Source: an optimization exercise on an open RTL-to-GDS flow (aim: small area, a short achievable clock period and few clock cycles per item). Production flows keep margins and buffers that such runs may drop. Function was checked by simulation only, so behaviour that the tests miss may differ from the original. Not every run is shown, and edits may drop behaviour that the tests do not exercise.

==> run_1/layer_met1.png <==
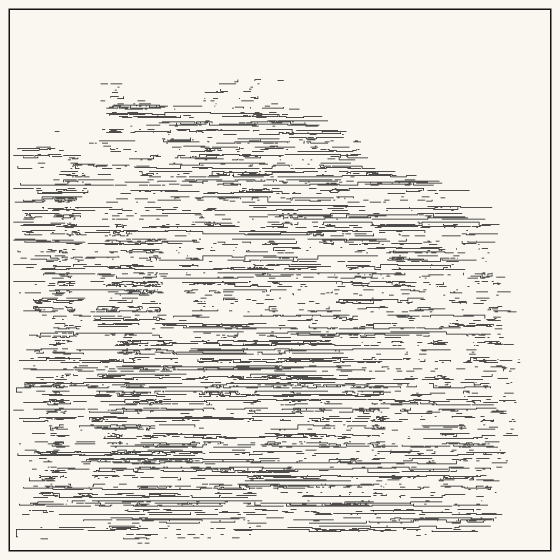
==> run_1/layer_met2.png <==
Bar = 50 µm.
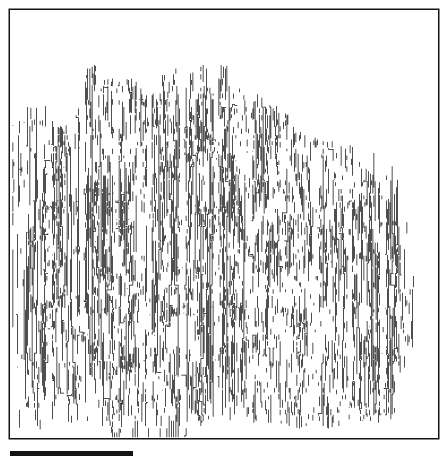
==> run_1/layer_met3.png <==
Cells faint in the background.
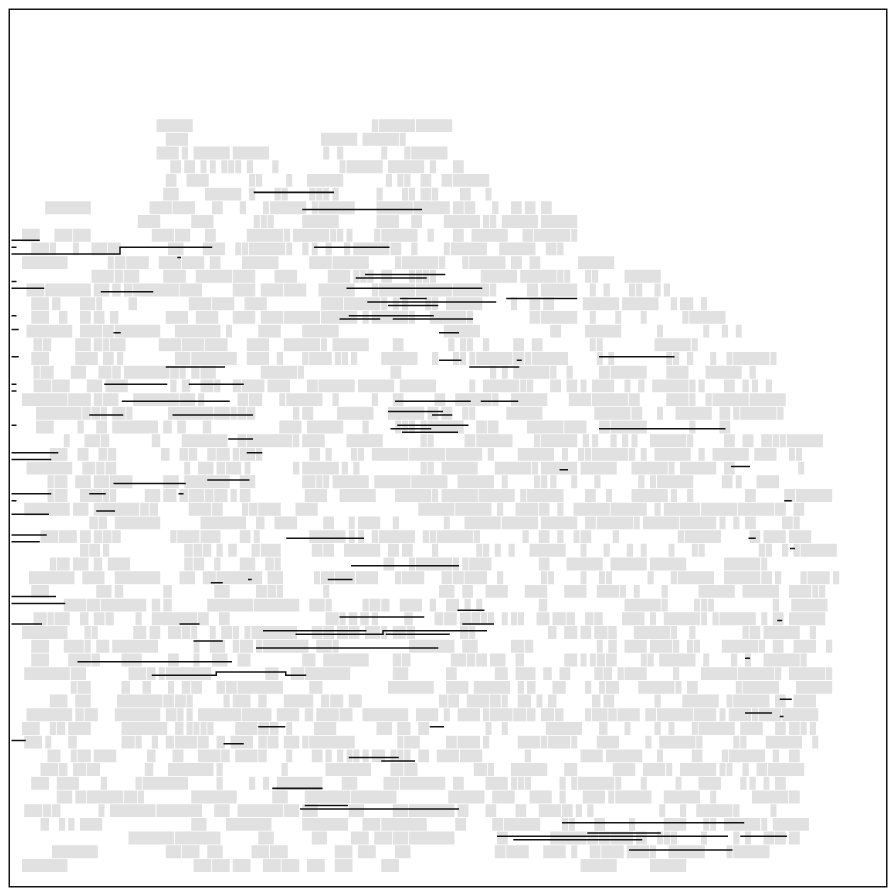
==> flow/design.v <==
module controller(input clk,rst,start,co,
		    output reg done, zx,initx,ldx, zt,initt,ldt, zr,initr,ldr, zc,ldc,enc, s);
	reg [2:0] ps, ns;
	parameter [2:0]
	Idle = 0, Initialization = 1, Begin = 2, Mult1 = 3, Mult2 = 4, Add=5;
	always@(ps,co,start)begin
		ns = Idle;
		case(ps)
			Idle:
				ns = (start)? Initialization : Idle;
			Initialization:
				ns = (start)? Initialization : Begin;
			Begin:
				ns = Mult1;
			Mult1:
				ns = Mult2;
			Mult2:
				ns = Add;
			Add:
				ns = (co)? Idle : Mult1;
		endcase
	end
	always@(ps,co,start)begin
	done = 1'b0; zx = 1'b0; initx = 1'b0; ldx = 1'b0; zt = 1'b0; initt = 1'b0; ldt = 1'b0; 
	zr = 1'b0; initr = 1'b0; ldr = 1'b0;  zc = 1'b0; ldc = 1'b0; enc = 1'b0; s = 1'b0;
		case(ps)
			Idle:begin
				zx = 1'b1;
				zt = 1'b1;
				zc = 1'b1;
				done = 1'b1;
			end
			Initialization: begin
				ldx = 1'b1;
			end
			Begin:begin
				initr = 1'b1;
				initt = 1'b1;
			end
			Mult1:begin
				s = 1'b0;
				ldt = 1'b1;
			end
			Mult2:begin
				s = 1'b1;
				ldt = 1'b1;
			end
			Add:begin
				enc =1'b1;
				ldr = 1'b1;
			end
		endcase
	end
	always@(posedge clk,posedge rst)begin
		if(rst == 1'b1)
			ps <= Idle;
		else
			ps <= ns;
	end
endmodule
module counter (input clk,rst,zero,ld,enb, input [2:0] in ,output reg [3:0] out, output  co);
	always@(posedge clk, posedge rst)begin
		if(rst == 1'b1)
			out <= 0;
		else
			if(zero == 1'b1)
				out <= 0;
			else if(ld == 1'b1)
				out <= in;
			else if(enb == 1'b1)
				out <= out + 1'b1;
	end
	assign co = (out >= 4'b1000)? 1'b1: 1'b0;
endmodule 
module LUT (input [3:0] adr, output [15:0] data);
reg [15:0] datat;
	always @(adr) begin
		case(adr)
			0: datat = 16'hFFFF;
			1: datat = 16'h8000; 
			2: datat = 16'h5555; 
			3: datat = 16'h4000; 
			4: datat = 16'h3333; 
			5: datat = 16'h2AAA; 
			6: datat = 16'h2492; 
			7: datat = 16'h2000; 
			default: datat = 16'h2000;
		endcase
	end
assign data = datat;
endmodule
module adder(input [17:0] a,b, output [17:0] s);
assign s = a+b;
endmodule
module multiplier(input [15:0] a,b, output [15:0] c);
wire [31:0]temp;
	assign temp = a*b;
	assign c = temp[31:16];
endmodule
module mux2to1(input [15:0] a,b, input s, output [15:0] y);
	assign y = (~s)? a:b;
endmodule 
module register (input clk,rst,zero,init,ld, input [15:0] r_in, output reg [15:0] r_out);
	always@(posedge clk, posedge rst)begin
		if(rst == 1'b1)
			r_out <= 0;
		else
			if(zero == 1'b1)
				r_out <= 0;
			else if (init == 1'b1)
				r_out <= 16'hFFFF;
			else if(ld == 1'b1)
				r_out <= r_in;
	end
 endmodule
module register18 (input clk,rst,zero,init,ld, input [17:0] r_in, output reg [17:0] r_out);
	always@(posedge clk, posedge rst)begin
		if(rst == 1'b1)
			r_out <= 0;
		else
			if(zero == 1'b1)
				r_out <= 0;
			else if (init == 1'b1)
				r_out <= 16'hFFFF;
			else if(ld == 1'b1)
				r_out <= r_in;
	end
 endmodule
module datapath(input clk,rst, zx,initx,ldx, zt,initt,ldt, zr,initr,ldr, zc,ldc,enc, s,
		 input [15:0] x, output co,output [17:0]result);
	wire [15:0] xptwo;
	wire [2:0] c_in = 0;
	wire [15:0] data,m_out,temp_in,ymux;
	wire [15:0] xptwor,temp_out, xr;
	wire [17:0] res_in;
	wire [3:0] adr;
	register regx(clk,rst,zx,initx,ldx,x,xr);
	counter count(clk,rst,zc,ldc,enc,c_in,adr,co);
	LUT lut(adr,data);
	mux2to1 mux(xr,data,s,m_out);
	multiplier mult(m_out,temp_out,temp_in);
	register rtemp(clk,rst,zt,initt,ldt,temp_in,temp_out);
	adder add(result,{2'b00,temp_out},res_in);
	register18 rres(clk,rst,zr,initr,ldr,res_in,result);
endmodule
module exponential(input clk,rst,start, input [15:0] _x, output done, output[1:0] intpart, output [15:0]fracpart);
	wire co,zx,initx,ldx,zt,initt,ldt,zr,initr,ldr,zc,ldc,enc,s;
	controller control(clk,rst,start,co,done, zx,initx,ldx, 
			  zt,initt,ldt, zr,initr,ldr, zc,ldc,enc, s);
	datapath dP(clk,rst, zx,initx,ldx, zt,initt,ldt,
		    zr,initr,ldr, zc,ldc,enc, s,_x,co,{intpart,fracpart});
endmodule
==> flow/run.sh <==
#!/bin/bash
# synth_recipe.tcl (not shown) runs the flow's synth.tcl, then flattens the netlist and writes it again
# the make line also repeats each setting of config.mk as NAME=value (left out here)
make -C /OpenROAD-flow-scripts/flow DESIGN_CONFIG=/design/flow/config.mk WORK_HOME=/design/flow/orfs CLKGATE_MAP_FILE= SYNTH_SCRIPT=/design/flow/synth_recipe.tcl finish
==> flow/config.mk <==
export PLATFORM = sky130hd
export DESIGN_NAME = exponential
export DESIGN_NICKNAME = exponential
export VERILOG_FILES = /design/flow/design.v
export SDC_FILE = /design/flow/constraint.sdc
export NUM_CORES = 4
export LEC_CHECK = 0
export CAP_MARGIN = 20
export CORE_MARGIN = 2
export CORE_UTILIZATION = 40
export PLACE_DENSITY = 0.6
export SLEW_MARGIN = 20
==> flow/constraint.sdc <==
create_clock -name core_clock -period 9.0 [get_ports {clk}]
set_input_delay 1.8000 -clock core_clock [delete_from_list [all_inputs] [get_ports {clk}]]
set_output_delay 1.8000 -clock core_clock [all_outputs]
set_load 0.01 [all_outputs]
==> flow_metrics.py, run 1 <==
metrics = {
    "run_status": {
        "outcome": "timing/DRC/antenna clean",
    },
    "clocking": {
        "cts_setup_buffers": 0,
        "cts-buffers-inserted": 9,
        "hold_buffers": 0,
        "cts.sinks": 57,
        "post_cts_resized": 0,
        "cts_max_level": 3,
    },
    "synth": {
        "yosys.cell_types.count": 59,
        "synth_top_family_by_area": "adder cells",
        "postSynthAreaPerCell_um2": 8.80,
        "synthAdderAreaFrac_pct": 46.9,
        "ys_ff_latch": 57,
        "async_flop_share_pct": 100,
        "synth_most_common_cell": "inv_1",
        "synth_nets": 1647,
        "ys.flop_type": "dfrtp_1",
        "synth-xor-area-share_pct": 1.82,
        "netlist_top_cells_area": "fa_1 34%, ha_1 13%, dfrtp_1 12%, inv_1 7.9%, nand2_1 6.5%",
        "synthCells": 1312,
        "synth-edff-count": 0,
        "synth_common_cells": "242 x inv_1, 200 x nand2_1, 194 x fa_1",
    },
    "floorplanning": {
        "die_x_um": 174,
        "die_height_um": 174,
        "die_area_mm2": 0.0302,
        "rows": 62,
        "coreArea_mm2": 0.0285,
    },
    "global_route": {
        "grt_pass1_vias": 9483,
        "grt_pass1_wl_um": 49800,
        "grt_antenna_before_repair": 0,
        "grt_max_degree": 58,
        "grt_overflow": 0,
    },
    "placement": {
        "pre_cts_ws_ns": 0.803,
        "gp_congestion": 0.845,
        "dpl.hpwl_um": 22200,
        "place_area_mm2": 0.0123,
    },
    "timing": {
        "timing.hold.ws_ns": 0.478,
        "slew_headroom_pct": 37.9,
        "rsz0062_at_grt": "no",
        "fmax_ghz": 0.121,
        "worst_pin_slew_ns": 0.922,
        "fin_ws_ns": 0.719,
        "period_needed_ns": 8.28,
    },
    "hold_path": {
        "min_path_type": "flop to flop",
    },
    "setup_path": {
        "cpMaxStageDelayCell": "or3b_1",
        "cpLargestDelayFamily": "adder cells",
        "path_common_cell": "fa_1",
        "required_ns": 9.18,
        "start_kind": "flop",
        "max_stage_delay_ns": 0.77,
        "crit_chain": "or3b_1, buf_4, nor3_1, a21o_1, nand2_1, fa_1, fa_1, inv_1, fa_1, fa_1, fa_1, inv_1, fa_1, inv_1, ha_1, a2111oi_0, o21a_1, o211ai_1, o22ai_1, or3_4, a21boi_2, or3_1, a21oi_1, a211oi_2",
        "worst-path-max-fanout": 22,
        "worst-setup-path-type": "flop to flop",
        "critPathBufInv": 4,
    },
    "cells_and_area": {
        "finish.utilization_pct": 44.1,
        "drive_above_1_share_pct": 4.23,
        "design_area_mm2": 0.0126,
        "insertedDiodeCount": 0,
    },
    "job": {
        "drv_cap": 0,
    },
    "detailed_routing": {
        "dr.pass1.iters": 5,
        "drt_iter0_drc": 502,
        "avgRoutedWirePerCell_um": 17.1,
    },
}
Testbench counts for the RTL of run 1, summed over its fixed seeds: cycles 36,006, items 1,200.
About layer_met1.png:
main direction	horizontal
share of all routed wire	45%
nets with wire on the layer	1509
longest straight run	54.7 µm
GR met1 Demand/Resource: 28.5%
DRT Wirelength: 29200 µm
via count: 8884

About layer_met2.png:
nets with wire on the layer	1388
share of all routed wire	50%
longest straight run	66.1 µm
main direction	vertical
wire length on this layer	14500 µm
met2 usage: 35.8%

About layer_met3.png:
longest straight run	45.5 µm
wire length on this layer	1080 µm
nets with wire on the layer	68
met3 Track Usage GR: 1.66%

==> run 1: worst paths after layout <==
kind	startpoint	end	slack (ns)	cells past startpoint
max	control.ps[1]	dP.rtemp.r_out[13]	0.72	24
min	dP.rres.r_out[17]	dP.rres.r_out[17]	0.48	1
max reg2reg	control.ps[1]	dP.rtemp.r_out[13]	0.72	24
min reg2reg	dP.rres.r_out[17]	dP.rres.r_out[17]	0.48	1
max in group asynchronous	rst	dP.rtemp.r_out[1]	6.50	3
min in group asynchronous	rst	dP.rres.r_out[3]	2.01	3
==> run 1: worst register-to-register path, stage by stage, from the launching register on <==
cell and delay [ns]:
dfrtp_1 0.55, or3b_1 0.78, buf_4 0.31, nor3_1 0.25, a21o_1 0.57, nand2_1 0.18, fa_1 0.54, fa_1 0.52
inv_1 0.06, fa_1 0.55, fa_1 0.43, fa_1 0.50, inv_1 0.05, fa_1 0.49, inv_1 0.05, ha_1 0.33
a2111oi_0 0.43, o21a_1 0.20, o211ai_1 0.15, o22ai_1 0.35, or3_4 0.23, a21boi_2 0.06, or3_1 0.33, a21oi_1 0.18
a211oi_2 0.06
==> run 1: layout make-up <==
class,count,area (µm²)
Sequential cell,57,1430
Tap cell,384,480
Timing Repair Buffer,50,468
Multi-Input combinational cell,958,9030
Fill cell,2881,16000
Clock inverter,7,55.1
Clock buffer,9,225
Inverter,242,908
==> run 1: kinds of logic (layout without fill, tap and decap cells) <==
kind of cell	count (synthesis)	after routing
buffers and inverters	297	308
AO/OA/AOI/OAI	193	193
AND/OR/NAND/NOR	421	421
multiplexers	4	4
adder cells (fa/ha/maj)	316	316
flip-flops	57	57
XOR/XNOR	24	24
==> run 1: per-layer routing <==
layer | up-vias | wire (µm) | track usage, %
li1 | 4153 | - | -
met1 | 4525 | 13200 | 28.5
met2 | 178 | 14500 | 35.8
met3 | 28 | 1080 | 1.66
met4 | 0 | 428 | 4.17
met5 | - | 0 | 0
==> run 1: sequential cells by signal (all words and copies together) (netlist names) <==
| register | cells |
|---|---|
| dP.regx.r_out | 16 |
| dP.rtemp.r_out | 16 |
| control.ps | 3 |
| dP.count.out | 4 |
| dP.rres.r_out | 18 |
==> run 1: cells in the final DEF, fill, tap and decap left out, types with 9 or more instances in the layout <==
master,instances
nand2_1,200
ha_1,122
clkdlybuf4s50_1,37
o21a_1,11
clkbuf_16,9
fa_1,194
a21o_1,13
nand3_1,12
inv_1,241
buf_4,13
nor3_1,15
o211ai_1,11
nor2_1,35
a22o_1,16
xnor2_1,14
xor2_1,10
o21ai_0,33
and2_1,115
dfrtp_1,57
a21oi_1,55
==> run_1/layer_met4.png <==
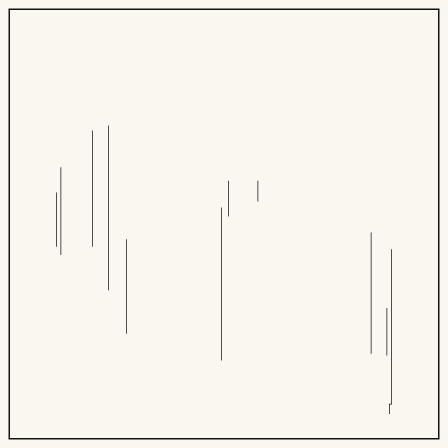

==> run 2, diff against run 1 <==
==> flow/design.v (replaced) <==
module exponential(input clk, rst, start, input [15:0] _x, output done,
                   output [1:0] intpart, output [15:0] fracpart);
	reg [3:0] st;           
	reg [15:0] xr, t;
	reg [17:0] r;
	wire cst   = (st == 4'd3) | (st == 4'd6) | (st == 4'd8) | (st == 4'd10);
	wire sh1   = (st == 4'd1);
	wire sh2   = (st == 4'd4);
	wire sh3   = (st == 4'd11) | (st == 4'd12);
	wire term  = (st != 4'd0) & ~cst;    
	reg [15:0] c;
	always @(*) begin
		case (st)
			4'd3:    c = 16'h5555;
			4'd6:    c = 16'h3333;
			4'd8:    c = 16'h2AAA;
			default: c = 16'h2492;
		endcase
	end
	wire [15:0] b = cst ? c : xr;
	wire [31:0] p = t * b;
	wire [15:0] tn = sh1 ? {1'b0,   p[31:17]} :
	                 sh2 ? {2'b00,  p[31:18]} :
	                 sh3 ? {3'b000, p[31:19]} : p[31:16];
	wire idle = (st == 4'd0);
	wire go = idle & start;
	wire [15:0] t1 = (_x[15:1] == 15'd0) ? 16'd0 : _x - 16'd2;
	always @(posedge clk or posedge rst) begin
		if (rst)
			st <= 4'd0;
		else if (go)
			st <= 4'd1;
		else if (st == 4'd12)
			st <= 4'd0;
		else if (!idle)
			st <= st + 4'd1;
	end
	always @(posedge clk) begin
		if (go) begin
			xr <= _x;
			t  <= t1;
			r  <= 18'h0FFFF;
		end else if (!idle) begin
			t <= tn;
			if (term)
				r <= r + {2'b00, t};
		end
	end
	assign done = idle;
	assign {intpart, fracpart} = r + {2'b00, t};
endmodule
==> run_2/layer_met4.png <==
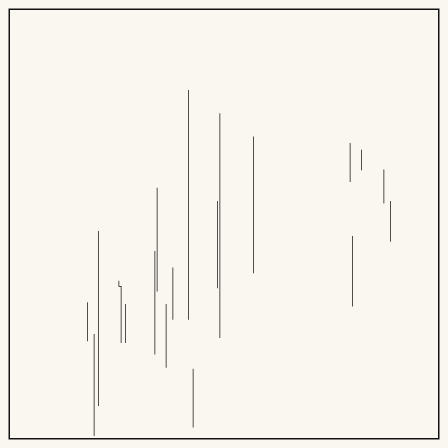
longest straight run	93.8 µm
nets with wire on the layer	15
share of all routed wire	2.2%
main direction	vertical
wire length on this layer	684 µm

==> run 2 against run 1 <==
  * Global-route usage up 0.40 points
  * Still clean
  * Critical endpoint is now t[4]
==> flow_metrics.py, run 2 <==
metrics = {
    "setup_path": {
        "start_kind": "flop",
        "r2r-start": "st[0]",
        "cpMaxStageDelayCell": "fa_1",
        "ff2ff_setup_slack_ns": 0.43,
        "r2r-end": "t[4]",
        "worst-setup-path-type": "flop to flop",
        "crit_start": "st[0]",
        "cp.depth": 26,
        "cpLargestDelayFamily": "adder cells",
        "r2r_cells": 26,
        "critPathArrivalTime_ns": 8.62,
        "required_ns": 9.05,
        "max_stage_delay_ns": 0.52,
        "critPathBufInv": 5,
        "worst-path-max-fanout": 16,
        "path_common_cell": "fa_1",
        "critPathCaptureType": "flop",
        "worstSetupEndpoint": "t[4]",
    },
    "synth": {
        "yosysTopAreaCellShare_pct": 33.1,
        "postSynthAreaPerCell_um2": 8.73,
        "async_flop_share_pct": 7.41,
        "ys.flop_type": "edfxtp_1",
        "yosys.area.top_type": "fa_1",
        "synth-edff-count": 32,
        "yosys.cell_types.count": 66,
        "synth_most_common_cell": "inv_1",
        "netlist_area_mm2": 0.0117,
        "yosysSeqAreaShare_pct": 12.1,
        "synth_common_cells": "255 x inv_1, 207 x nand2_1, 194 x fa_1",
        "synthCells": 1346,
        "ys_ff_latch": 54,
        "yosys_warnings": 1,
        "synth_nets": 1681,
        "netlist_top_cells_area": "fa_1 33%, ha_1 13%, edfxtp_1 8.2%, inv_1 8.1%, nand2_1 6.6%",
    },
    "placement": {
        "numPlacedInstances": 1740,
        "gp_congestion": 0.911,
        "pre_cts_ws_ns": 0.341,
        "portBuffers": 37,
        "dpl.hpwl_um": 23600,
    },
    "clocking": {
        "worst_skew_pair.late_latency_ns": 0.30,
        "hold_buffers": 0,
        "cts-buffers-inserted": 5,
        "cts_buffer_depth": 2,
        "cts_tree": "done",
        "cts_max_level": 2,
        "cts-root-buf": "clkbuf_16",
        "cts.sinks": 54,
        "cts_setup_buffers": 0,
        "path_clk_slew_ns": 0.07,
        "post_cts_resized": 0,
    },
    "detailed_routing": {
        "routed_wl_um": 30800,
        "drt_iter0_drc": 702,
        "via_count": 9242,
        "final_antenna_net_count": 0,
        "dr.pass1.iters": 5,
        "avgRoutedWirePerCell_um": 17.6,
        "route.detailed.drc": 0,
        "viasPerCell": 5.28,
    },
    "cells_and_area": {
        "fill_cells": 2849,
        "layout_common_cells": "255 x inv_1, 207 x nand2_1, 194 x fa_1, 122 x ha_1, 114 x and2_1",
        "drive_above_1_share_pct": 3.67,
        "final_common_cell": "inv_1",
        "nets": 1698,
        "syn_to_final_growth_pct": 8.18,
        "top_regs": "r: 18 flops, t: 16 flops, xr: 16 flops",
        "top_register": "r",
        "largest_reg_flops": 18,
    },
    "timing": {
        "fmax_ghz": 0.117,
        "slew_violations": 0,
        "worst_pin_slew_ns": 1.03,
        "setup_tns_ns": 0,
        "fin_ws_ns": 0.430,
        "slew_headroom_pct": 31.3,
        "period_needed_ns": 8.57,
        "finalClockSkew_ns": 0.00442,
        "finalHoldViolations": 0,
        "rsz0062_at_grt": "no",
        "setup_violations": 0,
        "finalCritPeriodShare_pct": 95.2,
    },
    "hold_path": {
        "min_path_type": "flop to flop",
    },
    "global_route": {
        "grt_pass1_wl_um": 51200,
        "grt_pass1_vias": 9659,
        "grt_antenna_before_repair": 2,
        "grt_overflow": 0,
        "grt_usage_pct": 21.1,
        "grt_max_degree": 39,
    },
    "run_status": {
        "outcome": "timing/DRC/antenna clean",
    },
    "floorplanning": {
        "start_util_pct": 40.8,
        "coreArea_mm2": 0.0288,
        "die_x_um": 175,
        "die_area_mm2": 0.0307,
    },
    "job": {
        "drv_cap": 0,
    },
}
Testbench counts for the RTL of run 2, summed over its fixed seeds: cycles 15,606, items 1,200.
==> run_2/layout.png <==
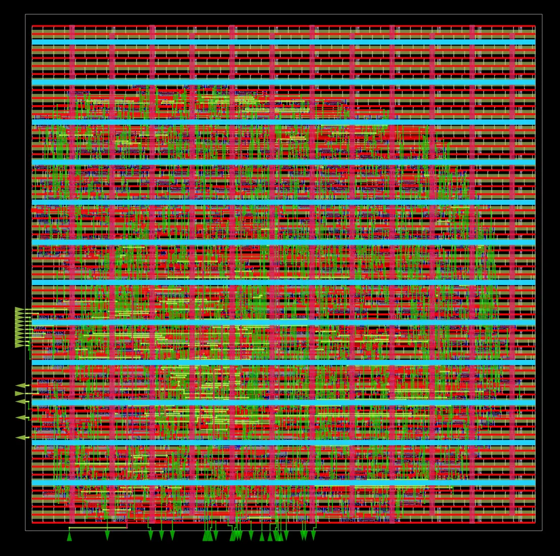
die height: 175 µm
# rows: 62
Layout Cells excl Fill: 1750
# IOs: 38

## run 2: changes by cell type after synthesis, sizes merged, moves of 6 or more
cell and delta:
edfxtp +32, inv +15, xnor2 +11, clkbuf -8
nor2 +16, a21oi -8, nand2 +6, o21ai +17
o211ai -6, dfrtp -53, xor2 +7, a22o -15
o221ai +7, dfxtp +18
## run 2: worst reg2reg max path, stage by stage (launching register included)
cell and delay, ns:
dfrtp_1 0.44, inv_1 0.15, ha_1 0.36, inv_1 0.23, nor3_1 0.48, a21o_2 0.44, nand2_1 0.14, fa_1 0.50
fa_1 0.51, fa_1 0.52, inv_1 0.06, fa_1 0.49, fa_1 0.50, inv_1 0.05, fa_1 0.48, inv_1 0.06
ha_1 0.31, a211oi_1 0.21, o21ai_0 0.14, a211o_1 0.28, a311o_2 0.35, a311o_2 0.52, a21o_1 0.25, a21oi_2 0.18
xor2_2 0.25, o21ai_1 0.09, a221o_1 0.36
## run 2: metal layers
layer	global-route usage (%)	share of wire (%)
met3	2.38	6.0
met5	0	0
met1	29.1	44
met4	5.24	2.2
met2	35.3	48
## run 2: logic make-up (layout without fill, tap and decap cells)
| kind of cell | Yosys count | in the layout | synth area share (%) |
|---|---|---|---|
| AO/OA/AOI/OAI | 197 | 197 | 11.2 |
| XOR/XNOR | 42 | 42 | 3.20 |
| adder cells (fa/ha/maj) | 316 | 316 | 46.1 |
| buffers and inverters | 303 | 321 | 9.91 |
| flip-flops | 54 | 54 | 12.1 |
| multiplexers | 3 | 3 | 0.256 |
| other | 0 | 2 | 0 |
| AND/OR/NAND/NOR | 431 | 431 | 17.2 |
## run 2: layout make-up
class                      instances  area (µm²)  area share (%)
clock inverter                     3        20.0           0.158
antenna                            2        5.00          0.0394
timing repair buffer              56         513            4.04
tap                              384         480            3.78
multi-input combinational        989        9180            72.2
clock buffer                       5         125           0.985
sequential                        54        1420            11.2
inverter                         257         965            7.59
## run 2: how the worst min path moves through the flow
stage,end,from,cells after the start
floorplan,r[17],r[17],1
global placement,r[17],r[17],1
global route,r[17],r[17],1
CTS,r[17],r[17],1
finish,r[17],r[17],1
detailed placement,r[17],r[17],1
## run 2: through the flow
stage / instance area, µm² / utilization, % / hold slack, ns
after global routing: 12700 / 44.1 / 0.504
after CTS: 12700 / 44.1 / 0.489
final: 12700 / 44.1 / 0.487
after detailed placement: 12500 / 43.6 / 0.474
after global placement: 12500 / 43.6 / 0.463
after floorplan: 11700 / - / 0.449
==> run_2/layer_met2.png <==
Bar = 50 µm.
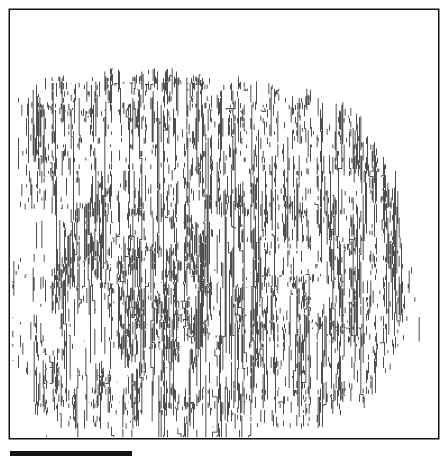

==> run 3, diff against run 2 <==
==> flow/design.v (replaced) <==
module exponential(input clk, rst, start, input [15:0] _x, output done,
                   output [1:0] intpart, output [15:0] fracpart);
	reg [3:0] st;           
	reg idle;               
	reg sh1, sh2, term;     
	reg [15:0] b, t;
	reg [17:0] r;
	wire go = idle & start;
	wire [3:0] nst = go ? 4'd1 : (idle | st == 4'd9) ? 4'd0 : st + 4'd1;
	always @(posedge clk or posedge rst) begin
		if (rst) begin
			st   <= 4'd0;
			idle <= 1'b1;
		end else begin
			st   <= nst;
			idle <= (nst == 4'd0);
		end
	end
	always @(posedge clk) begin
		sh1  <= (nst == 4'd1);                                
		sh2  <= (nst == 4'd4);                                
		term <= (nst == 4'd1) | (nst == 4'd2) | (nst == 4'd4) |
		        (nst == 4'd5) | (nst == 4'd7) | (nst == 4'd9);  
	end
	reg [15:0] bn;
	always @(*) begin
		case (nst)
			4'd3:    bn = 16'h5555;
			4'd6:    bn = 16'h3333;
			4'd8:    bn = 16'h2AAA;
			default: bn = _x;
		endcase
	end
	wire [31:0] p = t * b;
	wire [15:0] tn = sh1 ? {1'b0,  p[31:17]} :
	                 sh2 ? {2'b00, p[31:18]} : p[31:16];
	wire [15:0] t1 = (_x[15:1] == 15'd0) ? 16'd0 : _x - 16'd2;
	wire [22:0] p7 = t[6:0] * 16'h2492;
	wire [3:0]  t7 = p7[19:16];
	reg t8;                 
	always @(*) begin
		case (t7)
			4'd9:    t8 = b >= 16'd58255;
			4'd10:   t8 = b >= 16'd52429;
			4'd11:   t8 = b >= 16'd47663;
			4'd12:   t8 = b >= 16'd43691;
			4'd13:   t8 = b >= 16'd40330;
			4'd14:   t8 = b >= 16'd37450;
			4'd15:   t8 = b >= 16'd34953;
			default: t8 = 1'b0;
		endcase
	end
	wire [15:0] addb = idle ? {12'd0, t7} : t;
	wire [17:0] sum  = r + {2'b00, addb} + {17'd0, idle & t8};
	always @(posedge clk) begin
		if (go) begin
			b <= bn;
			t <= t1;
			r <= 18'h0FFFF;
		end else if (!idle) begin
			b <= bn;
			t <= tn;
			if (term)
				r <= sum;
		end
	end
	assign done = idle;
	assign {intpart, fracpart} = sum;
endmodule
==> run_3/layer_met2.png <==
Bar = 50 µm.
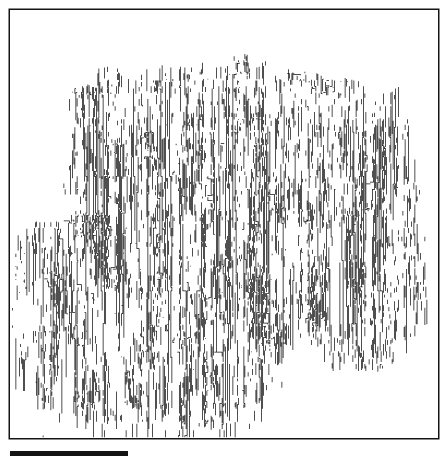
wire length on this layer	15300 µm
main direction	vertical
longest straight run	66.6 µm
nets with wire on the layer	1505
share of all routed wire	47%

==> run 3 against run 2 <==
  * Still clean
  * Critical path depth decreased by 2
  * Maximum frequency down 1.2%
  * Hold slack worse by 0.011 ns
  * Clock skew grew 0.0038 ns
  * Setup slack got worse by 0.10 ns
  * Core utilization increased by 0.10 points
  * Critical path type is now flop to output port
  * Critical endpoint is now fracpart[10]
==> flow_metrics.py, run 3 <==
metrics = {
    "run_status": {
        "outcome": "timing/DRC/antenna clean",
    },
    "clocking": {
        "hold_buffers": 0,
        "cts-root-buf": "clkbuf_16",
        "path_clk_slew_ns": 0.06,
        "cts-buffers-inserted": 9,
        "cts_tree": "done",
        "worst_skew_pair.late_latency_ns": 0.33,
        "cts_buffer_depth": 2,
        "cts_max_level": 3,
        "cts.sinks": 58,
    },
    "setup_path": {
        "start_kind": "flop",
        "worst-path-max-fanout": 5,
        "critPathArrivalTime_ns": 6.87,
        "required_ns": 7.20,
        "worst-setup-path-type": "flop to output port",
        "critPathBufInv": 1,
        "cpLargestDelayFamily": "compound AO/OA/AOI/OAI gates",
        "cp.depth": 24,
        "cpMaxStageDelayCell": "clkdlybuf4s50_1",
        "max_stage_delay_ns": 0.57,
        "critPathCaptureType": "output port",
        "r2r_cells": 20,
        "crit_chain": "ha_1, ha_1, fa_1, ha_1, a21o_1, a21o_2, o21ai_1, a31oi_2, a211oi_4, a41o_1, a22oi_1, a2111oi_2, a41oi_1, fa_1, fa_1, nor2b_1, o21ai_1, a21boi_1, o21ai_1, a21oi_2, a2111oi_0, nor3_1, xor2_1, clkdlybuf4s50_1",
    },
    "synth": {
        "yosys.cell_types.count": 75,
        "yosysTopAreaCellShare_pct": 31.5,
        "synthCells": 1416,
        "ys.flop_type": "edfxtp_1",
        "synth-edff-count": 32,
        "yosysSeqAreaShare_pct": 12.1,
        "synth_nets": 1769,
        "netlist_top_cells_area": "fa_1 31%, ha_1 14%, inv_1 7.9%, edfxtp_1 7.7%, nand2_1 6.0%",
        "ys_ff_latch": 58,
        "netlist_area_mm2": 0.0125,
        "async_flop_share_pct": 8.62,
        "synth_common_cells": "261 x inv_1, 199 x nand2_1, 196 x fa_1",
        "yosys.area.top_type": "fa_1",
        "postSynthAreaPerCell_um2": 8.81,
        "synth_most_common_cell": "inv_1",
        "yosys_warnings": 1,
    },
    "hold_path": {
        "whs_path_depth": 1,
        "min_path_type": "flop to flop",
    },
    "timing": {
        "finalCritPeriodShare_pct": 96.4,
        "period_needed_ns": 8.67,
        "fmax_ghz": 0.115,
        "finalClockSkew_ns": 0.00825,
        "setup_violations": 0,
        "slew_violations": 0,
        "setup_tns_ns": 0,
        "finalHoldViolations": 0,
        "rsz0062_at_grt": "no",
        "worst_pin_slew_ns": 1.11,
        "slew_headroom_pct": 26.0,
        "timing.hold.ws_ns": 0.476,
        "fin_ws_ns": 0.326,
    },
    "detailed_routing": {
        "via_count": 9769,
        "drt_iter0_drc": 584,
        "route.detailed.drc": 0,
        "final_antenna_net_count": 0,
        "viasPerCell": 5.35,
        "routed_wl_um": 32400,
        "dr.pass1.iters": 7,
        "avgRoutedWirePerCell_um": 17.7,
    },
    "floorplanning": {
        "die_height_um": 181,
        "io_pins": 38,
        "coreArea_mm2": 0.0307,
        "start_util_pct": 40.7,
        "rows": 64,
        "die_area_mm2": 0.0326,
        "die_x_um": 181,
    },
    "placement": {
        "portBuffers": 37,
        "pre_cts_ws_ns": 0.370,
        "gp_congestion": 0.889,
        "numPlacedInstances": 1808,
        "dpl.hpwl_um": 24800,
        "place_area_mm2": 0.0133,
    },
    "cells_and_area": {
        "design_area_mm2": 0.0136,
        "finish.utilization_pct": 44.3,
        "drive_above_1_share_pct": 4.48,
        "fin_cells": 1826,
        "insertedDiodeCount": 0,
        "final_common_cell": "inv_1",
        "largest_reg_flops": 18,
        "top_register": "r",
        "nets": 1778,
        "syn_to_final_growth_pct": 8.79,
        "top_regs": "r: 18 flops, b: 16 flops, t: 16 flops",
        "layout_common_cells": "261 x inv_1, 199 x nand2_1, 196 x fa_1, 138 x ha_1, 117 x and2_1",
    },
    "global_route": {
        "grt_antenna_before_repair": 5,
        "grt_max_degree": 33,
        "grt_pass1_vias": 10231,
        "grt_usage_pct": 20.8,
        "grt_pass1_wl_um": 54000,
        "grt_overflow": 0,
    },
    "job": {
        "drv_cap": 0,
    },
}
Testbench counts for the RTL of run 3, summed over its fixed seeds: cycles 12,006, items 1,200.
==> run_3/layer_met3.png <==
Cells faint in the background.
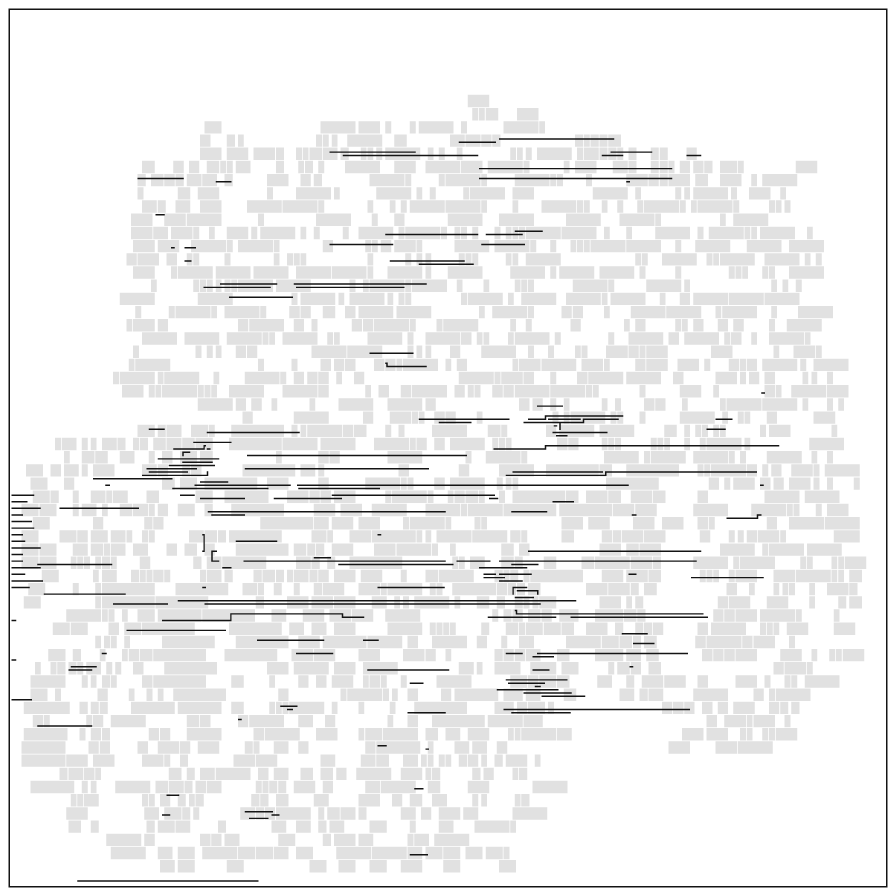
main direction	horizontal
longest straight run	81.9 µm
nets with wire on the layer	109
wire length on this layer	2010 µm
share of all routed wire	6.2%

==> run 3: repair_timing <==
| action | 4_1_cts | 5_1_grt |
|---|---|---|
| pin swaps | 1 | 0 |
| setup buffers | 2 | 0 |
| endpoints found under the setup margin | 1 | 3 |
| gates resized for setup | 0 | 2 |
==> run 3: area by class of cell <==
cell class,instances,area [µm²]
clock buffer,10,250
sequential,58,1510
multi-input combinational,1038,9770
clock inverter,6,47.5
inverter,262,983
fill,3043,17100
tap,396,495
timing repair buffer,56,513
==> run 3: cells by family (layout without fill, tap and decap cells) <==
kind of cell    Yosys count  count (layout)  synth area share (%)
mux                       5               5                 0.431
fa+ha+maj               334             334                  45.3
compound gates          191             191                  10.9
simple gates            460             460                  18.2
xor+xnor                 48              48                  3.43
buf+inv                 320             334                  9.64
flops                    58              58                  12.1
==> run 3: final timing paths <==
path | to | startpoint | slack (ns)
min in group asynchronous | st[2] | rst | 1.66
max | fracpart[10] | t[6] | 0.33
max reg2reg | t[1] | b[5] | 1.38
min | r[7] | r[7] | 0.48
max in group asynchronous | idle | rst | 7.11
min reg2reg | r[7] | r[7] | 0.48
==> run 3: metal layers <==
layer	GRT usage, %	up-vias	wire length [µm]
met1	28.1	4882	14300
met5	0	-	52
li1	-	4526	-
met4	5.58	8	754
met3	3.15	54	2010
met2	34.8	299	15300
==> run_3/layer_met1.png <==
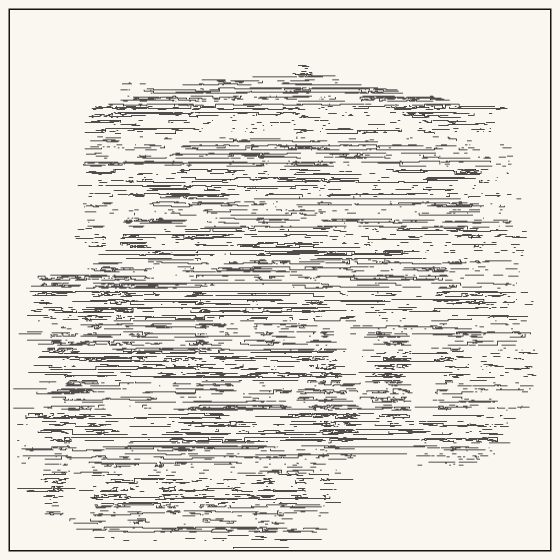

## Run 4: files that changed since run 3, shown whole
==> flow/design.v <==
module mul16(input [15:0] a, input [15:0] b, input [17:0] b3, output [15:0] hi);
	wire [16:0] b2 = {b, 1'b0};
	wire d0_1 = a[1:0] == 2'd1;
	wire d0_2 = a[1:0] == 2'd2;
	wire d0_3 = a[1:0] == 2'd3;
	wire pp1 = (d0_1 & b[0]) | (d0_2 & b2[0]) | (d0_3 & b3[0]);
	wire pp2 = (d0_1 & b[1]) | (d0_2 & b2[1]) | (d0_3 & b3[1]);
	wire pp3 = (d0_1 & b[2]) | (d0_2 & b2[2]) | (d0_3 & b3[2]);
	wire pp4 = (d0_1 & b[3]) | (d0_2 & b2[3]) | (d0_3 & b3[3]);
	wire pp5 = (d0_1 & b[4]) | (d0_2 & b2[4]) | (d0_3 & b3[4]);
	wire pp6 = (d0_1 & b[5]) | (d0_2 & b2[5]) | (d0_3 & b3[5]);
	wire pp7 = (d0_1 & b[6]) | (d0_2 & b2[6]) | (d0_3 & b3[6]);
	wire pp8 = (d0_1 & b[7]) | (d0_2 & b2[7]) | (d0_3 & b3[7]);
	wire pp9 = (d0_1 & b[8]) | (d0_2 & b2[8]) | (d0_3 & b3[8]);
	wire pp10 = (d0_1 & b[9]) | (d0_2 & b2[9]) | (d0_3 & b3[9]);
	wire pp11 = (d0_1 & b[10]) | (d0_2 & b2[10]) | (d0_3 & b3[10]);
	wire pp12 = (d0_1 & b[11]) | (d0_2 & b2[11]) | (d0_3 & b3[11]);
	wire pp13 = (d0_1 & b[12]) | (d0_2 & b2[12]) | (d0_3 & b3[12]);
	wire pp14 = (d0_1 & b[13]) | (d0_2 & b2[13]) | (d0_3 & b3[13]);
	wire pp15 = (d0_1 & b[14]) | (d0_2 & b2[14]) | (d0_3 & b3[14]);
	wire pp16 = (d0_1 & b[15]) | (d0_2 & b2[15]) | (d0_3 & b3[15]);
	wire pp17 = (d0_2 & b2[16]) | (d0_3 & b3[16]);
	wire pp18 = (d0_3 & b3[17]);
	wire d1_1 = a[3:2] == 2'd1;
	wire d1_2 = a[3:2] == 2'd2;
	wire d1_3 = a[3:2] == 2'd3;
	wire pp19 = (d1_1 & b[0]) | (d1_2 & b2[0]) | (d1_3 & b3[0]);
	wire pp20 = (d1_1 & b[1]) | (d1_2 & b2[1]) | (d1_3 & b3[1]);
	wire pp21 = (d1_1 & b[2]) | (d1_2 & b2[2]) | (d1_3 & b3[2]);
	wire pp22 = (d1_1 & b[3]) | (d1_2 & b2[3]) | (d1_3 & b3[3]);
	wire pp23 = (d1_1 & b[4]) | (d1_2 & b2[4]) | (d1_3 & b3[4]);
	wire pp24 = (d1_1 & b[5]) | (d1_2 & b2[5]) | (d1_3 & b3[5]);
	wire pp25 = (d1_1 & b[6]) | (d1_2 & b2[6]) | (d1_3 & b3[6]);
	wire pp26 = (d1_1 & b[7]) | (d1_2 & b2[7]) | (d1_3 & b3[7]);
	wire pp27 = (d1_1 & b[8]) | (d1_2 & b2[8]) | (d1_3 & b3[8]);
	wire pp28 = (d1_1 & b[9]) | (d1_2 & b2[9]) | (d1_3 & b3[9]);
	wire pp29 = (d1_1 & b[10]) | (d1_2 & b2[10]) | (d1_3 & b3[10]);
	wire pp30 = (d1_1 & b[11]) | (d1_2 & b2[11]) | (d1_3 & b3[11]);
	wire pp31 = (d1_1 & b[12]) | (d1_2 & b2[12]) | (d1_3 & b3[12]);
	wire pp32 = (d1_1 & b[13]) | (d1_2 & b2[13]) | (d1_3 & b3[13]);
	wire pp33 = (d1_1 & b[14]) | (d1_2 & b2[14]) | (d1_3 & b3[14]);
	wire pp34 = (d1_1 & b[15]) | (d1_2 & b2[15]) | (d1_3 & b3[15]);
	wire pp35 = (d1_2 & b2[16]) | (d1_3 & b3[16]);
	wire pp36 = (d1_3 & b3[17]);
	wire d2_1 = a[5:4] == 2'd1;
	wire d2_2 = a[5:4] == 2'd2;
	wire d2_3 = a[5:4] == 2'd3;
	wire pp37 = (d2_1 & b[0]) | (d2_2 & b2[0]) | (d2_3 & b3[0]);
	wire pp38 = (d2_1 & b[1]) | (d2_2 & b2[1]) | (d2_3 & b3[1]);
	wire pp39 = (d2_1 & b[2]) | (d2_2 & b2[2]) | (d2_3 & b3[2]);
	wire pp40 = (d2_1 & b[3]) | (d2_2 & b2[3]) | (d2_3 & b3[3]);
	wire pp41 = (d2_1 & b[4]) | (d2_2 & b2[4]) | (d2_3 & b3[4]);
	wire pp42 = (d2_1 & b[5]) | (d2_2 & b2[5]) | (d2_3 & b3[5]);
	wire pp43 = (d2_1 & b[6]) | (d2_2 & b2[6]) | (d2_3 & b3[6]);
	wire pp44 = (d2_1 & b[7]) | (d2_2 & b2[7]) | (d2_3 & b3[7]);
	wire pp45 = (d2_1 & b[8]) | (d2_2 & b2[8]) | (d2_3 & b3[8]);
	wire pp46 = (d2_1 & b[9]) | (d2_2 & b2[9]) | (d2_3 & b3[9]);
	wire pp47 = (d2_1 & b[10]) | (d2_2 & b2[10]) | (d2_3 & b3[10]);
	wire pp48 = (d2_1 & b[11]) | (d2_2 & b2[11]) | (d2_3 & b3[11]);
	wire pp49 = (d2_1 & b[12]) | (d2_2 & b2[12]) | (d2_3 & b3[12]);
	wire pp50 = (d2_1 & b[13]) | (d2_2 & b2[13]) | (d2_3 & b3[13]);
	wire pp51 = (d2_1 & b[14]) | (d2_2 & b2[14]) | (d2_3 & b3[14]);
	wire pp52 = (d2_1 & b[15]) | (d2_2 & b2[15]) | (d2_3 & b3[15]);
	wire pp53 = (d2_2 & b2[16]) | (d2_3 & b3[16]);
	wire pp54 = (d2_3 & b3[17]);
	wire d3_1 = a[7:6] == 2'd1;
	wire d3_2 = a[7:6] == 2'd2;
	wire d3_3 = a[7:6] == 2'd3;
	wire pp55 = (d3_1 & b[0]) | (d3_2 & b2[0]) | (d3_3 & b3[0]);
	wire pp56 = (d3_1 & b[1]) | (d3_2 & b2[1]) | (d3_3 & b3[1]);
	wire pp57 = (d3_1 & b[2]) | (d3_2 & b2[2]) | (d3_3 & b3[2]);
	wire pp58 = (d3_1 & b[3]) | (d3_2 & b2[3]) | (d3_3 & b3[3]);
	wire pp59 = (d3_1 & b[4]) | (d3_2 & b2[4]) | (d3_3 & b3[4]);
	wire pp60 = (d3_1 & b[5]) | (d3_2 & b2[5]) | (d3_3 & b3[5]);
	wire pp61 = (d3_1 & b[6]) | (d3_2 & b2[6]) | (d3_3 & b3[6]);
	wire pp62 = (d3_1 & b[7]) | (d3_2 & b2[7]) | (d3_3 & b3[7]);
	wire pp63 = (d3_1 & b[8]) | (d3_2 & b2[8]) | (d3_3 & b3[8]);
	wire pp64 = (d3_1 & b[9]) | (d3_2 & b2[9]) | (d3_3 & b3[9]);
	wire pp65 = (d3_1 & b[10]) | (d3_2 & b2[10]) | (d3_3 & b3[10]);
	wire pp66 = (d3_1 & b[11]) | (d3_2 & b2[11]) | (d3_3 & b3[11]);
	wire pp67 = (d3_1 & b[12]) | (d3_2 & b2[12]) | (d3_3 & b3[12]);
	wire pp68 = (d3_1 & b[13]) | (d3_2 & b2[13]) | (d3_3 & b3[13]);
	wire pp69 = (d3_1 & b[14]) | (d3_2 & b2[14]) | (d3_3 & b3[14]);
	wire pp70 = (d3_1 & b[15]) | (d3_2 & b2[15]) | (d3_3 & b3[15]);
	wire pp71 = (d3_2 & b2[16]) | (d3_3 & b3[16]);
	wire pp72 = (d3_3 & b3[17]);
	wire d4_1 = a[9:8] == 2'd1;
	wire d4_2 = a[9:8] == 2'd2;
	wire d4_3 = a[9:8] == 2'd3;
	wire pp73 = (d4_1 & b[0]) | (d4_2 & b2[0]) | (d4_3 & b3[0]);
	wire pp74 = (d4_1 & b[1]) | (d4_2 & b2[1]) | (d4_3 & b3[1]);
	wire pp75 = (d4_1 & b[2]) | (d4_2 & b2[2]) | (d4_3 & b3[2]);
	wire pp76 = (d4_1 & b[3]) | (d4_2 & b2[3]) | (d4_3 & b3[3]);
	wire pp77 = (d4_1 & b[4]) | (d4_2 & b2[4]) | (d4_3 & b3[4]);
	wire pp78 = (d4_1 & b[5]) | (d4_2 & b2[5]) | (d4_3 & b3[5]);
	wire pp79 = (d4_1 & b[6]) | (d4_2 & b2[6]) | (d4_3 & b3[6]);
	wire pp80 = (d4_1 & b[7]) | (d4_2 & b2[7]) | (d4_3 & b3[7]);
	wire pp81 = (d4_1 & b[8]) | (d4_2 & b2[8]) | (d4_3 & b3[8]);
	wire pp82 = (d4_1 & b[9]) | (d4_2 & b2[9]) | (d4_3 & b3[9]);
	wire pp83 = (d4_1 & b[10]) | (d4_2 & b2[10]) | (d4_3 & b3[10]);
	wire pp84 = (d4_1 & b[11]) | (d4_2 & b2[11]) | (d4_3 & b3[11]);
	wire pp85 = (d4_1 & b[12]) | (d4_2 & b2[12]) | (d4_3 & b3[12]);
	wire pp86 = (d4_1 & b[13]) | (d4_2 & b2[13]) | (d4_3 & b3[13]);
	wire pp87 = (d4_1 & b[14]) | (d4_2 & b2[14]) | (d4_3 & b3[14]);
	wire pp88 = (d4_1 & b[15]) | (d4_2 & b2[15]) | (d4_3 & b3[15]);
	wire pp89 = (d4_2 & b2[16]) | (d4_3 & b3[16]);
	wire pp90 = (d4_3 & b3[17]);
	wire d5_1 = a[11:10] == 2'd1;
	wire d5_2 = a[11:10] == 2'd2;
	wire d5_3 = a[11:10] == 2'd3;
	wire pp91 = (d5_1 & b[0]) | (d5_2 & b2[0]) | (d5_3 & b3[0]);
	wire pp92 = (d5_1 & b[1]) | (d5_2 & b2[1]) | (d5_3 & b3[1]);
	wire pp93 = (d5_1 & b[2]) | (d5_2 & b2[2]) | (d5_3 & b3[2]);
	wire pp94 = (d5_1 & b[3]) | (d5_2 & b2[3]) | (d5_3 & b3[3]);
	wire pp95 = (d5_1 & b[4]) | (d5_2 & b2[4]) | (d5_3 & b3[4]);
	wire pp96 = (d5_1 & b[5]) | (d5_2 & b2[5]) | (d5_3 & b3[5]);
	wire pp97 = (d5_1 & b[6]) | (d5_2 & b2[6]) | (d5_3 & b3[6]);
	wire pp98 = (d5_1 & b[7]) | (d5_2 & b2[7]) | (d5_3 & b3[7]);
	wire pp99 = (d5_1 & b[8]) | (d5_2 & b2[8]) | (d5_3 & b3[8]);
	wire pp100 = (d5_1 & b[9]) | (d5_2 & b2[9]) | (d5_3 & b3[9]);
	wire pp101 = (d5_1 & b[10]) | (d5_2 & b2[10]) | (d5_3 & b3[10]);
	wire pp102 = (d5_1 & b[11]) | (d5_2 & b2[11]) | (d5_3 & b3[11]);
	wire pp103 = (d5_1 & b[12]) | (d5_2 & b2[12]) | (d5_3 & b3[12]);
	wire pp104 = (d5_1 & b[13]) | (d5_2 & b2[13]) | (d5_3 & b3[13]);
	wire pp105 = (d5_1 & b[14]) | (d5_2 & b2[14]) | (d5_3 & b3[14]);
	wire pp106 = (d5_1 & b[15]) | (d5_2 & b2[15]) | (d5_3 & b3[15]);
	wire pp107 = (d5_2 & b2[16]) | (d5_3 & b3[16]);
	wire pp108 = (d5_3 & b3[17]);
	wire d6_1 = a[13:12] == 2'd1;
	wire d6_2 = a[13:12] == 2'd2;
	wire d6_3 = a[13:12] == 2'd3;
	wire pp109 = (d6_1 & b[0]) | (d6_2 & b2[0]) | (d6_3 & b3[0]);
	wire pp110 = (d6_1 & b[1]) | (d6_2 & b2[1]) | (d6_3 & b3[1]);
	wire pp111 = (d6_1 & b[2]) | (d6_2 & b2[2]) | (d6_3 & b3[2]);
	wire pp112 = (d6_1 & b[3]) | (d6_2 & b2[3]) | (d6_3 & b3[3]);
	wire pp113 = (d6_1 & b[4]) | (d6_2 & b2[4]) | (d6_3 & b3[4]);
	wire pp114 = (d6_1 & b[5]) | (d6_2 & b2[5]) | (d6_3 & b3[5]);
	wire pp115 = (d6_1 & b[6]) | (d6_2 & b2[6]) | (d6_3 & b3[6]);
	wire pp116 = (d6_1 & b[7]) | (d6_2 & b2[7]) | (d6_3 & b3[7]);
	wire pp117 = (d6_1 & b[8]) | (d6_2 & b2[8]) | (d6_3 & b3[8]);
	wire pp118 = (d6_1 & b[9]) | (d6_2 & b2[9]) | (d6_3 & b3[9]);
	wire pp119 = (d6_1 & b[10]) | (d6_2 & b2[10]) | (d6_3 & b3[10]);
	wire pp120 = (d6_1 & b[11]) | (d6_2 & b2[11]) | (d6_3 & b3[11]);
	wire pp121 = (d6_1 & b[12]) | (d6_2 & b2[12]) | (d6_3 & b3[12]);
	wire pp122 = (d6_1 & b[13]) | (d6_2 & b2[13]) | (d6_3 & b3[13]);
	wire pp123 = (d6_1 & b[14]) | (d6_2 & b2[14]) | (d6_3 & b3[14]);
	wire pp124 = (d6_1 & b[15]) | (d6_2 & b2[15]) | (d6_3 & b3[15]);
	wire pp125 = (d6_2 & b2[16]) | (d6_3 & b3[16]);
	wire pp126 = (d6_3 & b3[17]);
	wire d7_1 = a[15:14] == 2'd1;
	wire d7_2 = a[15:14] == 2'd2;
	wire d7_3 = a[15:14] == 2'd3;
	wire pp127 = (d7_1 & b[0]) | (d7_2 & b2[0]) | (d7_3 & b3[0]);
	wire pp128 = (d7_1 & b[1]) | (d7_2 & b2[1]) | (d7_3 & b3[1]);
	wire pp129 = (d7_1 & b[2]) | (d7_2 & b2[2]) | (d7_3 & b3[2]);
	wire pp130 = (d7_1 & b[3]) | (d7_2 & b2[3]) | (d7_3 & b3[3]);
	wire pp131 = (d7_1 & b[4]) | (d7_2 & b2[4]) | (d7_3 & b3[4]);
	wire pp132 = (d7_1 & b[5]) | (d7_2 & b2[5]) | (d7_3 & b3[5]);
	wire pp133 = (d7_1 & b[6]) | (d7_2 & b2[6]) | (d7_3 & b3[6]);
	wire pp134 = (d7_1 & b[7]) | (d7_2 & b2[7]) | (d7_3 & b3[7]);
	wire pp135 = (d7_1 & b[8]) | (d7_2 & b2[8]) | (d7_3 & b3[8]);
	wire pp136 = (d7_1 & b[9]) | (d7_2 & b2[9]) | (d7_3 & b3[9]);
	wire pp137 = (d7_1 & b[10]) | (d7_2 & b2[10]) | (d7_3 & b3[10]);
	wire pp138 = (d7_1 & b[11]) | (d7_2 & b2[11]) | (d7_3 & b3[11]);
	wire pp139 = (d7_1 & b[12]) | (d7_2 & b2[12]) | (d7_3 & b3[12]);
	wire pp140 = (d7_1 & b[13]) | (d7_2 & b2[13]) | (d7_3 & b3[13]);
	wire pp141 = (d7_1 & b[14]) | (d7_2 & b2[14]) | (d7_3 & b3[14]);
	wire pp142 = (d7_1 & b[15]) | (d7_2 & b2[15]) | (d7_3 & b3[15]);
	wire pp143 = (d7_2 & b2[16]) | (d7_3 & b3[16]);
	wire pp144 = (d7_3 & b3[17]);
	wire s145 = pp13 ^ pp29;
	wire c146 = pp13 & pp29;
	wire s147 = pp14 ^ pp30 ^ pp46;
	wire c148 = (pp14 & pp30) | (pp14 & pp46) | (pp30 & pp46);
	wire s149 = pp15 ^ pp31 ^ pp47;
	wire c150 = (pp15 & pp31) | (pp15 & pp47) | (pp31 & pp47);
	wire s151 = pp63 ^ pp79;
	wire c152 = pp63 & pp79;
	wire s153 = pp16 ^ pp32 ^ pp48;
	wire c154 = (pp16 & pp32) | (pp16 & pp48) | (pp32 & pp48);
	wire s155 = pp64 ^ pp80 ^ pp96;
	wire c156 = (pp64 & pp80) | (pp64 & pp96) | (pp80 & pp96);
	wire s157 = pp17 ^ pp33 ^ pp49;
	wire c158 = (pp17 & pp33) | (pp17 & pp49) | (pp33 & pp49);
	wire s159 = pp65 ^ pp81 ^ pp97;
	wire c160 = (pp65 & pp81) | (pp65 & pp97) | (pp81 & pp97);
	wire s161 = pp18 ^ pp34 ^ pp50;
	wire c162 = (pp18 & pp34) | (pp18 & pp50) | (pp34 & pp50);
	wire s163 = pp66 ^ pp82 ^ pp98;
	wire c164 = (pp66 & pp82) | (pp66 & pp98) | (pp82 & pp98);
	wire s165 = pp35 ^ pp51 ^ pp67;
	wire c166 = (pp35 & pp51) | (pp35 & pp67) | (pp51 & pp67);
	wire s167 = pp83 ^ pp99;
	wire c168 = pp83 & pp99;
	wire s169 = pp36 ^ pp52 ^ pp68;
	wire c170 = (pp36 & pp52) | (pp36 & pp68) | (pp52 & pp68);
	wire s171 = pp84 ^ pp100;
	wire c172 = pp84 & pp100;
	wire s173 = pp53 ^ pp69 ^ pp85;
	wire c174 = (pp53 & pp69) | (pp53 & pp85) | (pp69 & pp85);
	wire s175 = pp54 ^ pp70;
	wire c176 = pp54 & pp70;
	wire s177 = pp9 ^ pp25;
	wire c178 = pp9 & pp25;
	wire s179 = pp10 ^ pp26 ^ pp42;
	wire c180 = (pp10 & pp26) | (pp10 & pp42) | (pp26 & pp42);
	wire s181 = pp11 ^ pp27 ^ pp43;
	wire c182 = (pp11 & pp27) | (pp11 & pp43) | (pp27 & pp43);
	wire s183 = pp59 ^ pp75;
	wire c184 = pp59 & pp75;
	wire s185 = pp12 ^ pp28 ^ pp44;
	wire c186 = (pp12 & pp28) | (pp12 & pp44) | (pp28 & pp44);
	wire s187 = pp60 ^ pp76 ^ pp92;
	wire c188 = (pp60 & pp76) | (pp60 & pp92) | (pp76 & pp92);
	wire s189 = s145 ^ pp45 ^ pp61;
	wire c190 = (s145 & pp45) | (s145 & pp61) | (pp45 & pp61);
	wire s191 = pp77 ^ pp93 ^ pp109;
	wire c192 = (pp77 & pp93) | (pp77 & pp109) | (pp93 & pp109);
	wire s193 = c146 ^ s147 ^ pp62;
	wire c194 = (c146 & s147) | (c146 & pp62) | (s147 & pp62);
	wire s195 = pp78 ^ pp94 ^ pp110;
	wire c196 = (pp78 & pp94) | (pp78 & pp110) | (pp94 & pp110);
	wire s197 = c148 ^ s149 ^ s151;
	wire c198 = (c148 & s149) | (c148 & s151) | (s149 & s151);
	wire s199 = pp95 ^ pp111 ^ pp127;
	wire c200 = (pp95 & pp111) | (pp95 & pp127) | (pp111 & pp127);
	wire s201 = c150 ^ c152 ^ s153;
	wire c202 = (c150 & c152) | (c150 & s153) | (c152 & s153);
	wire s203 = s155 ^ pp112 ^ pp128;
	wire c204 = (s155 & pp112) | (s155 & pp128) | (pp112 & pp128);
	wire s205 = c154 ^ c156 ^ s157;
	wire c206 = (c154 & c156) | (c154 & s157) | (c156 & s157);
	wire s207 = s159 ^ pp113 ^ pp129;
	wire c208 = (s159 & pp113) | (s159 & pp129) | (pp113 & pp129);
	wire s209 = c158 ^ c160 ^ s161;
	wire c210 = (c158 & c160) | (c158 & s161) | (c160 & s161);
	wire s211 = s163 ^ pp114 ^ pp130;
	wire c212 = (s163 & pp114) | (s163 & pp130) | (pp114 & pp130);
	wire s213 = c162 ^ c164 ^ s165;
	wire c214 = (c162 & c164) | (c162 & s165) | (c164 & s165);
	wire s215 = s167 ^ pp115 ^ pp131;
	wire c216 = (s167 & pp115) | (s167 & pp131) | (pp115 & pp131);
	wire s217 = c166 ^ c168 ^ s169;
	wire c218 = (c166 & c168) | (c166 & s169) | (c168 & s169);
	wire s219 = s171 ^ pp116 ^ pp132;
	wire c220 = (s171 & pp116) | (s171 & pp132) | (pp116 & pp132);
	wire s221 = c170 ^ c172 ^ s173;
	wire c222 = (c170 & c172) | (c170 & s173) | (c172 & s173);
	wire s223 = pp101 ^ pp117 ^ pp133;
	wire c224 = (pp101 & pp117) | (pp101 & pp133) | (pp117 & pp133);
	wire s225 = c174 ^ s175 ^ pp86;
	wire c226 = (c174 & s175) | (c174 & pp86) | (s175 & pp86);
	wire s227 = pp102 ^ pp118 ^ pp134;
	wire c228 = (pp102 & pp118) | (pp102 & pp134) | (pp118 & pp134);
	wire s229 = c176 ^ pp71 ^ pp87;
	wire c230 = (c176 & pp71) | (c176 & pp87) | (pp71 & pp87);
	wire s231 = pp103 ^ pp119 ^ pp135;
	wire c232 = (pp103 & pp119) | (pp103 & pp135) | (pp119 & pp135);
	wire s233 = pp72 ^ pp88 ^ pp104;
	wire c234 = (pp72 & pp88) | (pp72 & pp104) | (pp88 & pp104);
	wire s235 = pp120 ^ pp136;
	wire c236 = pp120 & pp136;
	wire s237 = pp89 ^ pp105 ^ pp121;
	wire c238 = (pp89 & pp105) | (pp89 & pp121) | (pp105 & pp121);
	wire s239 = pp90 ^ pp106;
	wire c240 = pp90 & pp106;
	wire s241 = pp7 ^ pp23;
	wire c242 = pp7 & pp23;
	wire s243 = pp8 ^ pp24 ^ pp40;
	wire c244 = (pp8 & pp24) | (pp8 & pp40) | (pp24 & pp40);
	wire s245 = s177 ^ pp41 ^ pp57;
	wire c246 = (s177 & pp41) | (s177 & pp57) | (pp41 & pp57);
	wire s247 = c178 ^ s179 ^ pp58;
	wire c248 = (c178 & s179) | (c178 & pp58) | (s179 & pp58);
	wire s249 = c180 ^ s181 ^ s183;
	wire c250 = (c180 & s181) | (c180 & s183) | (s181 & s183);
	wire s251 = c182 ^ c184 ^ s185;
	wire c252 = (c182 & c184) | (c182 & s185) | (c184 & s185);
	wire s253 = c186 ^ c188 ^ s189;
	wire c254 = (c186 & c188) | (c186 & s189) | (c188 & s189);
	wire s255 = c190 ^ c192 ^ s193;
	wire c256 = (c190 & c192) | (c190 & s193) | (c192 & s193);
	wire s257 = c194 ^ c196 ^ s197;
	wire c258 = (c194 & c196) | (c194 & s197) | (c196 & s197);
	wire s259 = c198 ^ c200 ^ s201;
	wire c260 = (c198 & c200) | (c198 & s201) | (c200 & s201);
	wire s261 = c202 ^ c204 ^ s205;
	wire c262 = (c202 & c204) | (c202 & s205) | (c204 & s205);
	wire s263 = c206 ^ c208 ^ s209;
	wire c264 = (c206 & c208) | (c206 & s209) | (c208 & s209);
	wire s265 = c210 ^ c212 ^ s213;
	wire c266 = (c210 & c212) | (c210 & s213) | (c212 & s213);
	wire s267 = c214 ^ c216 ^ s217;
	wire c268 = (c214 & c216) | (c214 & s217) | (c216 & s217);
	wire s269 = c218 ^ c220 ^ s221;
	wire c270 = (c218 & c220) | (c218 & s221) | (c220 & s221);
	wire s271 = c222 ^ c224 ^ s225;
	wire c272 = (c222 & c224) | (c222 & s225) | (c224 & s225);
	wire s273 = c226 ^ c228 ^ s229;
	wire c274 = (c226 & c228) | (c226 & s229) | (c228 & s229);
	wire s275 = c230 ^ c232 ^ s233;
	wire c276 = (c230 & c232) | (c230 & s233) | (c232 & s233);
	wire s277 = c234 ^ c236 ^ s237;
	wire c278 = (c234 & c236) | (c234 & s237) | (c236 & s237);
	wire s279 = c238 ^ s239 ^ pp122;
	wire c280 = (c238 & s239) | (c238 & pp122) | (s239 & pp122);
	wire s281 = c240 ^ pp107 ^ pp123;
	wire c282 = (c240 & pp107) | (c240 & pp123) | (pp107 & pp123);
	wire s283 = pp108 ^ pp124;
	wire c284 = pp108 & pp124;
	wire s285 = pp5 ^ pp21;
	wire c286 = pp5 & pp21;
	wire s287 = pp6 ^ pp22 ^ pp38;
	wire c288 = (pp6 & pp22) | (pp6 & pp38) | (pp22 & pp38);
	wire s289 = s241 ^ pp39 ^ pp55;
	wire c290 = (s241 & pp39) | (s241 & pp55) | (pp39 & pp55);
	wire s291 = c242 ^ s243 ^ pp56;
	wire c292 = (c242 & s243) | (c242 & pp56) | (s243 & pp56);
	wire s293 = c244 ^ s245 ^ pp73;
	wire c294 = (c244 & s245) | (c244 & pp73) | (s245 & pp73);
	wire s295 = c246 ^ s247 ^ pp74;
	wire c296 = (c246 & s247) | (c246 & pp74) | (s247 & pp74);
	wire s297 = c248 ^ s249 ^ pp91;
	wire c298 = (c248 & s249) | (c248 & pp91) | (s249 & pp91);
	wire s299 = c250 ^ s251 ^ s187;
	wire c300 = (c250 & s251) | (c250 & s187) | (s251 & s187);
	wire s301 = c252 ^ s253 ^ s191;
	wire c302 = (c252 & s253) | (c252 & s191) | (s253 & s191);
	wire s303 = c254 ^ s255 ^ s195;
	wire c304 = (c254 & s255) | (c254 & s195) | (s255 & s195);
	wire s305 = c256 ^ s257 ^ s199;
	wire c306 = (c256 & s257) | (c256 & s199) | (s257 & s199);
	wire s307 = c258 ^ s259 ^ s203;
	wire c308 = (c258 & s259) | (c258 & s203) | (s259 & s203);
	wire s309 = c260 ^ s261 ^ s207;
	wire c310 = (c260 & s261) | (c260 & s207) | (s261 & s207);
	wire s311 = c262 ^ s263 ^ s211;
	wire c312 = (c262 & s263) | (c262 & s211) | (s263 & s211);
	wire s313 = c264 ^ s265 ^ s215;
	wire c314 = (c264 & s265) | (c264 & s215) | (s265 & s215);
	wire s315 = c266 ^ s267 ^ s219;
	wire c316 = (c266 & s267) | (c266 & s219) | (s267 & s219);
	wire s317 = c268 ^ s269 ^ s223;
	wire c318 = (c268 & s269) | (c268 & s223) | (s269 & s223);
	wire s319 = c270 ^ s271 ^ s227;
	wire c320 = (c270 & s271) | (c270 & s227) | (s271 & s227);
	wire s321 = c272 ^ s273 ^ s231;
	wire c322 = (c272 & s273) | (c272 & s231) | (s273 & s231);
	wire s323 = c274 ^ s275 ^ s235;
	wire c324 = (c274 & s275) | (c274 & s235) | (s275 & s235);
	wire s325 = c276 ^ s277 ^ pp137;
	wire c326 = (c276 & s277) | (c276 & pp137) | (s277 & pp137);
	wire s327 = c278 ^ s279 ^ pp138;
	wire c328 = (c278 & s279) | (c278 & pp138) | (s279 & pp138);
	wire s329 = c280 ^ s281 ^ pp139;
	wire c330 = (c280 & s281) | (c280 & pp139) | (s281 & pp139);
	wire s331 = c282 ^ s283 ^ pp140;
	wire c332 = (c282 & s283) | (c282 & pp140) | (s283 & pp140);
	wire s333 = c284 ^ pp125 ^ pp141;
	wire c334 = (c284 & pp125) | (c284 & pp141) | (pp125 & pp141);
	wire s335 = pp126 ^ pp142;
	wire c336 = pp126 & pp142;
	wire [31:0] ra = {pp144, c336, c334, c332, c330, c328, c326, c324, c322, c320, c318, c316, c314, c312, c310, c308, c306, c304, c302, c300, c298, c296, c294, c292, c290, c288, c286, s285, pp4, pp3, pp2, pp1};
	wire [31:0] rb = {1'b0, pp143, s335, s333, s331, s329, s327, s325, s323, s321, s319, s317, s315, s313, s311, s309, s307, s305, s303, s301, s299, s297, s295, s293, s291, s289, s287, pp37, pp20, pp19, 1'b0, 1'b0};
	wire [31:0] p = ra + rb;
	assign hi = p[31:16];
endmodule
module exponential(input clk, rst, start, input [15:0] _x, output done,
                   output [1:0] intpart, output [15:0] fracpart);
	reg [3:0] st;           
	reg idle;               
	reg sh1, sh2, term;     
	reg [15:0] b, t;
	reg [17:0] b3;          
	reg [17:0] r;
	wire go = idle & start;
	wire [3:0] nst = go ? 4'd1 : (idle | st == 4'd9) ? 4'd0 : st + 4'd1;
	always @(posedge clk or posedge rst) begin
		if (rst) begin
			st   <= 4'd0;
			idle <= 1'b1;
		end else begin
			st   <= nst;
			idle <= (nst == 4'd0);
		end
	end
	always @(posedge clk) begin
		sh1  <= (nst == 4'd1);                                
		sh2  <= (nst == 4'd4);                                
		term <= (nst == 4'd1) | (nst == 4'd2) | (nst == 4'd4) |
		        (nst == 4'd5) | (nst == 4'd7) | (nst == 4'd9);  
	end
	reg [15:0] bn;
	always @(*) begin
		case (nst)
			4'd3:    bn = 16'h5555;
			4'd6:    bn = 16'h3333;
			4'd8:    bn = 16'h2AAA;
			default: bn = _x;
		endcase
	end
	reg [17:0] bn3;
	always @(*) begin
		case (nst)
			4'd3:    bn3 = 18'h0FFFF;    
			4'd6:    bn3 = 18'h09999;    
			4'd8:    bn3 = 18'h07FFE;    
			default: bn3 = {2'b00, _x} + {1'b0, _x, 1'b0};
		endcase
	end
	always @(posedge clk)
		b3 <= bn3;
	wire [15:0] ph;                      
	mul16 mul(.a(t), .b(b), .b3(b3), .hi(ph));
	wire [15:0] tn = sh1 ? {1'b0,  ph[15:1]} :
	                 sh2 ? {2'b00, ph[15:2]} : ph;
	wire [15:0] t1 = (_x[15:1] == 15'd0) ? 16'd0 : _x - 16'd2;
	wire [6:0] u6 = t[6:0];
	reg [3:0] t7;
	always @(*) begin
		if (u6 >= 7'd85) t7 = 4'd12;
		else if (u6 >= 7'd78) t7 = 4'd11;
		else if (u6 >= 7'd71) t7 = 4'd10;
		else if (u6 >= 7'd64) t7 = 4'd9;
		else if (u6 >= 7'd57) t7 = 4'd8;
		else if (u6 >= 7'd50) t7 = 4'd7;
		else if (u6 >= 7'd43) t7 = 4'd6;
		else if (u6 >= 7'd36) t7 = 4'd5;
		else if (u6 >= 7'd29) t7 = 4'd4;
		else if (u6 >= 7'd22) t7 = 4'd3;
		else if (u6 >= 7'd15) t7 = 4'd2;
		else if (u6 >= 7'd8) t7 = 4'd1;
		else t7 = 4'd0;
	end
	reg t8;                 
	always @(*) begin
		case (t7)
			4'd9:    t8 = b >= 16'd58255;
			4'd10:   t8 = b >= 16'd52429;
			4'd11:   t8 = b >= 16'd47663;
			4'd12:   t8 = b >= 16'd43691;
			4'd13:   t8 = b >= 16'd40330;
			4'd14:   t8 = b >= 16'd37450;
			4'd15:   t8 = b >= 16'd34953;
			default: t8 = 1'b0;
		endcase
	end
	always @(posedge clk) begin
		if (go) begin
			b <= bn;
			t <= t1;
			r <= 18'h0FFFF;
		end else if (!idle) begin
			b <= bn;
			t <= tn;
			if (term)
				r <= r + {2'b00, t};
		end
	end
	wire [4:0]  lo = {1'b0, r[3:0]} + {1'b0, t7} + {4'd0, t8};
	wire [13:0] hi = lo[4] ? r[17:4] + 14'd1 : r[17:4];
	assign done = idle;
	assign {intpart, fracpart} = {hi, lo[3:0]};
endmodule
==> run_4/layer_met1.png <==
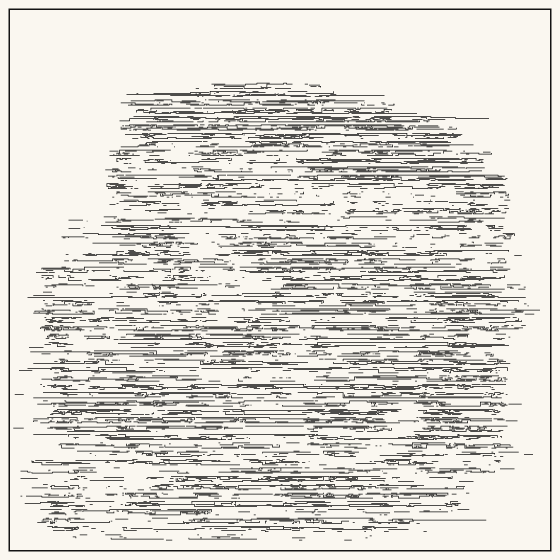
DRT Wirelength: 37300 µm
via count: 10503
GR met1 Demand/Resource: 33.1%

==> run_4/layer_met2.png <==
Bar = 50 µm.
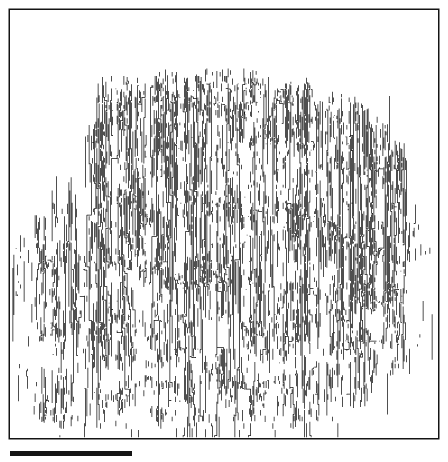
met2 usage: 38.3%

==> run 4 against run 3 <==
  * Maximum frequency up 26%
  * Setup slack better by 1.8 ns
  * Core utilization up 0.28 points
  * Register-to-register slack better by 0.81 ns
  * Critical path type unchanged
  * Still clean
  * Via count up 7.5%
==> flow_metrics.py, run 4 <==
metrics = {
    "synth": {
        "ys_ff_latch": 76,
        "synth_nets": 1593,
        "postSynthAreaPerCell_um2": 8.45,
        "async_flop_share_pct": 6.58,
        "yosysSeqAreaShare_pct": 15.9,
        "yosysTopAreaCellShare_pct": 14.8,
        "netlist_area_mm2": 0.0118,
        "netlist_top_cells_area": "fa_1 15%, ha_1 9.9%, mux2_2 9.1%, edfxtp_1 8.2%, dfxtp_1 6.6%",
        "yosys.area.top_type": "fa_1",
        "synth-edff-count": 32,
        "synth_most_common_cell": "inv_1",
        "synth_common_cells": "166 x inv_1, 112 x nand2_1, 95 x mux2_2",
        "yosys.cell_types.count": 76,
        "synthCells": 1394,
        "ys.flop_type": "dfxtp_1",
        "yosys_warnings": 1,
    },
    "global_route": {
        "grt_usage_pct": 24.5,
        "grt_pass1_wl_um": 58600,
        "grt_overflow": 0,
        "grt_antenna_before_repair": 0,
        "grt_pass1_vias": 10239,
        "grt_max_degree": 43,
    },
    "timing": {
        "timing.hold.ws_ns": 0.537,
        "finalClockSkew_ns": 0.00765,
        "setup_violations": 0,
        "rsz0062_at_grt": "no",
        "setup_tns_ns": 0,
        "period_needed_ns": 6.88,
        "finalCritPeriodShare_pct": 76.4,
        "fmax_ghz": 0.145,
        "slew_violations": 0,
        "slew_headroom_pct": 25.3,
        "worst_pin_slew_ns": 1.12,
        "finalHoldViolations": 0,
        "fin_ws_ns": 2.12,
    },
    "clocking": {
        "path_clk_slew_ns": 0.06,
        "cts_tree": "done",
        "cts_setup_buffers": 0,
        "cts.sinks": 76,
        "post_cts_resized": 0,
        "cts_buffer_depth": 2,
        "worst_skew_pair.late_latency_ns": 0.35,
        "cts_max_level": 3,
        "hold_buffers": 0,
        "cts-root-buf": "clkbuf_16",
        "cts-buffers-inserted": 9,
    },
    "setup_path": {
        "start_kind": "flop",
        "critPathBufInv": 2,
        "max_stage_delay_ns": 0.62,
        "crit_chain": "buf_4, and3_1, o41ai_1, a21oi_1, o21ai_0, o31ai_1, fa_1, fa_1, a21o_1, a21oi_1, nor2b_1, nand3_1, nor2_1, nand4_1, xnor2_1, clkdlybuf4s50_1",
        "critPathArrivalTime_ns": 5.08,
        "worst-setup-path-type": "flop to output port",
        "worst-path-max-fanout": 42,
        "critPathCaptureType": "output port",
        "cpMaxStageDelayCell": "o41ai_1",
        "cpLargestDelayFamily": "compound AO/OA/AOI/OAI gates",
        "required_ns": 7.20,
    },
    "detailed_routing": {
        "route.detailed.drc": 0,
        "viasPerCell": 5.92,
        "drt_iter0_drc": 1110,
        "final_antenna_net_count": 0,
        "dr.pass1.iters": 5,
        "avgRoutedWirePerCell_um": 21.0,
    },
    "floorplanning": {
        "coreArea_mm2": 0.0289,
        "die_height_um": 176,
        "die_area_mm2": 0.0308,
        "rows": 62,
        "start_util_pct": 40.8,
        "die_x_um": 176,
        "io_pins": 38,
    },
    "placement": {
        "pre_cts_ws_ns": 2.29,
        "dpl.hpwl_um": 27100,
        "gp_congestion": 0.934,
        "portBuffers": 37,
    },
    "job": {
        "drv_cap": 0,
    },
    "run_status": {
        "outcome": "timing/DRC/antenna clean",
    },
    "cells_and_area": {
        "drive_above_1_share_pct": 11.8,
        "insertedDiodeCount": 0,
        "syn_to_final_growth_pct": 9.12,
        "top_regs": "b3: 18 flops, r: 18 flops",
        "finish.utilization_pct": 44.5,
        "nets": 1584,
        "layout_common_cells": "166 x inv_1, 112 x nand2_1, 95 x mux2_2, 93 x ha_1, 87 x fa_1",
        "final_common_cell": "inv_1",
    },
    "hold_path": {
        "min_path_type": "flop to flop",
    },
}
Testbench counts for the RTL of run 4, summed over its fixed seeds: cycles 12,006, items 1,200.
-- run 4: cell count changes in the layout (fill, tap and decap cells not counted), sizes merged, moves of 27 or more --
cell,before,now
inv,263,167
and2,117,3
ha,138,93
mux2i,2,32
o21ai,36,80
nand2,199,112
nor2,43,70
a21oi,44,73
a22o,0,63
fa,196,87
mux2,3,95
a22oi,4,33
-- run 4: logic make-up (layout without fill, tap and decap cells) --
logic type	after synthesis	after routing	synth area share [%]
AOI/OAI and AO/OA	361	361	21.2
xor gates and xnor gates	68	68	5.06
adders and majority gates	180	180	24.7
buffers and inverters	258	254	8.29
DFF	76	76	15.9
muxes	127	127	11.8
and+or+nand+nor	324	324	13.1
-- run 4: metal layers --
metal  wire [µm]  vias up  GRT usage (%)
li1            -     4870              -
met1       16200     5118           33.1
met2       16500      431           38.3
met3        3110       84           5.15
met4        1420        0           9.50
met5           0        -              0
-- run 4: worst paths after layout --
kind	start	slack [ns]	to	depth (start not counted)
worst max-delay path	t[1]	2.12	intpart[0]	16
worst min-delay path	r[17]	0.54	r[17]	2
worst max register to register	t[9]	2.19	t[12]	21
worst min register to register	r[17]	0.54	r[17]	2
max in group asynchronous	rst	7.13	idle	2
min in group asynchronous	rst	1.64	st[0]	2
-- run 4: tightest hold or removal path: cells and delay by family, from the launching register on --
family	cells	cell delay (ns)
DFF	1	0.35
and+or+nand+nor	1	0.07
xor gates and xnor gates	1	0.08
-- run 4: final cells by class --
class                   count  area [µm²]
fillers                  2921       16000
repair buffers             72         633
multi-input cells        1060        8930
clock inverters             5        58.8
flip-flops and latches     76        1870
inverters                 166         623
well taps                 384         480
clock buffers              11         254
-- run 4: metrics by stage --
stage | instances | area (µm²)
after floorplan | 1394 | 11800
after global placement | 1757 | 12500
after detailed placement | 1757 | 12500
after CTS | 1773 | 12800
after global routing | 1774 | 12800
final | 1774 | 12800
==> run_4/layer_met3.png <==
Cells faint in the background.
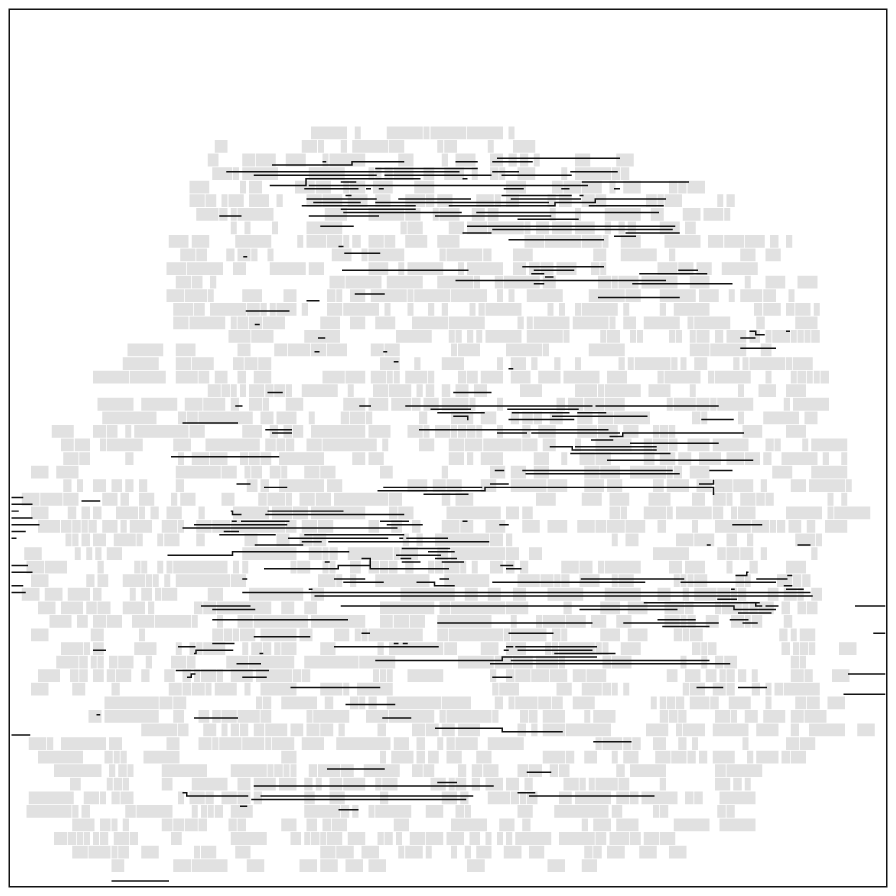

==> run 5, diff against run 4 <==
--- a/flow/config.mk
+++ b/flow/config.mk
@@ -11,2 +11,3 @@
 export PLACE_DENSITY = 0.6
+export SETUP_SLACK_MARGIN = 3
 export SLEW_MARGIN = 20
==> run_5/layer_met3.png <==
Cells faint in the background.
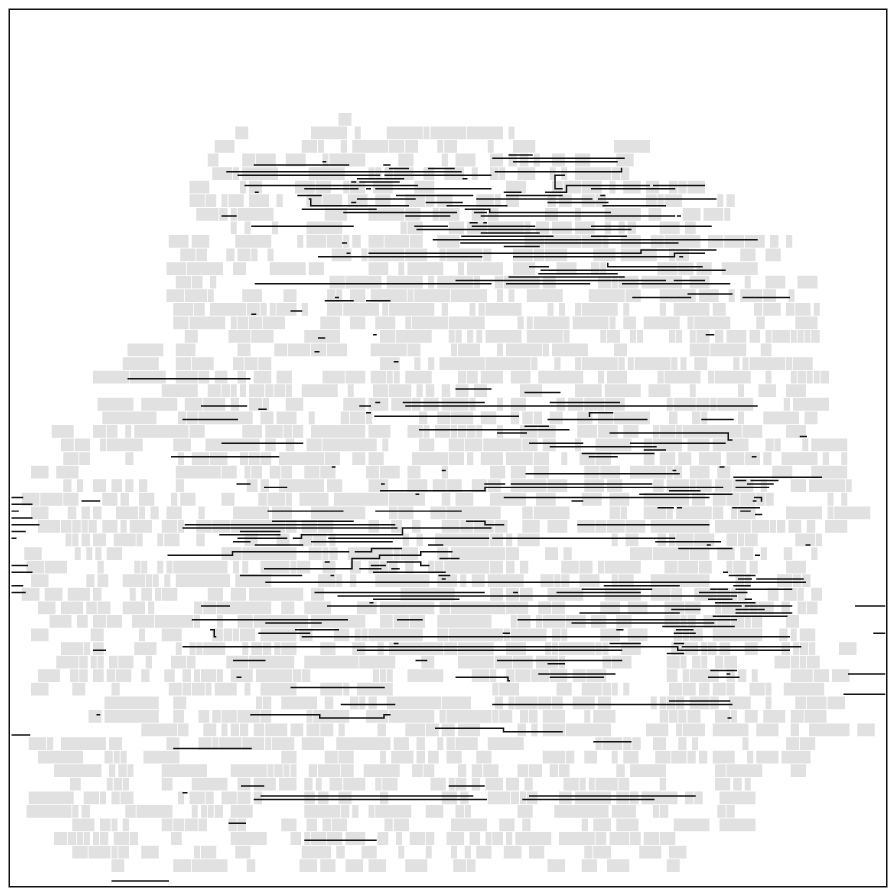
share of all routed wire	9.9%
nets with wire on the layer	145
main direction	horizontal

==> run_5/layer_met4.png <==
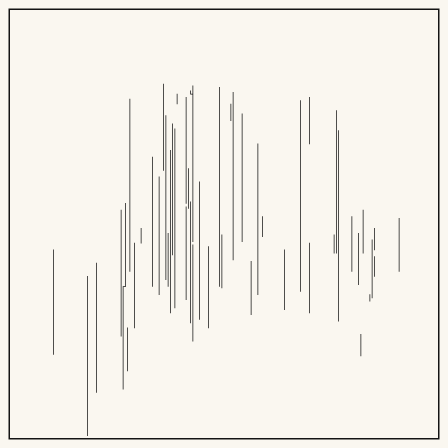
share of all routed wire	4.9%
nets with wire on the layer	42
wire length on this layer	1940 µm
longest straight run	81.6 µm

==> run 5 against run 4 <==
  * Non-clock buffer count up 58
  * Critical endpoint is now fracpart[10]
  * Clock skew is 0.0015 ns higher
  * Maximum frequency increased by 17%
  * First-iteration DRC count fell by 10%
  * Largest cell class unchanged
  * Core utilization grew 3.3 points
==> flow_metrics.py, run 5 <==
metrics = {
    "setup_path": {
        "max_stage_delay_ns": 0.55,
        "crit_chain": "buf_8, a21o_1, a21oi_1, nor2_1, nor2_1, nand2_1, o21ai_0, nand2_1, a21oi_2, o21ai_2, o31ai_2, fa_2, fa_2, a21o_1, a21oi_4, nor2b_4, nand3_2, nor2_2, xor2_1, clkdlybuf4s50_1",
        "start_kind": "flop",
        "worst-setup-path-type": "flop to output port",
        "required_ns": 7.20,
        "cpMaxStageDelayCell": "clkdlybuf4s50_1",
        "worst-path-max-fanout": 29,
        "critPathCaptureType": "output port",
        "critPathArrivalTime_ns": 4.08,
    },
    "timing": {
        "setup_tns_ns": 0,
        "finalHoldViolations": 0,
        "finalCritPeriodShare_pct": 65.4,
        "slew_headroom_pct": 35.9,
        "slew_violations": 0,
        "fmax_ghz": 0.170,
        "rsz0062_at_grt": "yes",
        "period_needed_ns": 5.88,
        "setup_violations": 0,
        "timing.hold.ws_ns": 0.536,
        "finalClockSkew_ns": 0.00911,
        "worst_pin_slew_ns": 0.955,
    },
    "detailed_routing": {
        "route.detailed.drc": 0,
        "viasPerCell": 5.94,
        "avgRoutedWirePerCell_um": 21.8,
        "routed_wl_um": 39900,
        "drt_iter0_drc": 995,
        "dr.pass1.iters": 6,
        "via_count": 10884,
        "final_antenna_net_count": 0,
    },
    "floorplanning": {
        "die_height_um": 176,
        "coreArea_mm2": 0.0289,
        "start_util_pct": 40.8,
        "rows": 62,
        "die_x_um": 176,
        "die_area_mm2": 0.0308,
        "io_pins": 38,
    },
    "synth": {
        "synth_common_cells": "166 x inv_1, 112 x nand2_1, 95 x mux2_2",
        "ys.flop_type": "dfxtp_1",
        "ys_ff_latch": 76,
        "synthCells": 1394,
        "yosysTopAreaCellShare_pct": 14.8,
        "netlist_top_cells_area": "fa_1 15%, ha_1 9.9%, mux2_2 9.1%, edfxtp_1 8.2%, dfxtp_1 6.6%",
        "async_flop_share_pct": 6.58,
        "synth_most_common_cell": "inv_1",
        "synth-edff-count": 32,
        "synth_nets": 1593,
        "yosys.area.top_type": "fa_1",
        "yosysSeqAreaShare_pct": 15.9,
        "yosys_warnings": 1,
        "netlist_area_mm2": 0.0118,
        "postSynthAreaPerCell_um2": 8.45,
        "yosys.cell_types.count": 76,
    },
    "cells_and_area": {
        "top_regs": "b3: 18 flops, r: 18 flops",
        "finish.utilization_pct": 47.8,
        "layout_common_cells": "162 x inv_1, 112 x nand2_1, 95 x mux2_2, 89 x ha_1, 84 x fa_1",
        "drive_above_1_share_pct": 18.6,
        "nets": 1642,
        "fill_cells": 2819,
        "final_common_cell": "inv_1",
        "syn_to_final_growth_pct": 17.2,
        "regArea_mm2": 0.00187,
        "multi_input_area_mm2": 0.00914,
        "insertedDiodeCount": 0,
    },
    "clocking": {
        "cts_buffer_depth": 2,
        "cts.sinks": 76,
        "hold_buffers": 0,
        "cts-buffers-inserted": 9,
        "path_clk_slew_ns": 0.06,
        "cts_tree": "done",
        "cts-root-buf": "clkbuf_16",
        "worst_skew_pair.late_latency_ns": 0.35,
        "cts_max_level": 3,
    },
    "global_route": {
        "grt_usage_pct": 25.8,
        "grt_max_degree": 33,
        "grt_antenna_before_repair": 0,
        "grt_pass1_vias": 10622,
        "grt_pass1_wl_um": 61300,
        "grt_overflow": 0,
    },
    "placement": {
        "dpl.hpwl_um": 27100,
        "portBuffers": 37,
        "gp_congestion": 0.934,
    },
    "job": {
        "drv_cap": 0,
    },
    "run_status": {
        "outcome": "timing/DRC/antenna clean",
    },
    "hold_path": {
        "min_path_type": "flop to flop",
    },
}
[run 5: through the flow]
step / cell area, µm² / instances / setup WS (ns)
floorplan: 11800 / 1394 / 3.08
global placement: 12500 / 1757 / 2.34
detailed placement: 12500 / 1757 / 2.29
CTS: 13400 / 1812 / 3.00
global route: 13800 / 1832 / 2.87
finish: 13800 / 1832 / 3.12
[run 5: final cells by class]
type / count / area share, %
repair buffers: 130 / 9.85
clock inverters: 5 / 0.426
inverters: 166 / 4.62
flip-flops and latches: 76 / 13.5
multi-input cells: 1060 / 66.2
well taps: 384 / 3.48
clock buffers: 11 / 1.84
[run 5: metal layers]
layer	track usage, %	share of wire, %
met4	12.0	4.9
met2	39.6	44
met3	7.14	9.9
met1	33.8	41
met5	0	0
[run 5: critical path, delay by kind of cell (launching register included)]
| kind | cells | cell delay (ns) |
|---|---|---|
| adder cells (fa/ha/maj) | 2 | 0.47 |
| AO/OA/AOI/OAI | 8 | 1.11 |
| XOR/XNOR | 1 | 0.15 |
| AND/OR/NAND/NOR | 7 | 0.82 |
| buffers and inverters | 2 | 0.76 |
| flip-flops | 1 | 0.40 |
[run 5: worst paths after layout]
kind / endpoint / from / cells past startpoint / slack [ns]
min in group asynchronous: st[0] / rst / 2 / 1.64
setup reg to reg: t[12] / b3[16] / 19 / 3.17
hold / removal: r[17] / r[17] / 2 / 0.54
max in group asynchronous: idle / rst / 2 / 7.13
setup / recovery: fracpart[10] / t[2] / 20 / 3.12
hold reg to reg: r[17] / r[17] / 2 / 0.54
[run 5: cells by family after synthesis]
kind of cell             count (synthesis)  share of synthesized area (%)
AO/OA/AOI/OAI                          361                           21.2
XOR/XNOR                                68                           5.06
adder cells (fa/ha/maj)                180                           24.7
buffers and inverters                  258                           8.29
flip-flops                              76                           15.9
multiplexers                           127                           11.8
AND/OR/NAND/NOR                        324                           13.1
[run 5: timing repair]
item / 4_1_cts / 5_1_grt
setup buffers: 36 / 17
endpoints found under the setup margin: 30 / 30
gates cloned: 3 / 3
gates resized for setup: 38 / 64
pin swaps: 9 / 13
==> run_5/layout.png <==
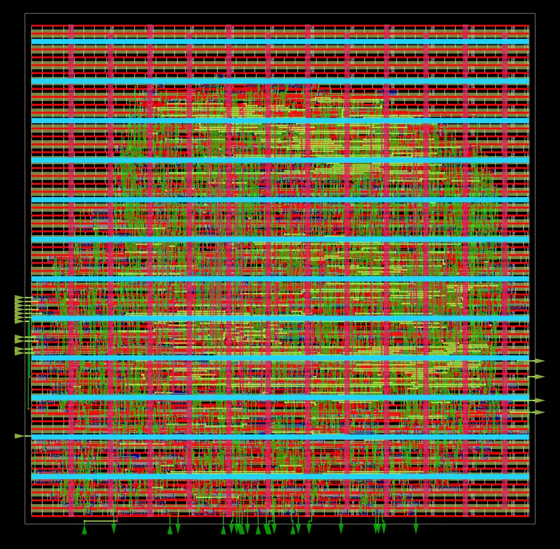

==> run 6, diff against run 5 <==
--- a/flow/config.mk
+++ b/flow/config.mk
@@ -11,3 +11,3 @@
 export PLACE_DENSITY = 0.6
-export SETUP_SLACK_MARGIN = 3
+export SETUP_SLACK_MARGIN = 4
 export SLEW_MARGIN = 20
==> run_6/layout.png <==
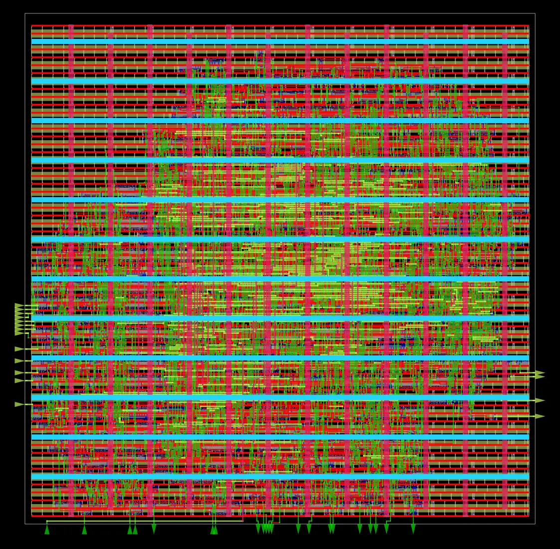
final core occ: 50.3%
DRT Wirelength: 39600 µm

==> run_6/layer_met2.png <==
Bar = 50 µm.
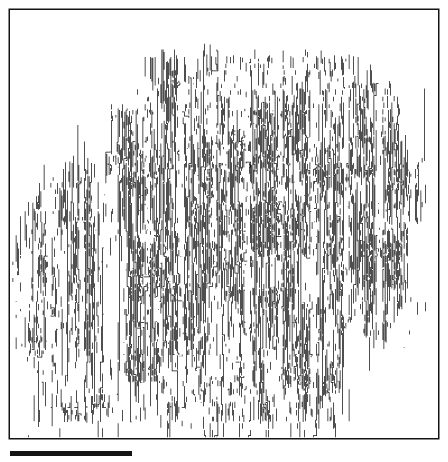
main direction	vertical
share of all routed wire	44%
nets with wire on the layer	1400
longest straight run	78.2 µm
wire length on this layer	17500 µm
met2 usage: 40.7%
via count: 11110

==> run 6 against run 5 <==
  * Critical path depth rose by 2
  * Final area rose by 5.2%
  * Non-clock buffer count rose by 40
  * Global-route usage rose by 0.15 points
  * Hold slack improved by 0.0014 ns
  * Routed wire length fell by 0.88%
  * Count of clock-buffer cells in the layout fell by 1
  * Die area did not move
  * Register-to-register slack improved by 0.06 ns
  * Core utilization rose by 2.5 points
==> flow_metrics.py, run 6 <==
metrics = {
    "detailed_routing": {
        "final_antenna_net_count": 0,
        "route.detailed.drc": 0,
        "dr.pass1.iters": 5,
        "avgRoutedWirePerCell_um": 21.1,
        "viasPerCell": 5.93,
        "drt_iter0_drc": 874,
    },
    "setup_path": {
        "worst-setup-path-type": "flop to flop",
        "ff2ff_setup_slack_ns": 3.23,
        "r2r-end": "t[10]",
        "critPathCaptureType": "flop",
        "critPathArrivalTime_ns": 5.83,
        "required_ns": 9.06,
        "r2r-start": "t[3]",
        "start_kind": "flop",
        "r2r_cells": 22,
        "worst-path-max-fanout": 6,
    },
    "cells_and_area": {
        "syn_to_final_growth_pct": 23.3,
        "layout_common_cells": "154 x inv_1, 106 x nand2_1, 91 x mux2_2, 89 x buf_4, 85 x ha_1",
        "design_area_mm2": 0.0145,
        "final_common_cell": "inv_1",
        "drive_above_1_share_pct": 25.8,
        "top_regs": "b3: 18 flops, r: 18 flops",
        "nets": 1684,
        "fin_cells": 1874,
        "insertedDiodeCount": 0,
    },
    "floorplanning": {
        "die_height_um": 176,
        "start_util_pct": 40.8,
        "rows": 62,
        "io_pins": 38,
        "die_area_mm2": 0.0308,
        "die_x_um": 176,
        "coreArea_mm2": 0.0289,
    },
    "clocking": {
        "cts_buffer_depth": 2,
        "cts-root-buf": "clkbuf_16",
        "cts-buffers-inserted": 9,
        "cts_max_level": 3,
        "hold_buffers": 0,
        "cts.sinks": 76,
        "worst_skew_pair.late_latency_ns": 0.34,
        "path_clk_slew_ns": 0.06,
        "cts_tree": "done",
    },
    "run_status": {
        "outcome": "timing/DRC/antenna clean",
    },
    "placement": {
        "pre_cts_ws_ns": 2.19,
        "dpl.hpwl_um": 26500,
        "portBuffers": 37,
        "numPlacedInstances": 1747,
        "gp_congestion": 0.895,
        "place_area_mm2": 0.0127,
    },
    "hold_path": {
        "hp-start": "r[17]",
        "holdPathEnd": "r[17]",
        "whs_path_depth": 2,
        "min_path_type": "flop to flop",
    },
    "timing": {
        "timing.hold.ws_ns": 0.538,
        "fmax_ghz": 0.173,
        "fin_ws_ns": 3.23,
        "finalCritPeriodShare_pct": 64.1,
        "period_needed_ns": 5.77,
        "slew_headroom_pct": 44.0,
        "setup_violations": 0,
        "setup_tns_ns": 0,
        "rsz0062_at_grt": "yes",
        "slew_violations": 0,
        "finalHoldViolations": 0,
        "worst_pin_slew_ns": 0.834,
        "finalClockSkew_ns": 0.00619,
    },
    "synth": {
        "ys.flop_type": "dfxtp_1",
        "yosys.cell_types.count": 76,
        "netlist_area_mm2": 0.0118,
        "synth-edff-count": 32,
        "yosysSeqAreaShare_pct": 15.9,
        "synthCells": 1394,
        "netlist_top_cells_area": "fa_1 15%, ha_1 9.9%, mux2_2 9.1%, edfxtp_1 8.2%, dfxtp_1 6.6%",
        "synth_most_common_cell": "inv_1",
        "postSynthAreaPerCell_um2": 8.45,
        "async_flop_share_pct": 6.58,
        "yosys_warnings": 1,
        "synth_nets": 1593,
        "yosys.area.top_type": "fa_1",
        "yosysTopAreaCellShare_pct": 14.8,
        "ys_ff_latch": 76,
        "synth_common_cells": "166 x inv_1, 112 x nand2_1, 95 x mux2_2",
    },
    "global_route": {
        "grt_pass1_wl_um": 62300,
        "grt_max_degree": 35,
        "grt_usage_pct": 26.0,
        "grt_antenna_before_repair": 0,
        "grt_pass1_vias": 10963,
        "grt_overflow": 0,
    },
    "job": {
        "drv_cap": 0,
    },
}
[run 6: final cells by class]
type,count,area (µm²)
clock buffers,10,229
clock inverters,6,47.5
fillers,2734,14300
inverters,166,634
multi-input cells,1060,9620
flip-flops and latches,76,1870
well taps,384,480
repair buffers,170,1630
repair inverters,2,15.0
[run 6: timing repair]
| item | CTS | global route |
|---|---|---|
| endpoints found under the setup margin | 34 | 38 |
| cloned | 6 | 0 |
| setup buffers | 90 | 15 |
| gates resized for setup | 175 | 47 |
| pin swaps | 61 | 45 |
[run 6: cell families after synthesis]
logic type	after synthesis	share of synthesized area [%]
AOI/OAI and AO/OA	361	21.2
and+or+nand+nor	324	13.1
buffers and inverters	258	8.29
adders and majority gates	180	24.7
xor gates and xnor gates	68	5.06
muxes	127	11.8
DFF	76	15.9
[run 6: worst max-delay path by stage]
stage,startpoint,to,slack [ns],depth (start not counted)
final,t[3],t[10],3.23,22
after global routing,t[2],fracpart[15],3.03,23
after CTS,t[1],intpart[0],3.30,22
after detailed placement,t[2],intpart[0],2.19,15
after global placement,t[2],intpart[0],2.30,15
after floorplan,t[5],t[13],3.60,23
[run 6: metal layers]
metal	track usage (%)	share of wire (%)	wire length, µm	vias up
met5	0	0	0	-
met4	8.51	3.2	1270	0
met1	35.0	42	16700	5397
met3	6.80	10	4140	105
met2	40.7	44	17500	536
li1	-	-	-	5072
[run 6: worst max-delay path, stage by stage (launching register included)]
cell and delay [ns]:
edfxtp_1 0.37, buf_6 0.15, buf_8 0.13, mux2_4 0.29, a22oi_2 0.18, fa_2 0.52
fa_1 0.50, inv_1 0.05, fa_1 0.50, inv_1 0.05, fa_1 0.49, inv_2 0.04
ha_4 0.23, a211oi_2 0.21, o211ai_1 0.13, a221oi_2 0.29, nand2_2 0.15, o211ai_4 0.31
a21boi_4 0.12, nor4_2 0.22, nor3_2 0.10, xnor2_1 0.28, o221ai_1 0.16
==> run_6/layer_met3.png <==
Cells faint in the background.
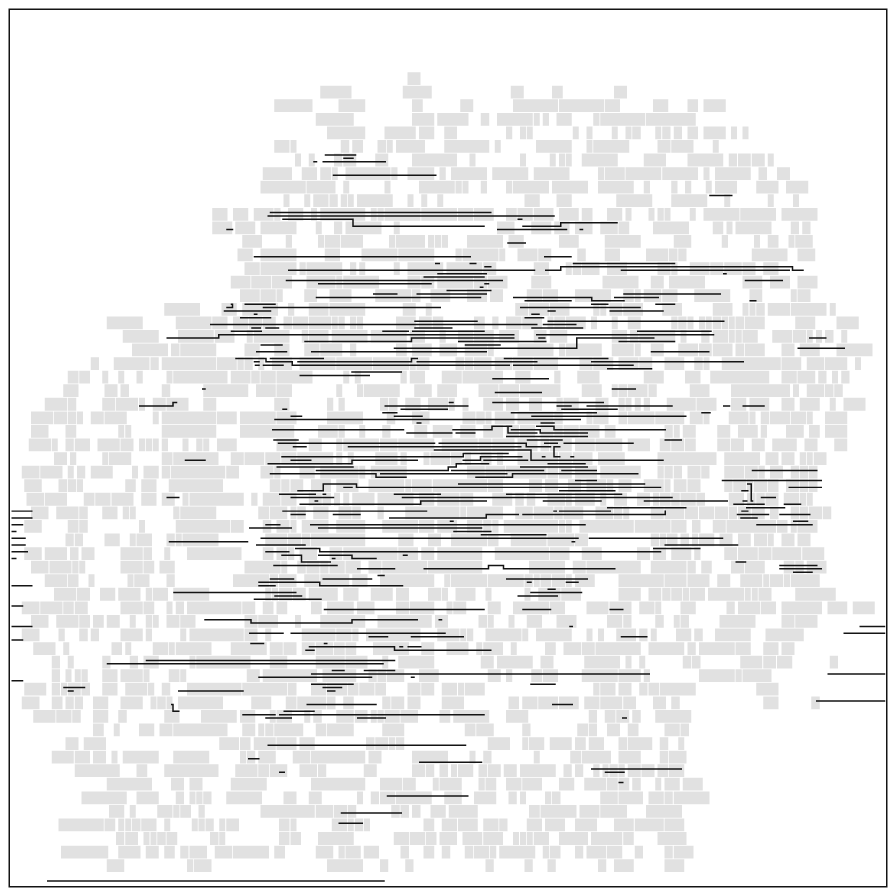

==> run 7, diff against run 6 <==
--- a/flow/config.mk
+++ b/flow/config.mk
@@ -9,5 +9,5 @@
 export CORE_MARGIN = 2
-export CORE_UTILIZATION = 40
-export PLACE_DENSITY = 0.6
-export SETUP_SLACK_MARGIN = 4
+export CORE_UTILIZATION = 65
+export PLACE_DENSITY = 0.85
+export SETUP_SLACK_MARGIN = 3
 export SLEW_MARGIN = 20
==> run_7/layer_met3.png <==
Cells faint in the background.
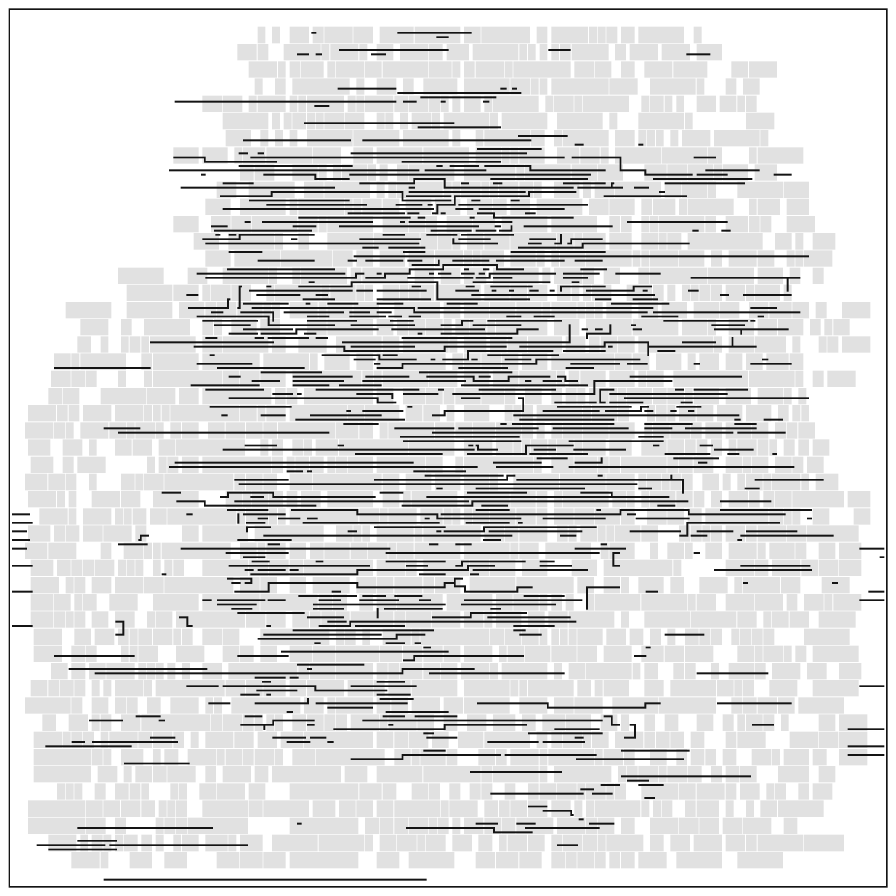
main direction	horizontal
wire length on this layer	5710 µm
share of all routed wire	14%
met3 Track Usage GR: 9.67%
via count: 11753
DRT Wirelength: 40000 µm

==> run_7/layer_met4.png <==
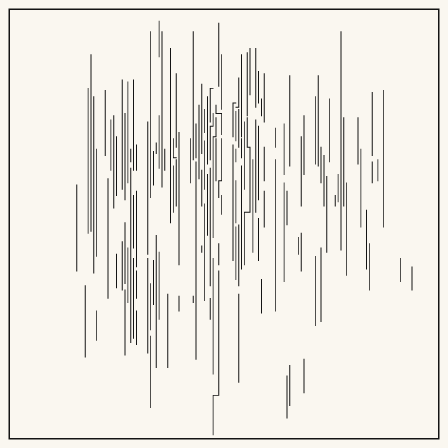
nets with wire on the layer	112
wire length on this layer	3110 µm
share of all routed wire	7.8%

==> run 7 against run 6 <==
  * Final cell count shrank 11%
  * Critical endpoint is now t[12]
  * Die area is 38% lower
  * Non-clock buffer count fell by 41
  * Critical path type unchanged
  * Global-route usage rose by 12 points
  * Core utilization rose by 26 points
  * Area after synthesis stayed put
==> flow_metrics.py, run 7 <==
metrics = {
    "detailed_routing": {
        "viasPerCell": 7.01,
        "dr.pass1.iters": 7,
        "drt_iter0_drc": 1895,
        "final_antenna_net_count": 0,
        "avgRoutedWirePerCell_um": 23.8,
        "route.detailed.drc": 0,
    },
    "setup_path": {
        "required_ns": 9.08,
        "cpMaxStageDelayCell": "edfxtp_1",
        "start_kind": "flop",
        "worst-setup-path-type": "flop to flop",
        "critPathBufInv": 4,
        "path_common_cell": "fa_1",
        "crit_start": "b[13]",
        "max_stage_delay_ns": 0.65,
        "critPathArrivalTime_ns": 6.52,
        "r2r-end": "t[12]",
        "cpLargestDelayFamily": "adder cells",
        "ff2ff_setup_slack_ns": 2.57,
        "critPathCaptureType": "flop",
        "r2r_cells": 21,
        "worst-path-max-fanout": 11,
        "crit_chain": "mux2_2, a22oi_1, fa_1, fa_1, inv_1, fa_1, inv_1, fa_1, inv_1, ha_1, nand3_2, nor4_4, o2111ai_2, a21oi_2, buf_6, o211ai_4, a21oi_2, nor2_2, xnor2_2, a222oi_1, o211ai_1",
        "r2r-start": "b[13]",
    },
    "hold_path": {
        "min_path_type": "flop to flop",
        "holdPathEnd": "r[17]",
        "whs_path_depth": 2,
        "hp-start": "r[17]",
    },
    "synth": {
        "yosys.cell_types.count": 76,
        "synth_most_common_cell": "inv_1",
        "synth-xor-area-share_pct": 5.06,
        "ys_ff_latch": 76,
        "ys.flop_type": "dfxtp_1",
        "synth_top_family_by_area": "adder cells",
        "yosysTopAreaCellShare_pct": 14.8,
        "synth_nets": 1593,
        "synth_common_cells": "166 x inv_1, 112 x nand2_1, 95 x mux2_2",
        "yosys_warnings": 1,
        "netlist_area_mm2": 0.0118,
        "netlist_top_cells_area": "fa_1 15%, ha_1 9.9%, mux2_2 9.1%, edfxtp_1 8.2%, dfxtp_1 6.6%",
        "postSynthAreaPerCell_um2": 8.45,
        "synth-edff-count": 32,
        "synth-simple-area-share_pct": 13.1,
        "yosys.area.top_type": "fa_1",
        "synthCells": 1394,
        "async_flop_share_pct": 6.58,
        "synth_compound_area_share_pct": 21.2,
        "synthAdderAreaFrac_pct": 24.7,
        "synthMuxAreaShare_pct": 11.8,
        "yosysSeqAreaShare_pct": 15.9,
    },
    "placement": {
        "pre_cts_ws_ns": 2.26,
        "portBuffers": 37,
        "place_area_mm2": 0.0123,
        "dpl.hpwl_um": 24400,
        "gp_congestion": 1.01,
    },
    "timing": {
        "period_needed_ns": 6.43,
        "fmax_ghz": 0.155,
        "finalCritPeriodShare_pct": 71.5,
        "finalHoldViolations": 0,
        "fin_ws_ns": 2.57,
        "setup_tns_ns": 0,
        "worst_pin_slew_ns": 0.897,
        "slew_violations": 0,
        "finalClockSkew_ns": 0.0126,
        "setup_violations": 0,
        "rsz0062_at_grt": "yes",
        "slew_headroom_pct": 39.7,
    },
    "cells_and_area": {
        "top_regs": "b3: 18 flops, r: 18 flops",
        "design_area_mm2": 0.0137,
        "nets": 1642,
        "syn_to_final_growth_pct": 16.0,
        "insertedDiodeCount": 0,
        "final_common_cell": "inv_1",
        "layout_common_cells": "162 x inv_1, 109 x nand2_1, 94 x mux2_2, 89 x ha_1, 82 x fa_1",
        "drive_above_1_share_pct": 20.2,
    },
    "global_route": {
        "grt_max_degree": 35,
        "grt_pass1_vias": 11222,
        "grt_antenna_before_repair": 2,
        "grt_usage_pct": 38.0,
        "grt_pass1_wl_um": 58600,
        "grt_overflow": 0,
    },
    "floorplanning": {
        "rows": 49,
        "die_area_mm2": 0.0192,
        "die_x_um": 139,
        "start_util_pct": 66.0,
        "io_pins": 38,
        "coreArea_mm2": 0.0178,
        "die_height_um": 139,
    },
    "clocking": {
        "cts-root-buf": "clkbuf_16",
        "worst_skew_pair.late_latency_ns": 0.35,
        "cts_tree": "done",
        "cts-buffers-inserted": 9,
        "cts.sinks": 76,
        "path_clk_slew_ns": 0.07,
        "hold_buffers": 0,
        "cts_max_level": 3,
        "cts_buffer_depth": 2,
    },
    "job": {
        "drv_cap": 0,
    },
    "run_status": {
        "outcome": "timing/DRC/antenna clean",
    },
}
[run 7: worst max-delay path by stage]
| stage | end | depth (start not counted) |
|---|---|---|
| after floorplan | t[14] | 22 |
| after global placement | t[13] | 21 |
| after detailed placement | t[12] | 21 |
| after CTS | fracpart[11] | 23 |
| after global routing | t[12] | 23 |
| final | t[12] | 21 |
[run 7: stage by stage]
| stage | cells | hold slack (ns) | util (%) |
|---|---|---|---|
| final | 1677 | 0.547 | 76.6 |
| after global routing | 1677 | 0.588 | 76.6 |
| after CTS | 1653 | 0.550 | 73.7 |
| after detailed placement | 1595 | 0.530 | 68.8 |
| after global placement | 1595 | 0.529 | 68.8 |
| after floorplan | 1394 | 0.476 | - |
[run 7: layer usage]
layer	up-vias	wire, µm	GRT usage, %	share of wire, %
met5	-	0	0	0
met4	0	3110	20.4	7.8
met3	320	5710	9.67	14
met2	1038	17400	60.2	43
met1	5409	13800	48.0	34
li1	4986	-	-	-
[run 7: worst reg2reg max path, delay by kind of cell, from the launching register on]
kind,cells,cell delay [ns]
xor gates and xnor gates,1,0.17
and+or+nand+nor,3,0.55
AOI/OAI and AO/OA,7,1.66
muxes,1,0.38
DFF,1,0.65
buffers and inverters,4,0.32
adders and majority gates,5,2.44
[run 7: cell families (layout without fill, tap and decap cells)]
kind of cell | Yosys count | after routing
AND/OR/NAND/NOR | 324 | 324
multiplexers | 127 | 127
flip-flops | 76 | 76
buffers and inverters | 258 | 312
AO/OA/AOI/OAI | 361 | 361
XOR/XNOR | 68 | 68
adder cells (fa/ha/maj) | 180 | 180
[run 7: layout make-up]
type | count | area (µm²)
multi-input cells | 1060 | 9320
fillers | 1117 | 4180
flip-flops and latches | 76 | 1870
repair buffers | 129 | 1250
inverters | 166 | 627
well taps | 229 | 287
clock buffers | 10 | 250
clock inverters | 6 | 50.0
repair inverters | 1 | 7.51
[run 7: repair_timing]
action,4_1_cts,5_1_grt
pin swaps,6,36
buffers inserted,37,23
gates cloned,5,1
gates resized for setup,48,100
setup endpoints to repair,30,30
==> run_7/layer_met2.png <==
Bar = 50 µm.
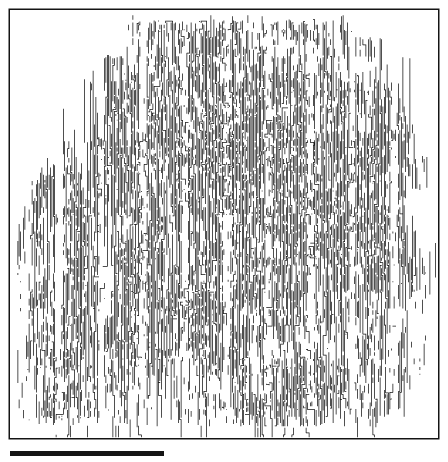

--- run 8: outline of the changes from run 7 ---
flow/design.v: 464 -> 465 lines; modules unchanged: 0
  mul16: edited, 367 -> 367 lines
  fa: new, 4 lines
  exponential: edited, 97 -> 94 lines
==> module fa as of run 8 <==
module fa(input a, b, c, output s, co);
	assign s = a ^ b ^ c;
	assign co = (a & b) | (a & c) | (b & c);
endmodule
--- a/flow/config.mk
+++ b/flow/config.mk
@@ -8,6 +8,8 @@
 export CAP_MARGIN = 20
 export CORE_MARGIN = 2
-export CORE_UTILIZATION = 65
-export PLACE_DENSITY = 0.85
+export CORE_UTILIZATION = 40
+export PLACE_DENSITY = 0.6
 export SETUP_SLACK_MARGIN = 3
 export SLEW_MARGIN = 20
+export SYNTH_HIERARCHICAL = 1
+export SYNTH_MINIMUM_KEEP_SIZE = 0
==> run_8/layer_met2.png <==
Bar = 50 µm.
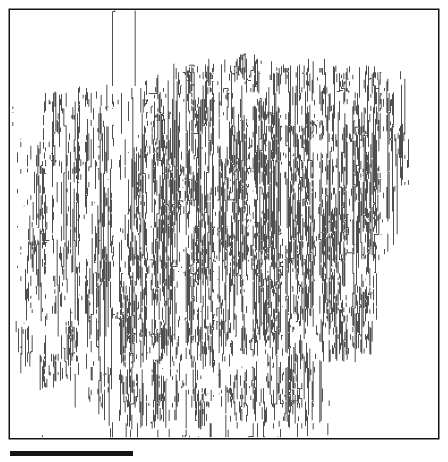
DRT Wirelength: 37500 µm
via count: 10280

==> run 8 against run 7 <==
  * Flip-flop and latch count unchanged
  * Core utilization down 29 points
==> flow_metrics.py, run 8 <==
metrics = {
    "run_status": {
        "outcome": "timing/DRC/antenna clean",
    },
    "synth": {
        "yosysTopAreaCellShare_pct": 14.9,
        "yosys.cell_types.count": 79,
        "yosys.area.top_type": "fa_1",
        "synth_nets": 1416,
        "netlist_area_mm2": 0.0115,
        "async_flop_share_pct": 6.58,
        "yosys_warnings": 7,
        "synthCells": 1223,
        "netlist_top_cells_area": "fa_1 15%, mux2_2 12%, ha_1 9.6%, a22o_1 9.1%, edfxtp_1 8.3%",
        "synth_common_cells": "120 x a22o_1, 119 x mux2_2, 88 x ha_1",
        "synth_most_common_cell": "a22o_1",
        "synth-edff-count": 32,
        "ys_ff_latch": 76,
        "ys.flop_type": "dfxtp_1",
        "postSynthAreaPerCell_um2": 9.42,
        "yosysSeqAreaShare_pct": 16.2,
    },
    "cells_and_area": {
        "fill_cells": 2748,
        "finish.utilization_pct": 47.7,
        "insertedDiodeCount": 0,
        "drive_above_1_share_pct": 26.2,
        "multi_input_area_mm2": 0.00966,
        "layout_common_cells": "120 x a22o_1, 119 x mux2_2, 79 x fa_1, 77 x ha_1, 77 x buf_4",
        "final_common_cell": "a22o_1",
        "top_regs": "b3: 18 flops, r: 18 flops",
        "syn_to_final_growth_pct": 18.1,
        "nets": 1470,
    },
    "floorplanning": {
        "io_pins": 38,
        "start_util_pct": 40.4,
        "rows": 62,
        "die_x_um": 174,
        "coreArea_mm2": 0.0285,
        "die_area_mm2": 0.0302,
        "die_height_um": 174,
    },
    "global_route": {
        "grt_usage_pct": 24.0,
        "grt_overflow": 0,
        "grt_pass1_wl_um": 57200,
        "grt_pass1_vias": 9989,
        "grt_max_degree": 33,
        "grt_antenna_before_repair": 0,
    },
    "hold_path": {
        "min_path_type": "flop to flop",
        "whs_path_depth": 1,
        "holdPathEnd": "r[4]",
        "hp-start": "r[4]",
    },
    "setup_path": {
        "required_ns": 7.20,
        "r2r_cells": 22,
        "worst-path-max-fanout": 4,
        "critPathCaptureType": "output port",
        "ff2ff_setup_slack_ns": 3.04,
        "r2r-end": "t[13]",
        "start_kind": "flop",
        "critPathArrivalTime_ns": 4.58,
        "worst-setup-path-type": "flop to output port",
    },
    "clocking": {
        "path_clk_slew_ns": 0.06,
        "cts-root-buf": "clkbuf_16",
        "cts_buffer_depth": 2,
        "hold_buffers": 0,
        "cts_max_level": 3,
        "cts_tree": "done",
        "worst_skew_pair.late_latency_ns": 0.35,
        "cts-buffers-inserted": 9,
        "cts.sinks": 76,
    },
    "placement": {
        "gp_congestion": 0.885,
        "portBuffers": 37,
        "dpl.hpwl_um": 25700,
    },
    "timing": {
        "slew_violations": 0,
        "finalHoldViolations": 0,
        "setup_violations": 0,
        "fmax_ghz": 0.157,
        "rsz0062_at_grt": "yes",
        "finalCritPeriodShare_pct": 70.9,
        "slew_headroom_pct": 32.5,
        "worst_pin_slew_ns": 1.01,
        "timing.hold.ws_ns": 0.473,
        "setup_tns_ns": 0,
        "finalClockSkew_ns": 0.00702,
        "period_needed_ns": 6.38,
    },
    "job": {
        "drv_cap": 0,
    },
    "detailed_routing": {
        "drt_iter0_drc": 776,
        "route.detailed.drc": 0,
        "final_antenna_net_count": 0,
        "dr.pass1.iters": 5,
        "avgRoutedWirePerCell_um": 22.5,
    },
}
Testbench counts for the RTL of run 8, summed over its fixed seeds: cycles 12,006, items 1,200.
==> run_8/layer_met1.png <==
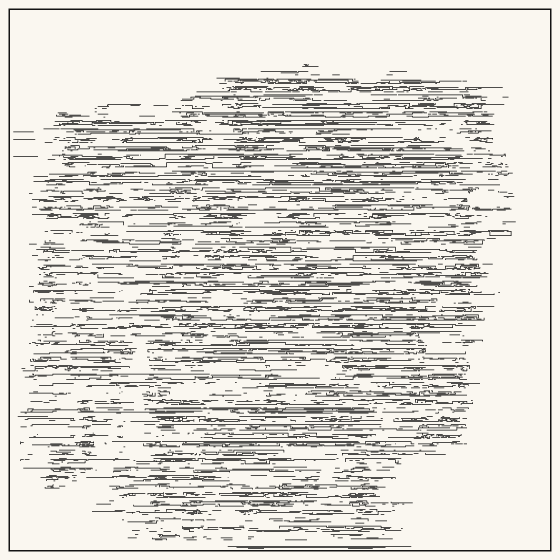
longest straight run	71.3 µm
main direction	horizontal
nets with wire on the layer	1349
share of all routed wire	43%
wire length on this layer	16200 µm

run 8: area by class of cell:
cell class              count  share of cell area (%)
flip-flops and latches     76                    13.7
repair buffers            129                    8.47
inverters                  35                   0.965
clock buffers              16                    2.31
well taps                 384                    3.53
multi-input cells        1026                    71.0
run 8: worst max path at each step:
stage,endpoint,slack [ns],depth (start not counted),start
global route,intpart[0],2.45,19,t[1]
finish,intpart[0],2.62,19,t[1]
CTS,intpart[0],2.82,19,t[2]
detailed placement,intpart[0],2.03,17,t[0]
global placement,intpart[0],2.05,17,t[0]
floorplan,intpart[0],3.27,17,t[1]
run 8: metrics by stage:
step                      cell area [µm²]  worst slack [ns]  std cells
after floorplan                     11500              3.27       1223
after global placement              12100              2.05       1578
after detailed placement            12100              2.03       1578
after CTS                           12900              2.82       1633
after global routing                13600              2.45       1666
final                               13600              2.62       1666
run 8: cells by family after synthesis:
logic type | count (synthesis) | share of synthesized area [%]
and+or+nand+nor | 245 | 11.5
adders and majority gates | 174 | 24.5
xor gates and xnor gates | 56 | 4.26
muxes | 151 | 14.4
AOI/OAI and AO/OA | 400 | 24.7
DFF | 76 | 16.2
buffers and inverters | 121 | 4.42
run 8: Yosys stat by module, one instance, submodules excluded:
module	cells inside	copies in the design
exponential	589	1
fa	1	83
mul16	551	1
run 8: critical path: stages, from the launching register on:
cell and delay, ns:
edfxtp_1 0.43, buf_12 0.16, or3_4 0.38, a21oi_2 0.15
nor4b_2 0.06, a311oi_2 0.30, nand2_1 0.14, o221ai_2 0.17
o22ai_2 0.12, fa_2 0.41, fa_2 0.41, a211oi_4 0.29
o21ai_2 0.11, a31oi_2 0.24, o31a_1 0.22, buf_6 0.12
nand2b_4 0.12, a31oi_4 0.08, xor2_1 0.17, buf_2 0.14
run 8: what timing repair did:
item                       4_1_cts  5_1_grt
buffers inserted                37       33
pin swaps                       21       49
setup endpoints to repair       33       29
resized for setup               59      105
gates cloned                     2        0
run 8: layer usage:
layer,share of wire [%],global-route usage [%],vias to the layer above,wire (µm)
met5,0,0,-,0
met4,3.0,7.53,0,1120
met3,6.4,3.62,77,2400
met2,47,39.8,415,17800
met1,43,32.2,5081,16200
li1,-,-,4707,-

==> layout pictures side by side <==
Signal wires on met4.
(a)
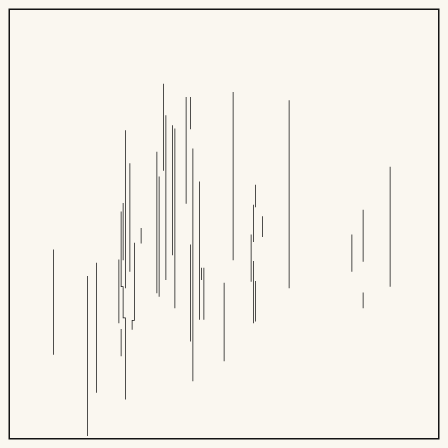
(b)
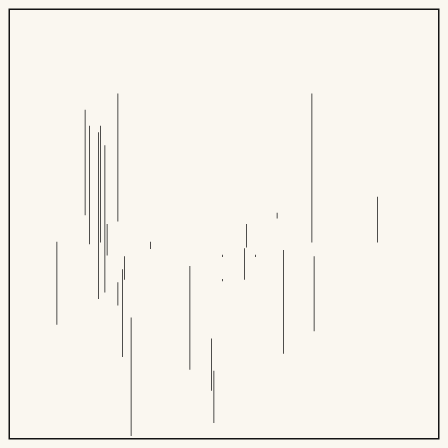
(c)
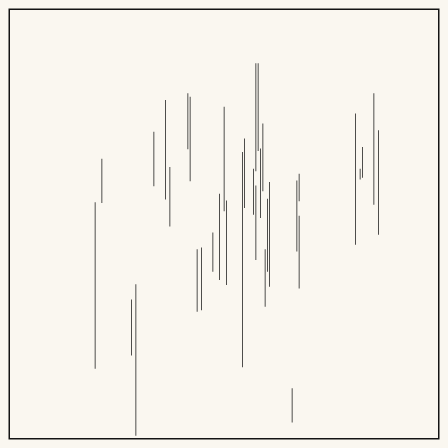
(d)
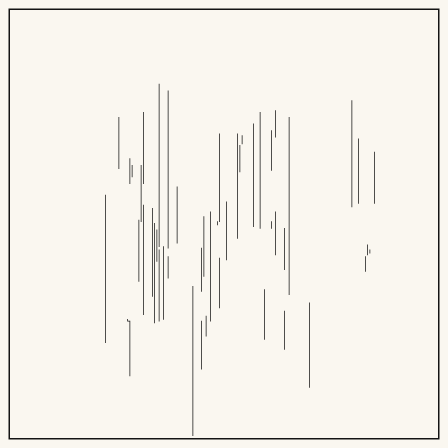
For run 8, see (c).
For run 4, see (a).
For run 6, see (d).
For run 3, see (b).

Key to (c):
nets with wire on the layer	32
main direction	vertical
longest straight run	87.0 µm
share of all routed wire	3.0%


## Gallery

Full-chip view from the flow's report step.
Plate I
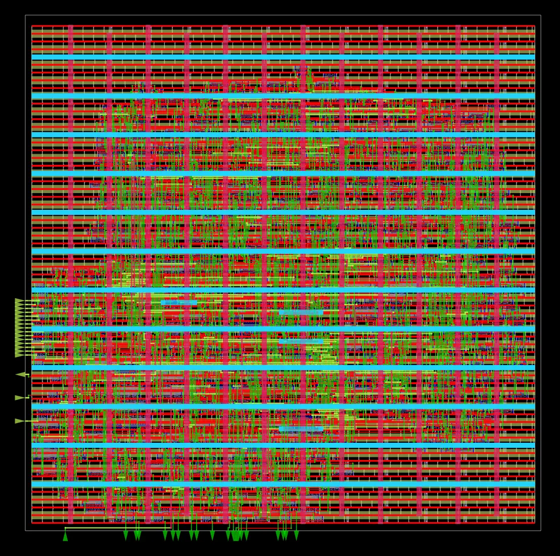
Plate II
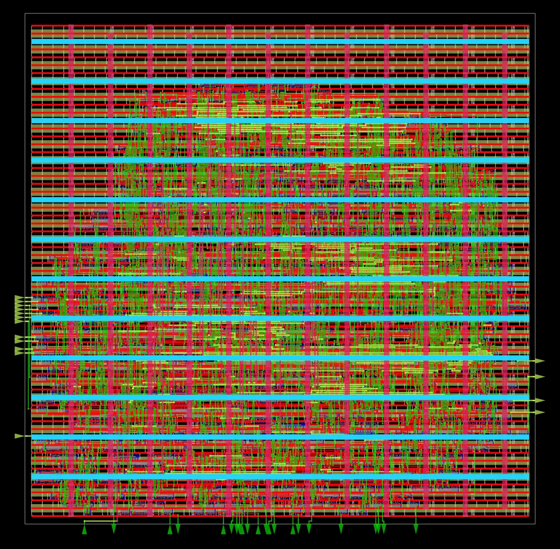
Plate III
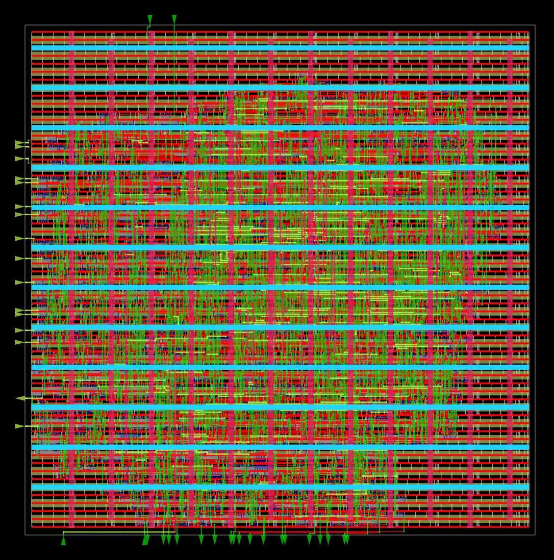
Plate IV
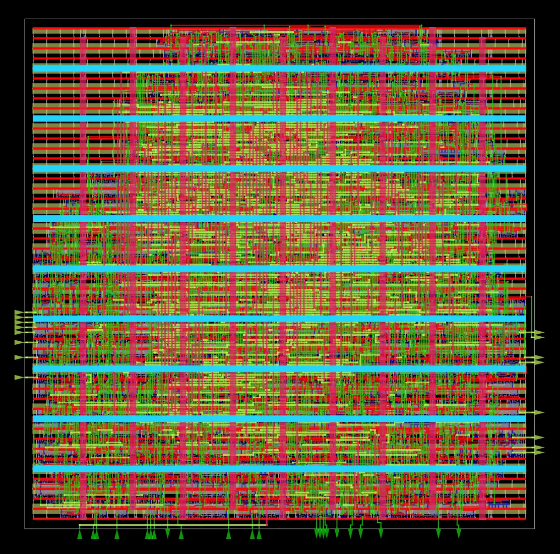
Plate V
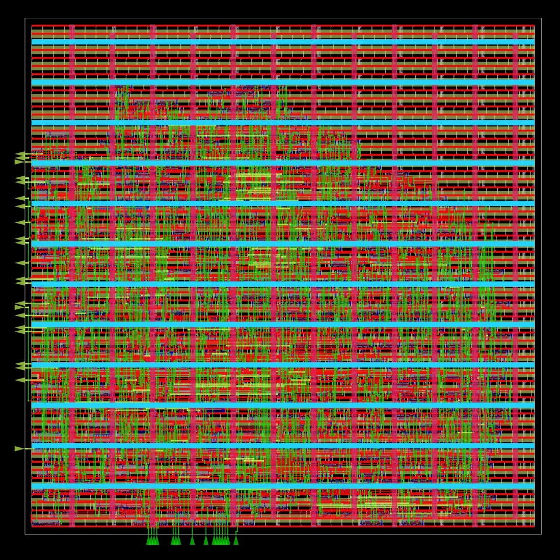
Plate IV comes from run 7.
Plate III comes from run 8.
Plate II comes from run 4.
Plate V comes from run 1.
Plate I comes from run 3.
Of these, highest utilization: Plate IV
Of these, smallest die: Plate IV

## separate check: timing with driven ports
Ports are ideal in the flow. The routed layouts listed here were re-timed in OpenROAD.
Step 1, drivers: a clkbuf_16 drives clk and a buf_2 each remaining input, both assumed.
Step 2 adds t to the input delays and takes it off the output delays; t is the mean of the earliest and latest rising clock arrival at the registers after step 1. Input paths then give back, and output paths get back, about the clock's delay inside the block.
Slacks: ideal / step 1 / step 2; pairs: ideal / step 1.
run	t, ns	slack for setup (ns)	worst setup path at the end	clock arrival spread, ns	worst slew at a driven data input, ns
run 1	0.372	0.719 / 0.719 / 0.719	register to register	0.005 / 0.006	0.04
run 2	0.329	0.430 / 0.430 / 0.430	register to register	0.004 / 0.004	0.04
run 3	0.363	0.326 / 0.289 / 0.652	register to output	0.008 / 0.009	0.05
run 4	0.385	2.120 / 2.078 / 2.186	register to register	0.008 / 0.009	0.04
run 5	0.385	3.118 / 3.075 / 3.167	register to register	0.009 / 0.009	0.04
run 6	0.376	3.231 / 3.212 / 3.231	register to register	0.006 / 0.006	0.04
run 7	0.386	2.569 / 2.569 / 2.569	register to register	0.013 / 0.013	0.04
run 8	0.386	2.623 / 2.582 / 2.968	register to output	0.007 / 0.007	0.04
After both steps setup and hold are still met in every run listed.
